This design comes from an exercise in tuning for small area on the open sky130 flow, not from production work.
Where RTL was checked, it was by simulation tests only, not by an equivalence proof against the original.
Not every run is shown, and edits may drop behaviour that the tests do not exercise.
The RTL of runs 5 to 7 was laid out without a check of its function.
No activity file was given, so power comes from the tool's default toggle rates.

--- flow/run.sh ---
#!/bin/bash
# synth_recipe.tcl (not shown) runs the flow's synth.tcl, then flattens the netlist and writes it again
# the make line also repeats each setting of config.mk as NAME=value (left out here)
make -C /OpenROAD-flow-scripts/flow DESIGN_CONFIG=/design/flow/config.mk WORK_HOME=/design/flow/orfs CLKGATE_MAP_FILE= SYNTH_SCRIPT=/design/flow/synth_recipe.tcl finish
--- flow/config.mk ---
export PLATFORM = sky130hd
export DESIGN_NAME = RAM_
export DESIGN_NICKNAME = RAM_
export VERILOG_FILES = /design/flow/design.v
export SDC_FILE = /design/flow/constraint.sdc
export NUM_CORES = 4
export LEC_CHECK = 0
export CAP_MARGIN = 20
export CORE_MARGIN = 2
export CORE_UTILIZATION = 70
export CTS_CLUSTER_DIAMETER = 90
export CTS_CLUSTER_SIZE = 25
export SLEW_MARGIN = 20
export SYNTH_HIERARCHICAL = 1
export SYNTH_MEMORY_MAX_BITS = 4096
--- flow/constraint.sdc ---
create_clock -name core_clock -period 6.0 [get_ports {clk}]
set_input_delay 1.2000 -clock core_clock [delete_from_list [all_inputs] [get_ports {clk}]]
set_output_delay 1.2000 -clock core_clock [all_outputs]
set_load 0.01 [all_outputs]
--- flow/design.v ---
module RAM_aoi3(s0, d0, s1, d1, s2, d2, y);
input s0, d0, s1, d1, s2, d2;
output y;
assign y = ~((s0 & d0) | (s1 & d1) | (s2 & d2));
endmodule
module RAM_nor2(a, b, y);
input a, b;
output y;
assign y = ~(a | b);
endmodule
module RAM_(clk,rst_n,din,rx_valid,dout,tx_valid);
parameter MEM_DEPTH = 256;
parameter ADDR_SIZE = 8;
parameter DATA_WIDTH = 8;
input clk,rst_n,rx_valid;
input wire [9:0] din;
output reg [7:0] dout;
output reg tx_valid;
reg [DATA_WIDTH-1:0] ring0 [63:0];
reg [DATA_WIDTH-1:0] ring1 [63:0];
reg [DATA_WIDTH-1:0] ring2 [63:0];
reg [DATA_WIDTH-1:0] ring3 [63:0];
reg [7:0] temp_address;
reg [2:0] m;                  
reg a_valid;                  
reg [7:0] a_data;
reg b_valid;                  
reg [7:0] b_addr;
reg [7:0] b_data;
genvar gi, gj;
wire [1:0] pos_a = temp_address[1:0] + m[1:0];
wire [1:0] pos_b = b_addr[1:0] + m[1:0];
wire tap_a = (pos_a == 2'd3);
wire tap_b = (pos_b == 2'd3);
wire [2:0] pol_t = m - 3'd1 - {1'b0, pos_a};
wire pol_a = pol_t[2];
wire [15:0] hi_n, lo_n;
generate
	for (gi = 0; gi < 16; gi = gi + 1) begin : g_pre
		assign hi_n[gi] = ~(temp_address[7:4] == gi);
		assign lo_n[gi] = ~({temp_address[3:2], pos_a} == gi);
	end
endgenerate
wire [255:0] sel;
generate
	for (gi = 0; gi < 256; gi = gi + 1) begin : g_sel
		RAM_nor2 u_s(.a(lo_n[gi % 16]), .b(hi_n[gi / 16]), .y(sel[gi]));
	end
endgenerate
wire [DATA_WIDTH-1:0] pdat [255:0];
generate
	for (gi = 0; gi < 64; gi = gi + 1) begin : g_pos
		assign pdat[4*gi]   = ring0[gi];
		assign pdat[4*gi+1] = ring1[gi];
		assign pdat[4*gi+2] = ring2[gi];
		assign pdat[4*gi+3] = ring3[gi];
	end
endgenerate
wire [85:0] term_n [7:0];
generate
	for (gj = 0; gj < 8; gj = gj + 1) begin : g_bit
		for (gi = 0; gi < 85; gi = gi + 1) begin : g_term
			RAM_aoi3 u_t(.s0(sel[3*gi]),   .d0(pdat[3*gi][gj]),
			             .s1(sel[3*gi+1]), .d1(pdat[3*gi+1][gj]),
			             .s2(sel[3*gi+2]), .d2(pdat[3*gi+2][gj]),
			             .y(term_n[gj][gi]));
		end
		assign term_n[gj][85] = ~(sel[255] & pdat[255][gj]);
	end
endgenerate
reg [7:0] raw;
integer j;
always @(*) begin
	for (j = 0; j < 8; j = j + 1)
		raw[j] = ~(&term_n[j]);
end
wire b_match = b_valid & (b_addr == temp_address);
wire fwd = a_valid | b_match;
wire [7:0] fwd_data = a_valid ? a_data : b_data;
wire [7:0] rdata = fwd ? fwd_data : (raw ^ {8{pol_a}});
wire wr = rst_n & (din[9:8] == 2'b01) & rx_valid;
wire achg = rst_n & (((din[9:8] == 2'b00) & rx_valid) | (din[9:8] == 2'b10));
wire a_wr = tap_a & (wr | fwd);
wire [7:0] bus_a = (wr ? din[7:0] : fwd_data) ^ {8{~m[2]}};
wire b_ret = b_valid & tap_b;
wire b_wr = b_ret & ~b_match;
wire [7:0] bus_b = b_data ^ {8{~m[2]}};
wire [15:0] bhi_n;
wire [3:0] blo_n, alo_n;
generate
	for (gi = 0; gi < 16; gi = gi + 1) begin : g_bpre
		assign bhi_n[gi] = ~(b_addr[7:4] == gi);
	end
	for (gi = 0; gi < 4; gi = gi + 1) begin : g_bpre2
		assign blo_n[gi] = ~(b_wr & (b_addr[3:2] == gi));
		assign alo_n[gi] = ~(a_wr & (temp_address[3:2] == gi));
	end
endgenerate
wire [63:0] en_a, en_b, keep;
generate
	for (gi = 0; gi < 64; gi = gi + 1) begin : g_ring
		RAM_nor2 u_ea(.a(alo_n[gi % 4]), .b(hi_n[gi / 4]), .y(en_a[gi]));
		RAM_nor2 u_eb(.a(blo_n[gi % 4]), .b(bhi_n[gi / 4]), .y(en_b[gi]));
		RAM_nor2 u_k(.a(en_a[gi]), .b(en_b[gi]), .y(keep[gi]));
		for (gj = 0; gj < 8; gj = gj + 1) begin : g_b
			wire nx;
			RAM_aoi3 u_w(.s0(en_a[gi]), .d0(bus_a[gj]), .s1(en_b[gi]), .d1(bus_b[gj]),
			             .s2(keep[gi]), .d2(ring3[gi][gj]), .y(nx));
			always @(posedge clk) ring0[gi][gj] <= nx;
		end
	end
endgenerate
integer k;
always @(posedge clk) begin
	for (k = 0; k < 64; k = k + 1) begin
		ring1[k] <= ring0[k];
		ring2[k] <= ring1[k];
		ring3[k] <= ring2[k];
	end
end
always @(posedge clk) begin
	m <= m + 3'd1;
	if (wr) begin
		a_valid <= ~tap_a;
		a_data <= din[7:0];
	end
	else if (tap_a | achg)
		a_valid <= 1'b0;
	if (achg & a_valid & ~tap_a) begin
		b_valid <= 1'b1;
		b_addr <= temp_address;
		b_data <= a_data;
	end
	else if (b_ret)
		b_valid <= 1'b0;
end
always @(posedge clk) begin
	if (achg)
		temp_address <= din[7:0];
end
always @(posedge clk or negedge rst_n) begin
	if (~rst_n) begin
		dout <= 'b0;
		tx_valid <= 0;
	end
	else begin
		case(din[9:8])
			2'b00, 2'b01 : tx_valid <= 0;
			2'b10 : ;
			2'b11 : begin
				dout <= rdata;
				tx_valid <= 1;
			end
		endcase
	end
end
endmodule
run_1/pdn.png
Pins as bars on the die edge. Tap cells in gray.
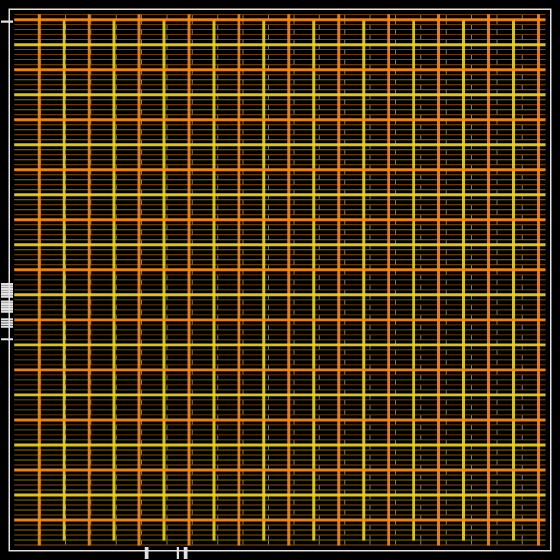
Orange stands for VSS. Yellow stands for VDD.
21 straps on met4. 21 straps on met5. 1080 tap cells.
Die Span X: 294 µm
Max VDD drop: 296 µV
area of the core: 83300 µm²
DIE HEIGHT: 294 µm

run_1/cell_classes.png
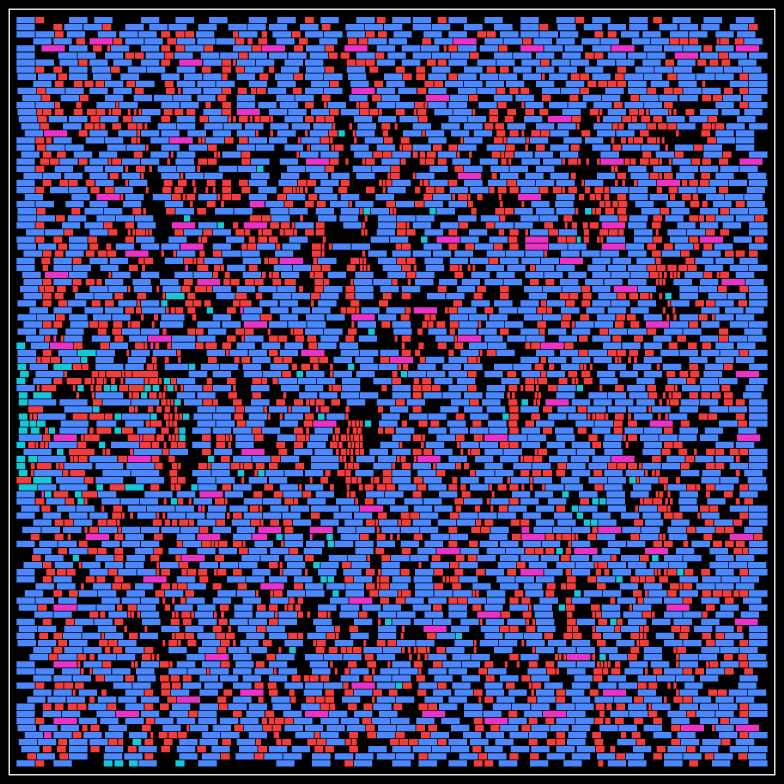
Red stands for all other logic, cells 2069, share of their area 26%. Magenta stands for clock drivers and dummy loads, cells 110, share of their area 4.0%. Cyan stands for other buffers and delay cells, cells 108, share of their area 1.5%. Blue stands for flip-flops, cells 2094, share of their area 68%.

run_1/clock_map.png
The bar under the picture is 100 µm long.
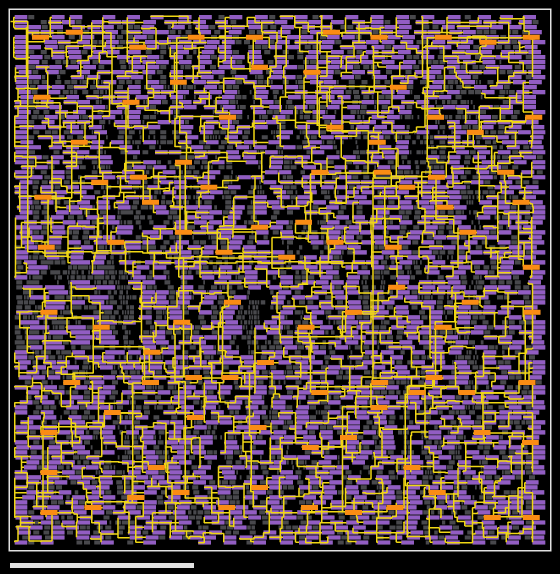
Orange stands for cells driving clock nets, count 93. Purple stands for flip-flops, count 2094. Yellow stands for clock wires, length 17000 µm.
There are 94 routed clock nets. Position of the flops: all over the die.
clk_skew: 0.0327 ns
Clk. pwr: 7.06 mW
clock network fraction of total power: 0.312
worst skew pair latency: 0.70 ns

==> reports/summary.txt, run 1 <==
status = no timing/DRC/antenna violations
Critical Path Fanout Max = 9
diode count = 2
WL met2 = 83200 µm
CP max stage cell = nand2_1
worst setup path startpoint = temp_address[0]
Pwr per Cell Area = 355 nW/µm²
CTS root buffer = clkbuf_16
clk cell area share = 0.0395
worst slack at placement = 0.536 ns
met3 Use GR = 0.136
IO Pins = 22
initial antenna violation count = 6
relative slew slack = 0.138
top post-synthesis cells by area = dfxtp_1 (70%), a222oi_1 (20%), nor2_1 (3.0%)
CTS clk-pin slew, worst paths = 0.10 ns
fin crit share = 0.993
Non-CTS inverters = 2
largest net degree at the start of global routing = 65
capture point of the worst path = dout[6]
Buffers excl. clock = 108
startpoint class of the critical path = flip-flop
Sink Count = 2094
Placed Area = 61000 µm²
Req. time, crit path = 6.57 ns
Post-CTS Setup Inserts = 0
Area Overhead vs Synth = 8.28%
worst hold path class = flip-flop to flip-flop
routed vias/inst = 8.32
Die ar. = 86200 µm²
Finished Layout Cells = 5463
Main synth FF type = dfxtp_1
GPL Wtd Cong = 1.03
Pwr Total = 22.6 mW
Nets = 4384
GRT overflow = 0
setup_tns = 0 ns
CTS buffer count = 93
FF-to-FF End = dout[6]
Worst Tran Pin Value = 1.29 ns
Yosys Warn Count = 15
hold_sp = ring1[60][0]
commonest non-fill, non-tap cell in the layout = dfxtp_1
kind of critical path = flip-flop to flip-flop
syn_nets = 4199
synthesized instance count = 4181
final hold violations = 0
DRT met1 WL = 73200 µm
Post-synth EDFFs = 33
vias in the first global route = 42900
Max Cap Viol = 0
post-DP HPWL = 132000 µm
hold depth = 0
Reg area = 42300 µm²
initial core utilization = 0.705
port buffer count = 21
register area share after synthesis = 0.721
delay-heaviest family, CP = simple AND/OR/NAND/NOR gates
WHS = 0.336 ns
final slew viol count = 0
Cell Area, Synth = 58700 µm²
first-pass GRT wire length = 293000 µm
clkbuf count = 106
fin worst setup slack = 0.0434 ns
Tapcells = 1080
fraction of layout cells with a size suffix above 1 = 0.0493
Min-Delay Endpoint = ring2[60][0]
total track usage = 0.465
Synth top area share = 0.700
Post-synth ARST share = 0.00430
largest class = flip-flops and latches
met1 Use GR = 0.641
FFs & Latches = 2094
Via Count = 45500
WL met3 = 34900 µm
crit-path cells = ha_1, xor2_1, xnor2_1, nor2_1, nand2_1, buf_4, nor2_1, a222oi_1, nand4_1, nor4_1, buf_4, nand4_1, nor4_2, xnor2_1, o21ai_1
flops & latches, synth = 2094
fraction of area in multi-input gates = 0.259
synth cell count leaders = dfxtp_1 (2052), a222oi_1 (1192), nor2_1 (473)
R2R Path Start = temp_address[0]
Leak = 22.9 nW
busiest grt layer = met2
DRT Pass-1 Iters = 14
Final Cell Area = 63600 µm²
run 1: worst register-to-register path: stages, from the launching register on:
cell and delay (ns):
edfxtp_1 0.47, ha_1 0.26, xor2_1 0.16, xnor2_1 0.34, nor2_1 0.14, nand2_1 0.82
buf_4 0.48, nor2_1 0.26, a222oi_1 0.72, nand4_1 0.29, nor4_1 0.65, buf_4 0.29
nand4_1 0.28, nor4_2 0.39, xnor2_1 0.18, o21ai_1 0.09
run 1: flip-flops by register name, indices dropped and copies added (netlist names), 512 cells and up:
name and count:
ring1 512, ring0 512, ring3 512, ring2 512
run 1: cells by family (layout without fill, tap and decap cells):
logic type,Yosys count,after routing,share of synthesized area
xor gates and xnor gates,38,38,0.00599
muxes,8,8,0.00136
adders and majority gates,5,5,0.00107
other,0,2,0
and+or+nand+nor,794,794,0.0629
buffers and inverters,20,220,0.00173
AOI/OAI and AO/OA,1222,1222,0.206
DFF,2094,2094,0.721
run 1: report_power, final:
group | switching (mW) | internal (mW) | leakage [nW]
Sequential | 0.295 | 14.4 | 17.6
Clock | 4.13 | 2.92 | 1.23
Combinational | 0.621 | 0.243 | 4.11
==> run 1 -> run 2 <==
--- a/flow/config.mk
+++ b/flow/config.mk
@@ -9,3 +9,3 @@
 export CORE_MARGIN = 2
-export CORE_UTILIZATION = 70
+export CORE_UTILIZATION = 55
 export CTS_CLUSTER_DIAMETER = 90
run_2/final_clocks.png
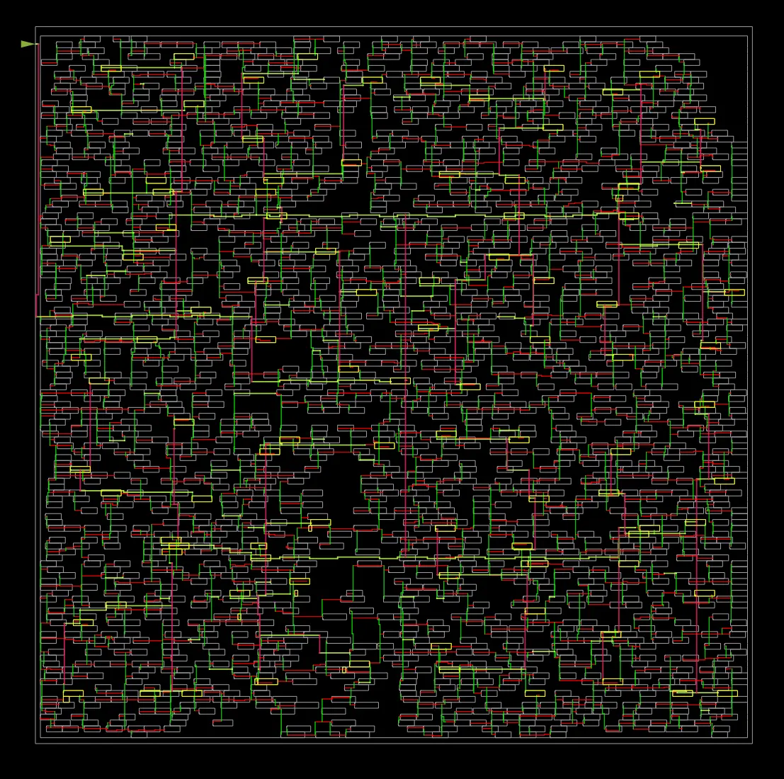
clkbuf count: 102
Sink Count: 2094
Clk. pwr: 7.16 mW

run_2/pdn.png
Pins as bars on the die edge. Tap cells in gray.
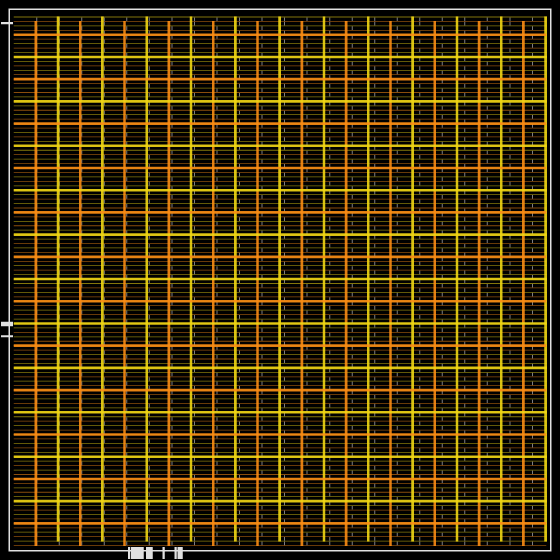
Orange stands for VSS. Yellow stands for VDD.
22 signal pins sit on the boundary. 120 met1 rails follow the rows. 1391 tap cells. The core has 119 rows. 24 straps on met4.
DIE HEIGHT: 331 µm
Max VDD drop: 316 µV
Die Span X: 331 µm

run_2/metal_stack.png
The bar under the picture is 100 µm long.
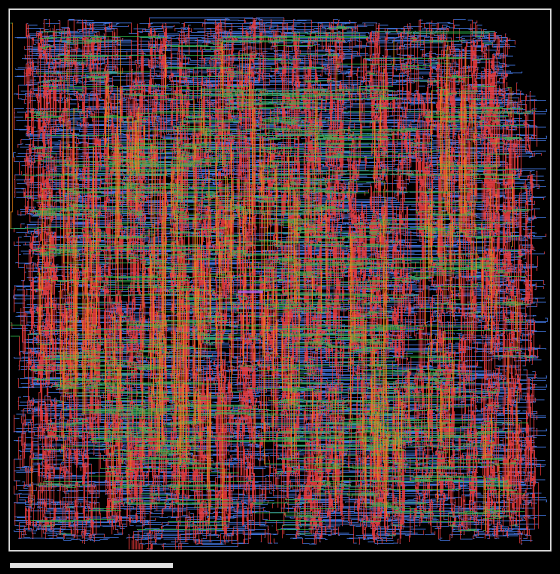
Orange stands for met4, wire length 12700 µm. Purple stands for met5, wire length 13.8 µm. Red stands for met2, wire length 93.9 mm. Green stands for met3, wire length 25.8 mm. Blue stands for met1, wire length 83.8 mm.
wire per inst: 37.4 µm
final WL: 216000 µm

==> reports/summary.txt, run 2 <==
status = complete, but fails checks
Violated Checks = setup timing
Final min period = 6.02 ns
WHS = 0.343 ns
Placed Area = 61600 µm²
capture point of the worst path = dout[2]
fin worst setup slack = -0.0183 ns
dominant cell type by area after synthesis = dfxtp_1
DRT Pass-1 Iters = 12
hold_sp = ring2[17][1]
CTS tree = yes
final setup fails = 1
final slew viol count = 0
Post-CTS Setup Inserts = 0
GRT overflow = 0
Final Cell Area = 64100 µm²
Cell Area, Synth = 58700 µm²
Main synth FF type = dfxtp_1
Yosys Warn Count = 15
port buffer count = 21
hold depth = 0
Reg power frac = 0.646
final hold violations = 0
total track usage = 0.384
Die ar. = 109000 µm²
crit-path cells = ha_1, xor2_1, xnor2_1, nor2b_1, nand2_1, nor2_1, a222oi_1, nand4_1, nor4_1, nand4_1, nor4_2, xnor2_1, o21ai_1
commonest non-fill, non-tap cell in the layout = dfxtp_1
R2R Path Start = temp_address[0]
Post-synth EDFFs = 33
FF-to-FF End = dout[2]
area of the core = 106000 µm²
sw power = 5.17 mW
CTS Buffer Depth = 3
Worst Tran Pin Value = 1.17 ns
Max Cap Viol = 0
Min-Delay Endpoint = ring3[17][1]
highest-power group = sequential cells
Area Overhead vs Synth = 9.16%
uppermost layer routed = met5
Nets = 4390
kind of critical path = flip-flop to flip-flop
post-route ant nets = 0
clock network fraction of total power = 0.315
synth cell count leaders = dfxtp_1 (2052), a222oi_1 (1192), nor2_1 (473)
GPL Wtd Cong = 0.932
seq pwr = 14.7 mW
Reg area = 42300 µm²
CTS clk-pin slew, worst paths = 0.11 ns
fin crit share = 1.00
DRT met1 WL = 83800 µm
worst slack at placement = 0.279 ns
busiest grt layer = met2
largest net degree at the start of global routing = 65
fraction of layout cells with a size suffix above 1 = 0.0536
synthesized instance count = 4181
Comb. pwr = 0.880 mW
met1 Use GR = 0.523
IO Pins = 22
post-DP HPWL = 139000 µm
Synth top area share = 0.700
Pwr Total = 22.7 mW
clk_skew = 0.0211 ns
met3 Use GR = 0.0820
cell with the most instances after synthesis = dfxtp_1
WL met3 = 25800 µm
flops & latches, synth = 2094
Via Count = 44200
syn_nets = 4199
worst setup path startpoint = temp_address[0]
CTS root buffer = clkbuf_16
Internal Power = 17.5 mW
top post-synthesis cells by area = dfxtp_1 (70%), a222oi_1 (20%), nor2_1 (3.0%)
worst hold path class = flip-flop to flip-flop
Req. time, crit path = 6.62 ns
combinational power share = 0.039
register area share after synthesis = 0.721
initial antenna violation count = 1
WL met2 = 93900 µm
relative slew slack = 0.216
H-tree depth = 3
Pwr per Cell Area = 354 nW/µm²
vias in the first global route = 41400
worst skew pair latency = 0.74 ns
Critical Path Fanout Max = 8
routed vias/inst = 7.66
first-pass GRT wire length = 302000 µm
startpoint class of the critical path = flip-flop
Post-synth ARST share = 0.00430
CP max stage cell = a222oi_1
post-synthesis area per instance = 14.0 µm²
CTS buffer count = 93
delay-heaviest family, CP = simple AND/OR/NAND/NOR gates
initial core utilization = 0.556
switching fraction of total power = 0.228
Leak = 23.0 nW
-- run 2: cell counts after synthesis --
No cell type changed its count.
-- run 2: layout make-up --
class                           instances  share of cell area
Tap cell                             1391              0.0272
Antenna cell                            3            0.000117
Timing Repair Buffer                  114              0.0162
Inverter                                2            0.000117
Clock buffer                          102              0.0382
Sequential cell                      2094               0.660
Multi-Input combinational cell       2067               0.257
Clock inverter                          4            0.000703
-- run 2: per-module statistics from Yosys (local to each module, per instance) --
module,area [µm²],flip-flops and latches
RAM_,45100,2094
RAM_nor2,3.75,0
RAM_aoi3,10.0,0
-- run 2: cells by family after synthesis --
logic type | Yosys count | share of synthesized area
compound gates | 1222 | 0.206
xor+xnor | 38 | 0.00599
fa+ha+maj | 5 | 0.00107
buf+inv | 20 | 0.00173
flops | 2094 | 0.721
mux | 8 | 0.00136
simple gates | 794 | 0.0629
-- run 2: through the flow --
step	setup TNS [ns]	utilization	instances
6_report	-0.0183	0.607	5777
5_1_grt	0	0.607	5774
4_1_cts	0	0.607	5774
3_5_place_dp	0	0.583	5668
3_3_place_gp	-0.0441	0.582	5665
2_1_floorplan	0	-	4181
==> run 2 -> run 3 <==
--- a/flow/design.v
+++ b/flow/design.v
@@ -22,3 +22,5 @@
 reg [DATA_WIDTH-1:0] ring3 [63:0];
-reg [7:0] temp_address;
+reg [7:2] temp_address;       
+reg [1:0] pos_a;              
+reg pol_a;                    
 reg [2:0] m;                  
@@ -27,11 +29,8 @@
 reg b_valid;                  
-reg [7:0] b_addr;
+reg [7:2] b_addr;             
+reg [1:0] pos_b;              
 reg [7:0] b_data;
 genvar gi, gj;
-wire [1:0] pos_a = temp_address[1:0] + m[1:0];
-wire [1:0] pos_b = b_addr[1:0] + m[1:0];
 wire tap_a = (pos_a == 2'd3);
 wire tap_b = (pos_b == 2'd3);
-wire [2:0] pol_t = m - 3'd1 - {1'b0, pos_a};
-wire pol_a = pol_t[2];
 wire [15:0] hi_n, lo_n;
@@ -76,3 +75,3 @@
 end
-wire b_match = b_valid & (b_addr == temp_address);
+wire b_match = b_valid & (b_addr == temp_address) & (pos_b == pos_a);
 wire fwd = a_valid | b_match;
@@ -135,6 +134,16 @@
 		b_valid <= 1'b0;
+	pos_b <= (achg & a_valid & ~tap_a) ? pos_a + 2'd1 : pos_b + 2'd1;
 end
+wire [1:0] pos_n = din[1:0] + m[1:0] + 2'd1;
+wire [2:0] pol_t = m - {1'b0, pos_n};
 always @(posedge clk) begin
-	if (achg)
-		temp_address <= din[7:0];
+	if (achg) begin
+		temp_address <= din[7:2];
+		pos_a <= pos_n;
+		pol_a <= pol_t[2];
+	end
+	else begin
+		pos_a <= pos_a + 2'd1;
+		pol_a <= pol_a ^ tap_a;
+	end
 end
--- a/flow/config.mk
+++ b/flow/config.mk
@@ -9,5 +9,5 @@
 export CORE_MARGIN = 2
-export CORE_UTILIZATION = 55
+export CORE_UTILIZATION = 72
 export CTS_CLUSTER_DIAMETER = 90
-export CTS_CLUSTER_SIZE = 25
+export CTS_CLUSTER_SIZE = 30
 export SLEW_MARGIN = 20
run_3/cell_classes.png
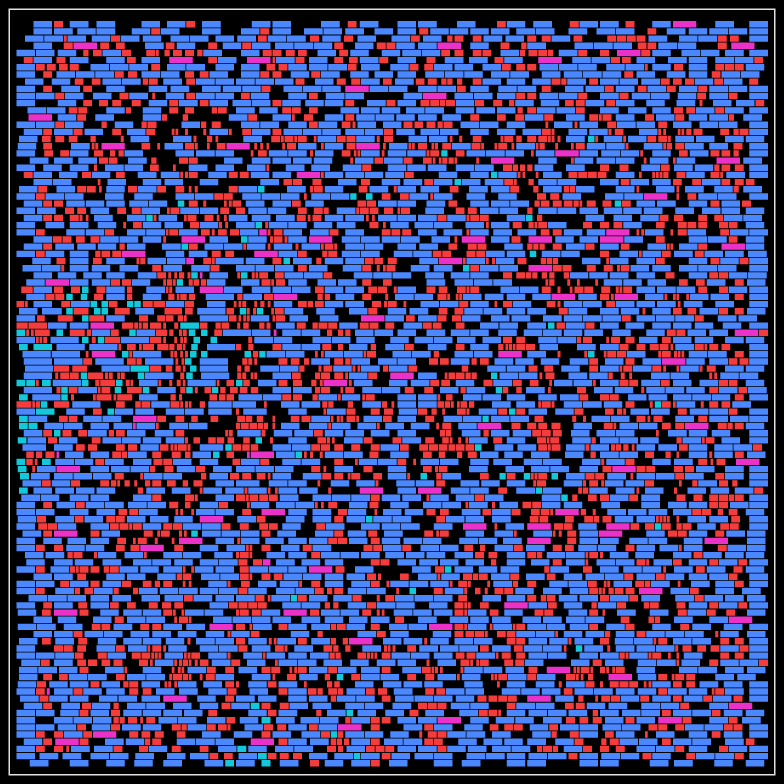
Cyan stands for other buffers and delay cells, cells 118, share of their area 1.6%. Red stands for all other logic, cells 2083, share of their area 27%. Blue stands for flip-flops, cells 2095, share of their area 68%. Magenta stands for clock drivers and dummy loads, cells 93, share of their area 3.5%.
Row Count: 104
Final Cell Area: 63300 µm²

run_3/pdn.png
Pins as bars on the die edge. Tap cells in gray.
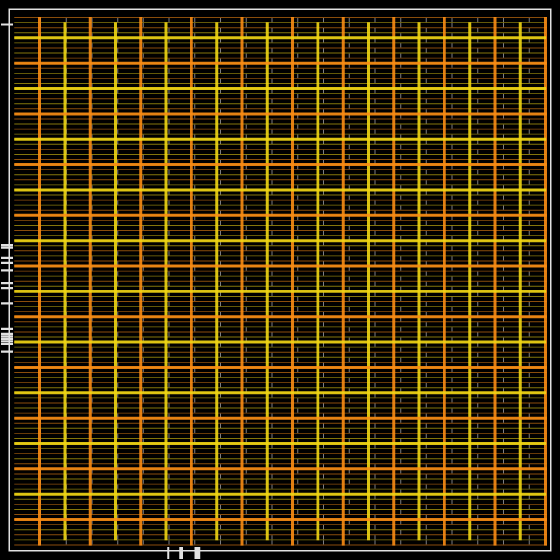
Yellow stands for VDD. Orange stands for VSS.
105 met1 rails follow the rows. 1060 tap cells.

run_3/final_clocks.png
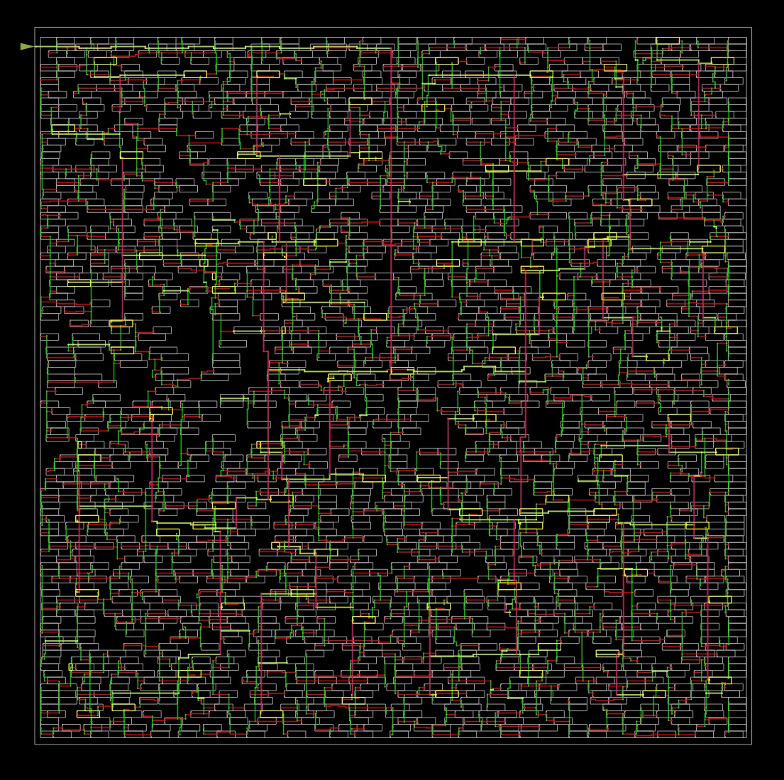
FFs & Latches: 2095
Sink Count: 2095
worst skew pair latency: 0.69 ns
clk_skew: 0.0263 ns
Clk. pwr: 6.56 mW

==> reports/summary.txt, run 3 <==
Yosys Warn Count = 15
final setup fails = 0
first-pass GRT wire length = 294000 µm
worst slack at placement = 1.06 ns
Main synth FF type = dfxtp_1
fin worst setup slack = 0.664 ns
Reg power frac = 0.651
Synth Area in XOR/XNOR = 0.00522
WL met3 = 38600 µm
kind of critical path = flip-flop to flip-flop
delay-heaviest family, CP = simple AND/OR/NAND/NOR gates
flops & latches, synth = 2095
WL met2 = 82300 µm
status = no timing/DRC/antenna violations
register area share after synthesis = 0.720
Max Cap Viol = 0
switching fraction of total power = 0.250
Via Count = 46200
Leak = 22.9 nW
post-route ant nets = 0
busiest grt layer = met2
vias in the first global route = 42700
Adder-Cell Fraction of Synth Area = 0.00183
combinational power share = 0.075
Die ar. = 83900 µm²
post-synthesis mux area share = 0.00190
Pwr Total = 24.0 mW
startpoint class of the critical path = flip-flop
Nets = 4398
Simple-Gate Fraction of Synth Area = 0.0608
Critical Path Fanout Max = 9
post-DP HPWL = 137000 µm
cell with the most instances after synthesis = dfxtp_1
largest net degree at the start of global routing = 65
syn_nets = 4218
initial core utilization = 0.728
routed vias/inst = 8.47
commonest non-fill, non-tap cell in the layout = dfxtp_1
port buffer count = 21
highest-power group = sequential cells
total track usage = 0.484
==> run 3: worst paths after layout <==
path / start / cells after the start / endpoint
worst max-delay path: pos_a[1] / 12 / dout[1]
worst min-delay path: ring2[18][3] / 0 / ring3[18][3]
worst max register to register: pos_a[1] / 12 / dout[1]
worst min register to register: ring2[18][3] / 0 / ring3[18][3]
max in group asynchronous: rst_n / 2 / tx_valid
min in group asynchronous: rst_n / 2 / dout[1]
==> run 3: Yosys stat by module (local to each module, per instance) <==
module / cells inside / cell area (µm²) / times used
RAM_: 2557 / 45100 / 1
RAM_aoi3: 1 / 10.0 / 1192
RAM_nor2: 1 / 3.75 / 448
==> run 3: layout make-up <==
class | count | area, µm² | share of cell area
repair buffers | 118 | 988 | 0.0156
inverters | 10 | 37.5 | 0.000593
flip-flops and latches | 2095 | 42300 | 0.668
diodes | 6 | 15.0 | 0.000237
clock buffers | 90 | 2120 | 0.0336
well taps | 1060 | 1330 | 0.0210
multi-input cells | 2073 | 16500 | 0.260
clock inverters | 3 | 26.3 | 0.000415
==> run 3 -> run 4 <==
--- a/flow/config.mk
+++ b/flow/config.mk
@@ -9,4 +9,4 @@
 export CORE_MARGIN = 2
-export CORE_UTILIZATION = 72
-export CTS_CLUSTER_DIAMETER = 90
+export CORE_UTILIZATION = 65
+export CTS_CLUSTER_DIAMETER = 100
 export CTS_CLUSTER_SIZE = 30
run_4/cell_classes.png
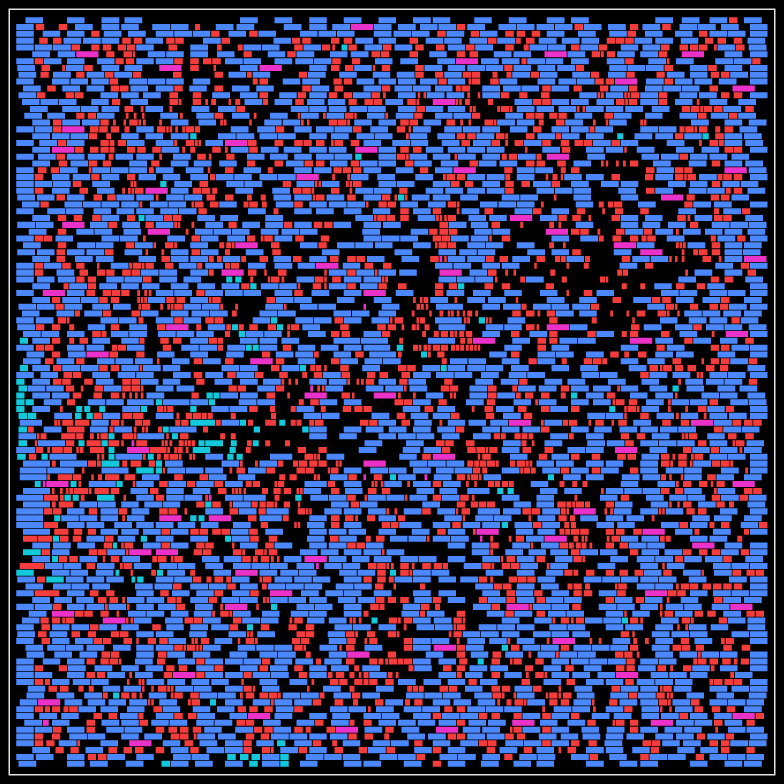
Red stands for all other logic, cells 2083, share of their area 27%. Cyan stands for other buffers and delay cells, cells 121, share of their area 1.7%. Magenta stands for clock drivers and dummy loads, cells 92, share of their area 3.3%. Blue stands for flip-flops, cells 2095, share of their area 68%.

run_4/pdn.png
Pins as bars on the die edge. Tap cells in gray.
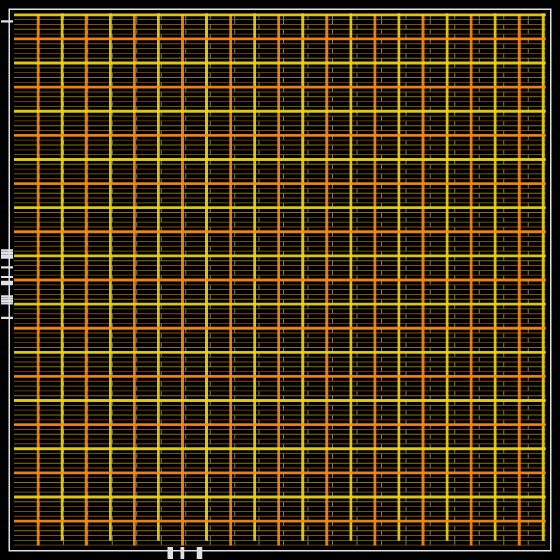
Yellow stands for VDD. Orange stands for VSS.
1176 tap cells. 22 straps on met4.

run_4/clock_map.png
The bar under the picture is 100 µm long.
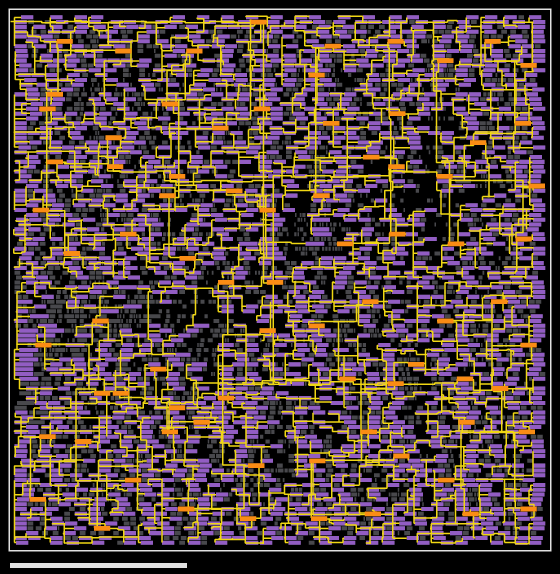
Orange stands for cells driving clock nets, count 79. Purple stands for flip-flops, count 2095. Yellow stands for clock wires, length 17100 µm.
Position of the flops: all over the die.
worst skew pair latency: 0.70 ns
clock network fraction of total power: 0.272
Clk. pwr: 6.52 mW
clk_skew: 0.0275 ns

==> reports/summary.txt, run 4 <==
IO Pins = 22
synth cell count leaders = dfxtp_1 (2057), a222oi_1 (1192), nor2_1 (478)
worst setup path startpoint = pos_a[0]
Comb. pwr = 1.86 mW
commonest non-fill, non-tap cell in the layout = dfxtp_1
Post-synth ARST share = 0.00430
dominant cell type by area after synthesis = dfxtp_1
first-pass GRT wire length = 311000 µm
post-synthesis mux area share = 0.00190
WL met3 = 39300 µm
status = no timing/DRC/antenna violations
port buffer count = 21
kind of critical path = flip-flop to flip-flop
Pwr per Cell Area = 378 nW/µm²
final hold violations = 0
Post-CTS Setup Inserts = 0
syn_nets = 4218
crit-path cells = inv_1, ha_1, nand2_1, nor2_1, a222oi_1, nand4_1, nor4_1, nand4_1, nor2_1, xor2_1, o21ai_2
Yosys Warn Count = 15
Finished Core Util = 0.707
DRT met1 WL = 80800 µm
Critical Path Stages = 11
CTS tree = yes
Final min period = 5.60 ns
CTS Buffer Depth = 3
flops & latches, synth = 2095
Reg power frac = 0.651
WHS = 0.338 ns
seq pwr = 15.6 mW
highest-power group = sequential cells
Leak = 22.9 nW
DIE HEIGHT = 305 µm
post-synthesis area per instance = 14.0 µm²
hold_sp = ring2[11][1]
sw power = 6.09 mW
FF-to-FF End = dout[0]
switching fraction of total power = 0.254
CTS clk-pin slew, worst paths = 0.12 ns
Internal Power = 17.9 mW
synthesized instance count = 4197
uppermost layer routed = met5
Req. time, crit path = 6.58 ns
Max VDD drop = 318 µV
cell with the most instances after synthesis = dfxtp_1
Die Span X = 305 µm
Synth Area in Compound Gates = 0.208
CTS root buffer = clkbuf_16
combinational power share = 0.077
Pwr Total = 24.0 mW
WL met2 = 87300 µm
Via Count = 46000
final setup fails = 0
H-tree depth = 3
R2R Path Start = pos_a[0]
initial core utilization = 0.655
CTS buffer count = 79
Die ar. = 92800 µm²
Area Overhead vs Synth = 7.99%
Adder-Cell Fraction of Synth Area = 0.00183
Cell Area, Synth = 58700 µm²
DRT Pass-1 Iters = 14
relative slew slack = 0.155
post-route ant nets = 0
placed instance count = 5471
Max Cap Viol = 0
Row Count = 110
capture point of the worst path = dout[0]
Synth Area in XOR/XNOR = 0.00522
fraction of layout cells with a size suffix above 1 = 0.0494
Placed Area = 61300 µm²
Finished Layout Cells = 5574
delay-heaviest family, CP = simple AND/OR/NAND/NOR gates
GPL Wtd Cong = 1.03
vias in the first global route = 42300
worst hold path class = flip-flop to flip-flop
register area share after synthesis = 0.720
Sink Count = 2095
worst slack at placement = 1.13 ns
GRT overflow = 0
wire per inst = 40.3 µm
total track usage = 0.465
# resized after CTS = 0
Critical Path Fanout Max = 11
final WL = 225000 µm
fin worst setup slack = 0.400 ns
startpoint class of the critical path = flip-flop
Simple-Gate Fraction of Synth Area = 0.0608
post-DP HPWL = 148000 µm
initial antenna violation count = 7
final slew viol count = 0
Nets = 4401
area of the core = 89700 µm²
CP max stage cell = nor4_1
Synth top area share = 0.701
Final Cell Area = 63400 µm²
[run 4: cells by family after synthesis]
logic type / count (synthesis)
mux: 11
flops: 2095
buf+inv: 29
compound gates: 1231
xor+xnor: 35
simple gates: 788
fa+ha+maj: 8
[run 4: routing by layer]
metal | vias up | global-route usage
met2 | 4426 | 0.627
met5 | - | 0
li1 | 18500 | -
met3 | 900 | 0.156
met1 | 22200 | 0.650
met4 | 2 | 0.273
[run 4: layout make-up]
class | count | area (µm²)
clock inverters | 1 | 7.51
well taps | 1176 | 1470
flip-flops and latches | 2095 | 42300
inverters | 10 | 37.5
clock buffers | 91 | 2060
multi-input cells | 2073 | 16500
diodes | 7 | 17.5
fillers | 6237 | 26300
repair buffers | 121 | 1070
[run 4: how the worst min path moves through the flow]
stage	endpoint	slack [ns]	depth (start not counted)
2_1_floorplan	ring1[0][0]	0.33	0
3_3_place_gp	ring2[56][7]	0.33	0
3_5_place_dp	ring2[23][1]	0.33	0
4_1_cts	ring1[33][7]	0.35	0
5_1_grt	ring3[51][5]	0.35	0
6_report	ring3[11][1]	0.34	0
==> run 4 -> run 5 <==
==> flow/design.v (replaced) <==
module RAM_(clk,rst_n,din,rx_valid,dout,tx_valid);
parameter MEM_DEPTH = 256;
parameter ADDR_SIZE = 8;
parameter DATA_WIDTH = 8;
input clk,rst_n,rx_valid;
input wire [9:0] din;
output reg [7:0] dout;
output reg tx_valid;
reg [DATA_WIDTH-1:0] mem [MEM_DEPTH-1:0];
reg [7:0] temp_address;
always @(posedge clk or negedge rst_n) begin
	if (~rst_n) 
		begin
			dout <= 'b0;
			tx_valid <= 0;
		end
	else begin
		case(din[9:8])
			'b00 : begin 
			if(rx_valid)
				temp_address <= din[7:0];
			tx_valid <= 0;
			end
			'b01 : begin 
			if(rx_valid)
				mem[temp_address] <= din[7:0];
			tx_valid <= 0; 
			end
			'b10 : begin
				temp_address <= din[7:0];
			end
			'b11 : begin
				 dout<= mem[temp_address]; 
				 tx_valid <= 1;
			end
		endcase
	end
end
endmodule
==> flow/config.mk (replaced) <==
export PLATFORM = sky130hd
export DESIGN_NAME = RAM_
export DESIGN_NICKNAME = RAM_
export VERILOG_FILES = /design/flow/design.v
export SDC_FILE = /design/flow/constraint.sdc
export NUM_CORES = 4
export LEC_CHECK = 0
export CAP_MARGIN = 40
export CORE_MARGIN = 2
export CORE_UTILIZATION = 40
export SLEW_MARGIN = 20
export SYNTH_MEMORY_MAX_BITS = 4096
run_5/final_clocks.png
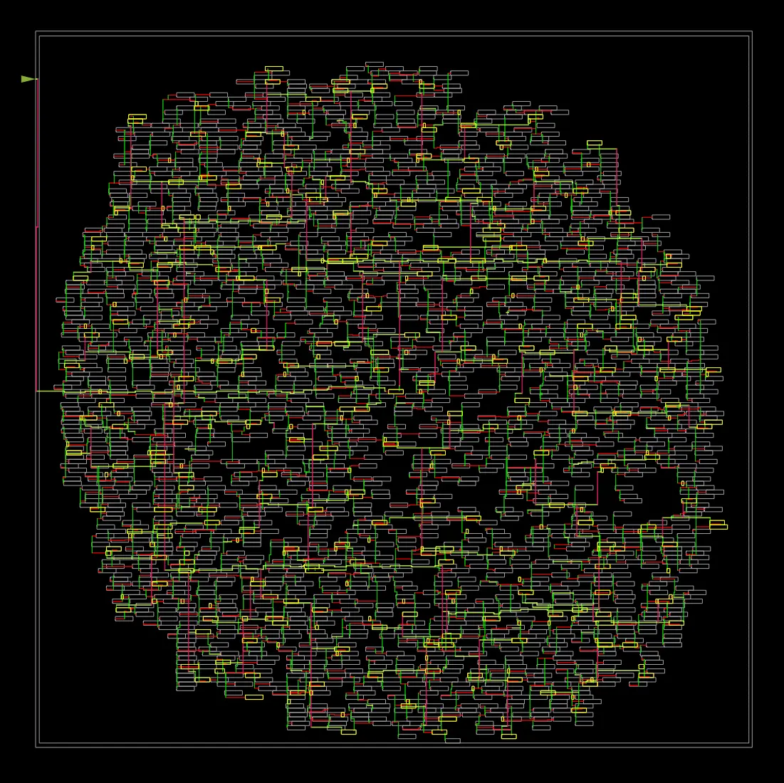
Clk. pwr: 13.1 mW
FFs & Latches: 2065
CTS buffer count: 208
worst skew pair latency: 0.92 ns

run_5/pdn.png
Pins as bars on the die edge. Tap cells in gray.
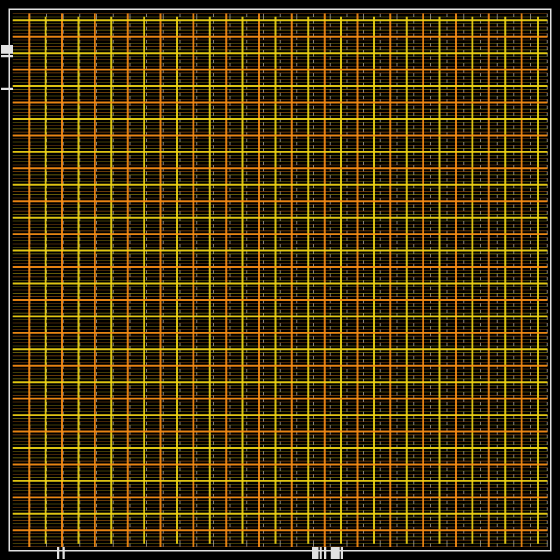
Orange stands for VSS. Yellow stands for VDD.
22 signal pins sit on the boundary. 32 straps on met5. The core has 162 rows. 163 met1 rails follow the rows.

run_5/clock_map.png
The bar under the picture is 100 µm long.
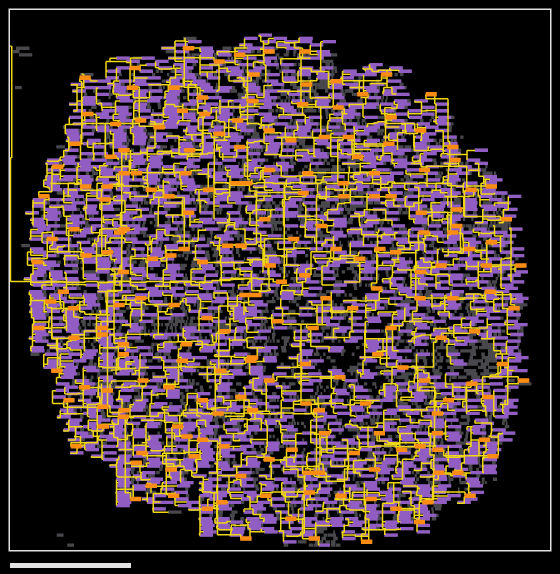
Orange stands for cells driving clock nets, count 208. Purple stands for flip-flops, count 2065. Yellow stands for clock wires, length 23.8 mm.
Position of the flops: all over the die. There are 209 routed clock nets.
clock network fraction of total power: 0.430
clk_skew: 0.0813 ns

==> reports/summary.txt, run 5 <==
GPL Wtd Cong = 1.10
relative slew slack = 0.0805
synthesized instance count = 4814
switching fraction of total power = 0.234
CTS root buffer = clkbuf_16
final hold violations = 0
max reg flops = 2048
final WL = 387000 µm
Synth top area share = 0.789
Max Cap Viol = 0
flops & latches, synth = 2065
WHS = 0.494 ns
H-tree depth = 4
fraction of layout cells with a size suffix above 1 = 0.168
placed instance count = 7547
top post-synthesis cells by area = edfxtp_1 (79%), a22oi_1 (5.1%), nand3_1 (2.6%)
wire per inst = 48.2 µm
fin worst setup slack = 0.761 ns
total track usage = 0.382
seq pwr = 15.9 mW
CP max stage cell = nor4_2
Max VDD drop = 269 µV
Area Overhead vs Synth = 18.0%
DIE HEIGHT = 446 µm
GRT overflow = 0
CTS clk-pin slew, worst paths = 0.07 ns
post-DP HPWL = 254000 µm
CTS Buffer Depth = 3
vias in the first global route = 51900
hold_sp = tx_valid
initial antenna violation count = 44
area of the core = 195000 µm²
Sink Count = 2065
Reg power frac = 0.524
Pwr Total = 30.4 mW
Post-synth ARST share = 0.00436
R2R Path Start = temp_address[7]
dominant cell type by area after synthesis = edfxtp_1
Internal Power = 23.3 mW
Main synth FF type = edfxtp_1
initial core utilization = 0.402
Final min period = 5.24 ns
Reg area = 62000 µm²
Critical Path Fanout Max = 29
Post-synth EDFFs = 2056
sw power = 7.12 mW
post-synthesis area per instance = 16.3 µm²
syn_nets = 4827
commonest non-fill, non-tap cell in the layout = edfxtp_1
kind of critical path = flip-flop to flip-flop
setup_tns = 0 ns
routed vias/inst = 7.31
status = no timing/DRC/antenna violations
worst setup path startpoint = temp_address[7]
worst slack at placement = 0.792 ns
Yosys Warn Count = 2
Final Cell Area = 92400 µm²
crit-path cells = buf_4, buf_4, and4_4, buf_4, buf_4, a222oi_1, o211ai_1, a2111oi_0, buf_1, nand4_1, nor4_2, a21oi_1
port buffer count = 21
Leak = 28.2 nW
# resized after CTS = 0
IO Pins = 22
fillers = 16500
startpoint class of the critical path = flip-flop
final setup fails = 0
Cell Area, Synth = 78300 µm²
Req. time, crit path = 6.77 ns
Largest Register = mem
==> run 5: logic make-up after synthesis <==
family | share of synthesized area
buffers and inverters | 0.0214
flip-flops | 0.791
AO/OA/AOI/OAI | 0.103
AND/OR/NAND/NOR | 0.0842
multiplexers | 0.000128
==> run 5: path summary, 6_finish.rpt <==
| check | to | depth (start not counted) |
|---|---|---|
| max in group asynchronous | dout[6] | 2 |
| setup / recovery | dout[3] | 12 |
| hold reg to reg | tx_valid | 1 |
| setup reg to reg | dout[3] | 12 |
| min in group asynchronous | dout[5] | 2 |
| hold / removal | tx_valid | 1 |
==> run 5: layer usage <==
metal | global-route usage | routed length [µm] | part of all wire
met1 | 0.460 | 124000 | 0.32
met2 | 0.514 | 151000 | 0.39
met3 | 0.208 | 72600 | 0.19
met4 | 0.274 | 38500 | 0.10
met5 | 0.0112 | 437 | 0.0011
==> run 5: final cells by class <==
type                       count  share of cell area
sequential                  2065               0.671
multi-input combinational   2364               0.166
clock buffer                 259              0.0584
timing repair buffer         528              0.0532
tap                         2624              0.0355
clock inverter               133              0.0149
antenna                       44             0.00119
==> run 5 -> run 6 <==
==> flow/design.v (replaced) <==
module RAM_aoi3(s0, d0, s1, d1, s2, d2, y);
input s0, d0, s1, d1, s2, d2;
output y;
assign y = ~((s0 & d0) | (s1 & d1) | (s2 & d2));
endmodule
module RAM_nor2(a, b, y);
input a, b;
output y;
assign y = ~(a | b);
endmodule
module RAM_(clk,rst_n,din,rx_valid,dout,tx_valid);
parameter MEM_DEPTH = 256;
parameter ADDR_SIZE = 8;
parameter DATA_WIDTH = 8;
input clk,rst_n,rx_valid;
input wire [9:0] din;
output reg [7:0] dout;
output reg tx_valid;
reg [DATA_WIDTH-1:0] mem [MEM_DEPTH-1:0];
reg [7:0] temp_address;
wire [15:0] lo_n, hi_n;
genvar gi, gj;
generate
	for (gi = 0; gi < 16; gi = gi + 1) begin : g_pre
		assign lo_n[gi] = ~(temp_address[3:0] == gi);
		assign hi_n[gi] = ~(temp_address[7:4] == gi);
	end
endgenerate
wire [MEM_DEPTH-1:0] sel;
generate
	for (gi = 0; gi < MEM_DEPTH; gi = gi + 1) begin : g_sel
		RAM_nor2 u_sel(.a(lo_n[gi % 16]), .b(hi_n[gi / 16]), .y(sel[gi]));
	end
endgenerate
reg [7:0] rdata;
wire [85:0] term_n [7:0];
generate
	for (gj = 0; gj < 8; gj = gj + 1) begin : g_bit
		for (gi = 0; gi < 85; gi = gi + 1) begin : g_term
			RAM_aoi3 u_t(.s0(sel[3*gi]),   .d0(mem[3*gi][gj]),
			             .s1(sel[3*gi+1]), .d1(mem[3*gi+1][gj]),
			             .s2(sel[3*gi+2]), .d2(mem[3*gi+2][gj]),
			             .y(term_n[gj][gi]));
		end
		assign term_n[gj][85] = ~(sel[255] & mem[255][gj]);
	end
endgenerate
integer i, j;
always @(*) begin
	for (j = 0; j < 8; j = j + 1)
		rdata[j] = ~(&term_n[j]);
end
wire wr = rst_n & (din[9:8] == 2'b01) & rx_valid;
wire [7:0] wdata = wr ? din[7:0] : rdata;
integer k;
always @(posedge clk) begin
	for (k = 0; k < MEM_DEPTH; k = k + 1)
		if (sel[k])
			mem[k] <= wdata;
end
always @(posedge clk) begin
	if (rst_n & ((din[9:8] == 2'b00 & rx_valid) | (din[9:8] == 2'b10)))
		temp_address <= din[7:0];
end
always @(posedge clk or negedge rst_n) begin
	if (~rst_n) begin
		dout <= 'b0;
		tx_valid <= 0;
	end
	else begin
		case(din[9:8])
			2'b00, 2'b01 : tx_valid <= 0;
			2'b10 : ;
			2'b11 : begin
				dout <= rdata;
				tx_valid <= 1;
			end
		endcase
	end
end
endmodule
--- a/flow/config.mk
+++ b/flow/config.mk
@@ -7,6 +7,7 @@
 export LEC_CHECK = 0
-export CAP_MARGIN = 40
+export CAP_MARGIN = 20
 export CORE_MARGIN = 2
-export CORE_UTILIZATION = 40
+export CORE_UTILIZATION = 65
 export SLEW_MARGIN = 20
+export SYNTH_HIERARCHICAL = 1
 export SYNTH_MEMORY_MAX_BITS = 4096
run_6/metal_stack.png
The bar under the picture is 100 µm long.
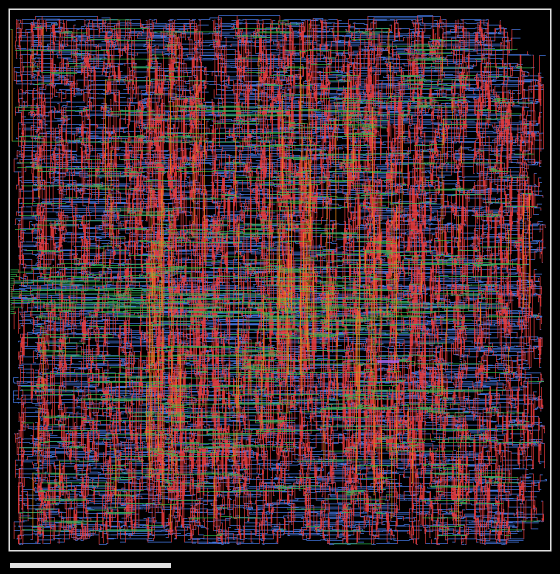
Orange stands for met4, wire length 5580 µm. Red stands for met2, wire length 80.5 mm. Purple stands for met5, wire length 12.0 µm. Blue stands for met1, wire length 67.6 mm. Green stands for met3, wire length 17100 µm.

run_6/cell_classes.png
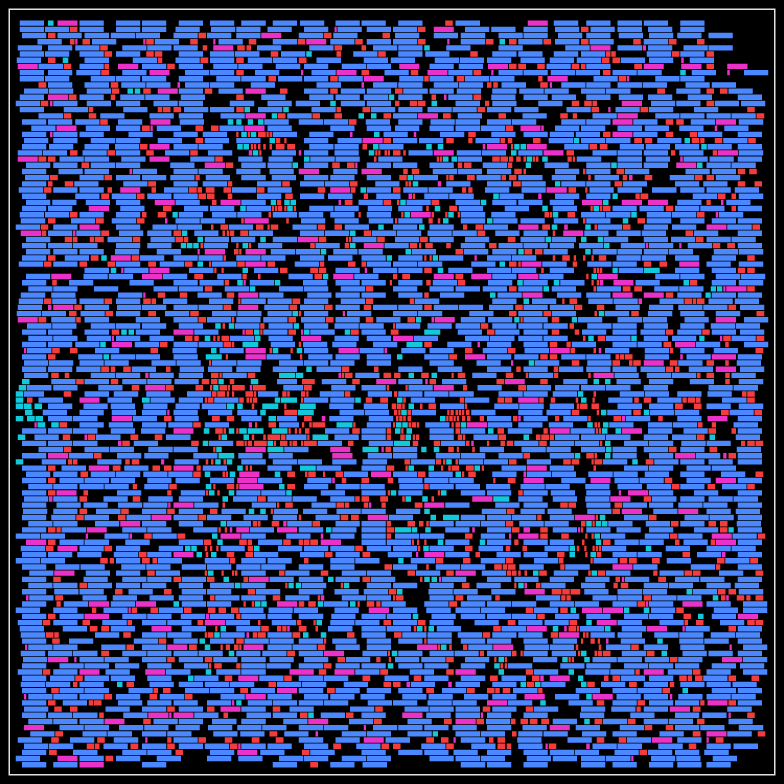
Cyan stands for other buffers and delay cells, cells 344, share of their area 3.6%. Blue stands for flip-flops, cells 2065, share of their area 77%. Magenta stands for clock drivers and dummy loads, cells 342, share of their area 7.2%. Red stands for all other logic, cells 1266, share of their area 12%.
area of the core: 109000 µm²
Finished Core Util: 0.756
Row Count: 121

run_6/pdn.png
Pins as bars on the die edge. Tap cells in gray.
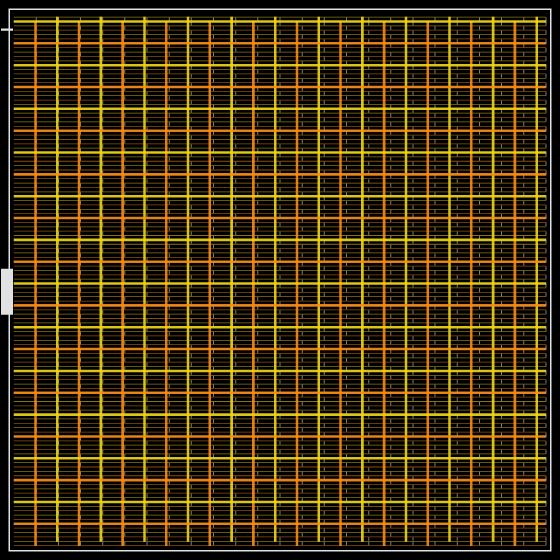
Orange stands for VSS. Yellow stands for VDD.
The core has 121 rows. 122 met1 rails follow the rows. 24 straps on met4. 1476 tap cells.
DIE HEIGHT: 336 µm
Die Span X: 336 µm
Max VDD drop: 300 µV

==> reports/summary.txt, run 6 <==
initial antenna violation count = 6
total track usage = 0.306
Buffers excl. clock = 344
Min-Delay Endpoint = tx_valid
max reg flops = 2048
crit-path cells = nor2b_1, nand2_1, nor2_1, buf_4, a222oi_1, nand4_1, nor4_1, buf_4, and4_1, a21oi_4, buf_4
Max Cap Viol = 0
top post-synthesis cells by area = edfxtp_1 (86%), a222oi_1 (9.5%), nor2_1 (1.5%)
Critical Path Fanout Max = 93
Internal Power = 23.8 mW
WHS = 0.489 ns
switching fraction of total power = 0.212
clk_skew = 0.0287 ns
Final min period = 5.28 ns
Cell Area, Synth = 71800 µm²
kind of critical path = flip-flop to flip-flop
status = no timing/DRC/antenna violations
sw power = 6.41 mW
Placed Area = 76600 µm²
final setup fails = 0
post-synthesis area per instance = 21.5 µm²
IO Pins = 22
largest registers = mem: 2048 flops, dout: 8 flops, temp_address: 8 flops
final slew viol count = 0
Die ar. = 113000 µm²
Final Cell Area = 82500 µm²
# resized after CTS = 0
Finished Layout Cells = 5495
largest class = flip-flops and latches
Area Overhead vs Synth = 15.0%
met3 Use GR = 0.0533
clk cell area share = 0.0707
Nets = 3882
setup_tns = 0 ns
Main synth FF type = edfxtp_1
hold depth = 1
fraction of area in multi-input gates = 0.121
CTS tree = yes
clkbuf count = 260
vias in the first global route = 37800
hold_sp = tx_valid
Synth top area share = 0.860
initial core utilization = 0.657
FF-to-FF End = mem[24][7]
relative slew slack = 0.222
==> run 6: power by group through the flow <==
| stage | sequential, mW | clock [mW] | combinational [mW] |
|---|---|---|---|
| floorplan | 17.5 | 0 | 0.773 |
| global placement | 17.4 | 0 | 1.74 |
| detailed placement | 17.4 | 0 | 1.86 |
| CTS | 17.1 | 11.4 | 1.85 |
| global route | 17.1 | 12.0 | 1.98 |
| finish | 17.1 | 11.3 | 1.83 |
==> run 6: worst max-delay path: cells and delay by family (launching register included) <==
family                 cells  cell delay, ns
AO/OA/AOI/OAI              2            0.58
buffers and inverters      3            0.93
flip-flops                 1            0.49
AND/OR/NAND/NOR            6            2.80
==> run 6: cell families (layout without fill, tap and decap cells) <==
| logic type | after synthesis | count (layout) | share of synthesized area |
|---|---|---|---|
| AO/OA/AOI/OAI | 705 | 705 | 0.0970 |
| buffers and inverters | 4 | 686 | 0.000261 |
| flip-flops | 2065 | 2065 | 0.863 |
| other | 0 | 2 | 0 |
| AND/OR/NAND/NOR | 561 | 561 | 0.0392 |
==> run 6: metal layers <==
metal	share of wire	vias to the layer above
li1	-	16600
met1	0.40	20200
met2	0.47	2295
met3	0.10	292
met4	0.033	2
met5	0.000064	-
==> run 6 -> run 7 <==
--- a/flow/config.mk
+++ b/flow/config.mk
@@ -7,6 +7,7 @@
 export LEC_CHECK = 0
-export CAP_MARGIN = 20
+export CAP_MARGIN = 10
 export CORE_MARGIN = 2
-export CORE_UTILIZATION = 65
-export SLEW_MARGIN = 20
+export CORE_UTILIZATION = 75
+export CTS_CLUSTER_SIZE = 30
+export SLEW_MARGIN = 10
 export SYNTH_HIERARCHICAL = 1
run_7/final_clocks.png
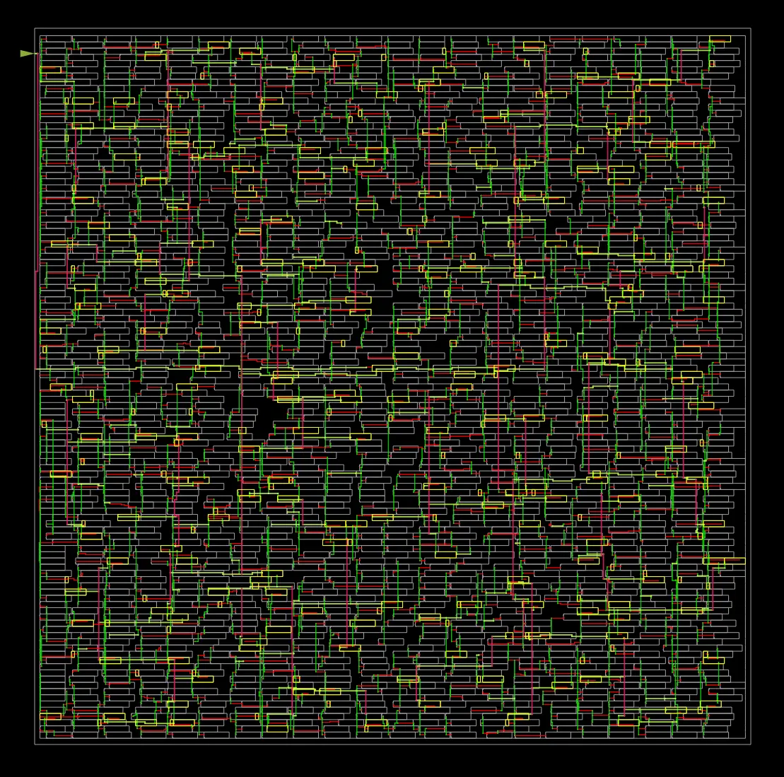
CTS buffer count: 185
Clk. pwr: 11.6 mW
clk_skew: 0.0265 ns

run_7/cell_classes.png
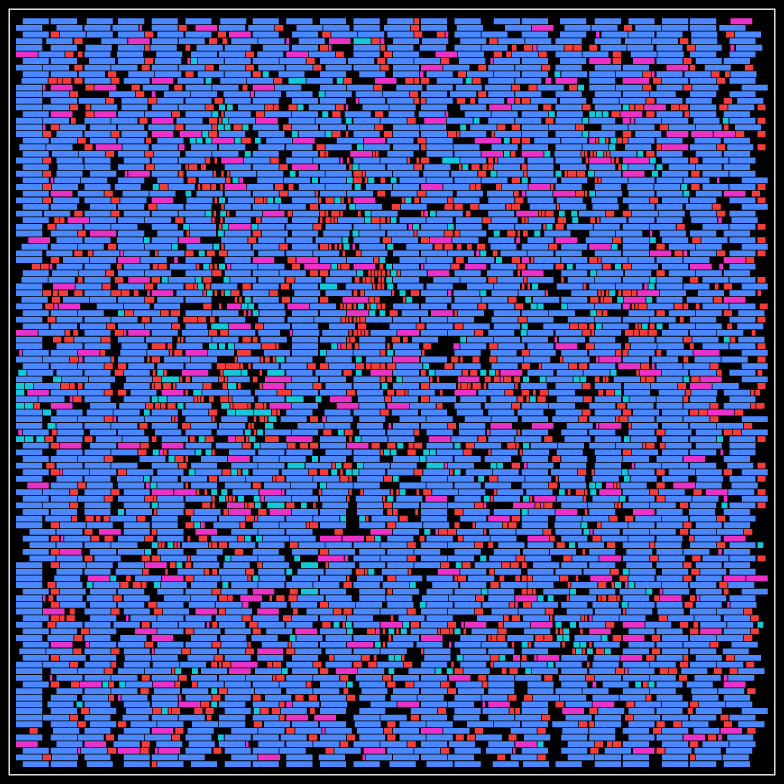
Red stands for all other logic, cells 1266, share of their area 12%. Blue stands for flip-flops, cells 2065, share of their area 77%. Magenta stands for clock drivers and dummy loads, cells 334, share of their area 7.3%. Cyan stands for other buffers and delay cells, cells 360, share of their area 3.7%.

run_7/pdn.png
Pins as bars on the die edge. Tap cells in gray.
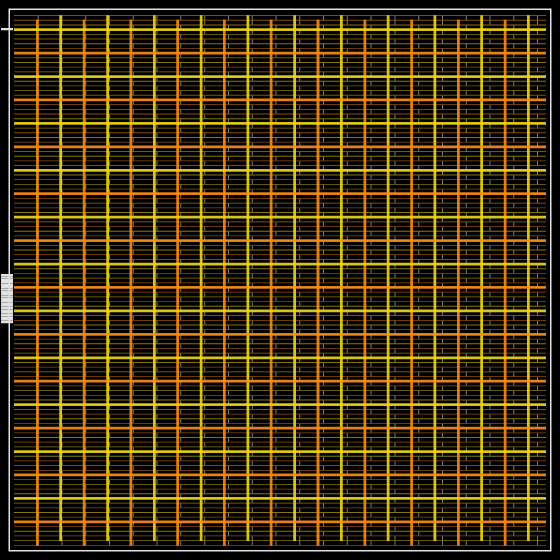
Yellow stands for VDD. Orange stands for VSS.
114 met1 rails follow the rows. 22 straps on met4. The core has 113 rows.
Max VDD drop: 374 µV
area of the core: 94900 µm²

==> reports/summary.txt, run 7 <==
status = no timing/DRC/antenna violations
Die ar. = 98200 µm²
vias in the first global route = 39900
highest-power group = sequential cells
Req. time, crit path = 6.30 ns
FF-to-FF End = mem[181][1]
post-route ant nets = 0
initial antenna violation count = 8
Placed Area = 76400 µm²
Pwr Total = 30.6 mW
Nets = 3891
worst r2r path cells = 10
synthesized instance count = 3335
dominant cell type by area after synthesis = edfxtp_1
fin worst setup slack = 0.354 ns
routed vias/inst = 7.80
fraction of layout cells with a size suffix above 1 = 0.156
Synth Area in Compound Gates = 0.0970
Synth Area in XOR/XNOR = 0
worst setup path startpoint = temp_address[0]
Leak = 25.9 nW
Reg power frac = 0.559
wire per inst = 34.1 µm
Main synth FF type = edfxtp_1
startpoint class of the critical path = flip-flop
Post-synth EDFFs = 2056
flops & latches, synth = 2065
syn_nets = 3348
total track usage = 0.374
Comb. pwr = 1.83 mW
setup_tns = 0 ns
post-synthesis mux area share = 0
final setup fails = 0
worst hold path class = flip-flop to flip-flop
Internal Power = 23.9 mW
crit-path cells = nor2b_1, nand2_1, nor2_1, buf_4, a222oi_1, nand4_1, nor4_1, and4_1, a21oi_4, buf_12
Cell Area, Synth = 71800 µm²
final slew viol count = 0
Critical Path Stages = 10
max reg flops = 2048
delay-heaviest family, CP = simple AND/OR/NAND/NOR gates
Yosys Warn Count = 9
CP max stage cell = nand2_1
Largest Register = mem
first-pass GRT wire length = 267000 µm
largest registers = mem: 2048 flops, dout: 8 flops, temp_address: 8 flops
Die Span X = 313 µm
CTS clk-pin slew, worst paths = 0.06 ns
top post-synthesis cells by area = edfxtp_1 (86%), a222oi_1 (9.5%), nor2_1 (1.5%)
relative slew slack = 0.154
Via Count = 41300
Synth top area share = 0.860
Worst Tran Pin Value = 1.27 ns
Adder-Cell Fraction of Synth Area = 0
CTS Buffer Depth = 3
switching fraction of total power = 0.217
largest family of logic cells by synthesized area = compound AO/OA/AOI/OAI gates
port buffer count = 21
Max Cap Viol = 0
Finished Layout Cells = 5292
GPL Wtd Cong = 0.889
post-DP HPWL = 104000 µm
worst skew pair latency = 0.78 ns
commonest non-fill, non-tap cell in the layout = edfxtp_1
Simple-Gate Fraction of Synth Area = 0.0392
Critical Path Fanout Max = 193
fin crit share = 0.941
worst slack at placement = 0.693 ns
capture point of the worst path = mem[181][1]
final WL = 181000 µm
IO Pins = 22
GRT overflow = 0
initial core utilization = 0.756
combinational power share = 0.060
hold depth = 1
placed instance count = 4955
## run 7: cell counts after synthesis
No cell type changed its count.
## run 7: final cells by class
type                    count  area (µm²)
clock inverters           111        1050
repair buffers            360        2960
well taps                1265        1580
clock buffers             223        4880
fillers                  3696       12600
flip-flops and latches   2065       62000
diodes                      2        5.00
multi-input cells        1266        9880
## run 7: metal layers
| layer | up-vias | wire [µm] | GRT usage |
|---|---|---|---|
| li1 | 16600 | - | - |
| met1 | 20600 | 62100 | 0.533 |
| met5 | - | 77 | 0.00193 |
| met2 | 3560 | 88000 | 0.593 |
| met3 | 476 | 22800 | 0.0735 |
| met4 | 12 | 7770 | 0.145 |
## run 7: per-module statistics from Yosys (local to each module, per instance)
module	cell area (µm²)	flip-flops and latches	cells inside
RAM_	64000	2065	2399
RAM_aoi3	10.0	0	1
RAM_nor2	3.75	0	1
## run 7: worst reg2reg max path, stage by stage, from the launching register on
cell	delay, ns
edfxtp_1	0.50
nor2b_1	0.23
nand2_1	0.94
nor2_1	0.42
buf_4	0.33
a222oi_1	0.45
nand4_1	0.32
nor4_1	0.76
and4_1	0.56
a21oi_4	0.13
buf_12	0.27

==> gallery <==
Clock wiring as the flow saved it.
shot_01.png
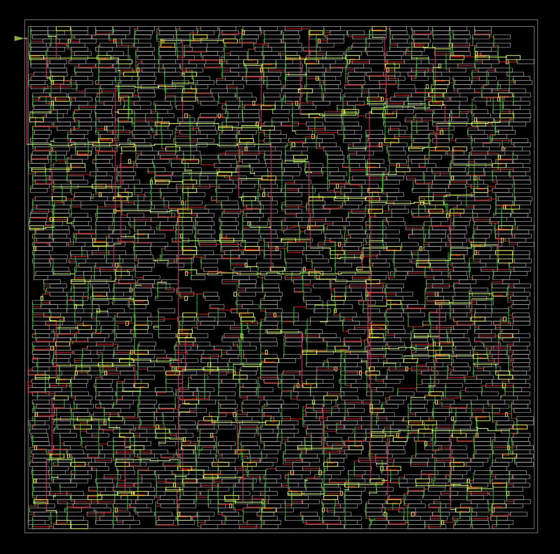
shot_02.png
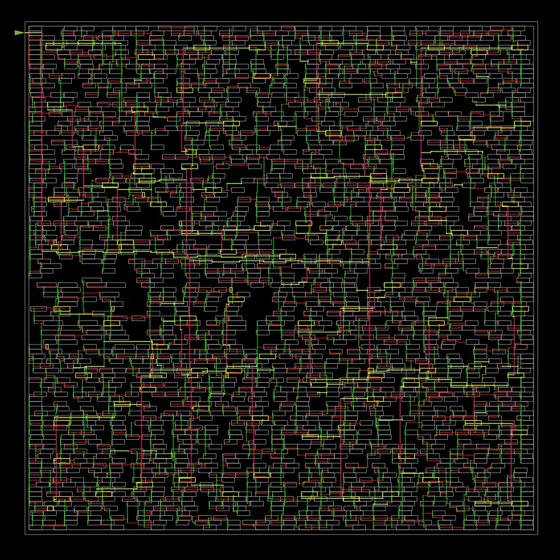
shot_03.png
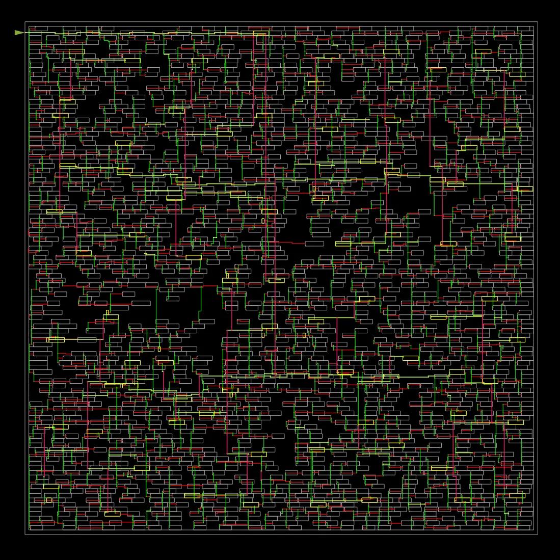
The one with the most clock buffers is shot_01.png.
run 4 -> shot_03.png
run 6 -> shot_01.png
run 1 -> shot_02.png


==> notes/layouts.md <==
Pictures saved along the way, in no particular order.

Signal wires by layer.
The bar under the picture is 100 µm long.
Plate I
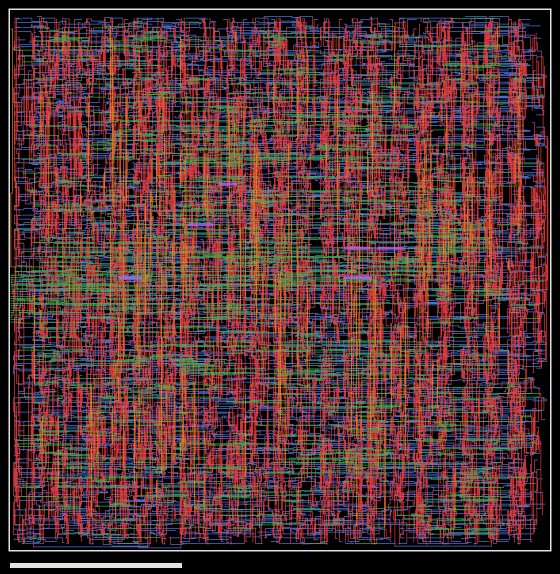
Plate II
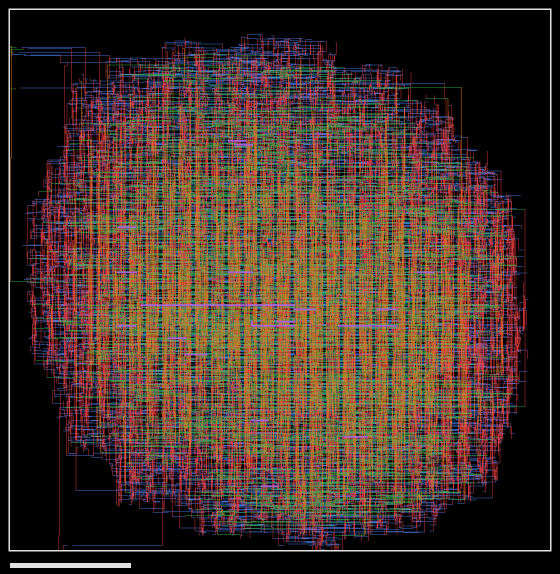
Plate III
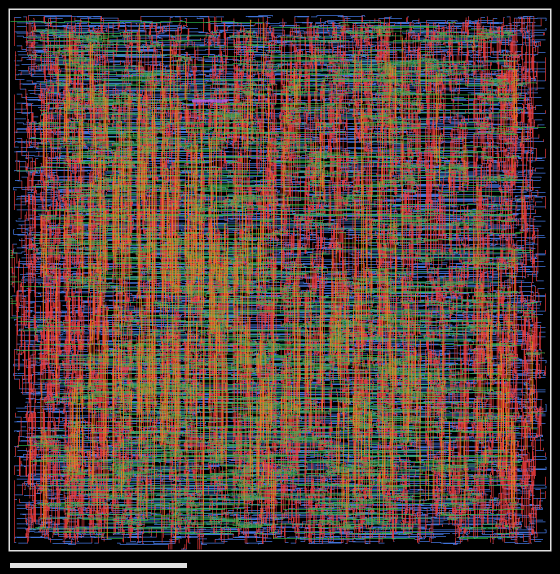
Plate IV
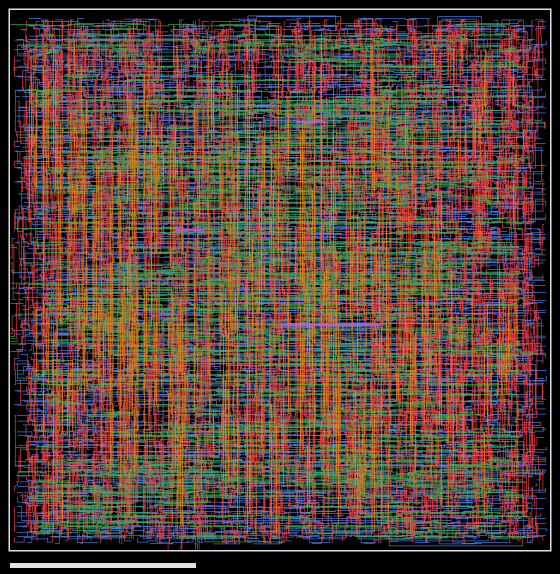
Plate V
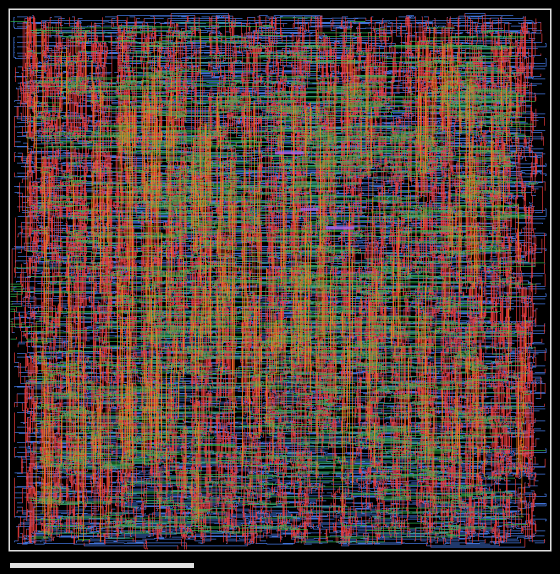
Plate V comes from run 1.
Plate I comes from run 7.
Plate III comes from run 4.
Plate II comes from run 5.
Plate IV comes from run 3.
Of these, largest die: Plate II
Of these, most wire: Plate II

Key to Plate I:
Orange stands for met4, wire length 7770 µm. Green stands for met3, wire length 22.8 mm. Blue stands for met1, wire length 62.1 mm. Purple stands for met5, wire length 77.3 µm. Red stands for met2, wire length 88.0 mm.

## port drivers added, routing unchanged
The results above use ideal ports. As a check the final layouts listed here were re-extracted and re-timed, cells and wires unchanged. Step 1 sets driving cells, clkbuf_16 on the clock port and buf_2 on the other inputs (assumed; they add their load-dependent delay and slew). Step 2, shift: input delay + t, output delay - t, t = (earliest + latest rising clock arrival at the registers) / 2. This alone moves slack from input paths to output paths. Slacks: ideal / step 1 / step 2; pairs: ideal / step 1.
| run | t (ns) | setup slack, ns | worst setup path at the end | slew at the worst register clock pin (ns) | cell pins on the clock port's net |
|---|---|---|---|---|---|
| run 1 | 0.760 | 0.043 / 0.043 / 0.043 | register to register | 0.10 / 0.10 | 1 |
| run 2 | 0.798 | -0.018 / -0.018 / -0.018 | register to register | 0.11 / 0.11 | 1 |
| run 3 | 0.748 | 0.664 / 0.664 / 0.664 | register to register | 0.12 / 0.12 | 1 |
| run 4 | 0.762 | 0.400 / 0.400 / 0.400 | register to register | 0.12 / 0.12 | 1 |
| run 5 | 0.966 | 0.761 / 0.761 / 0.525 | input to register | 0.07 / 0.07 | 1 |
| run 6 | 0.852 | 0.723 / 0.723 / 0.723 | register to register | 0.06 / 0.06 | 1 |
| run 7 | 0.841 | 0.354 / 0.354 / 0.354 | register to register | 0.07 / 0.07 | 1 |
The setup slack of run 5, which loses most, moves by 0.000 ns with the drivers and by -0.236 ns with both steps.
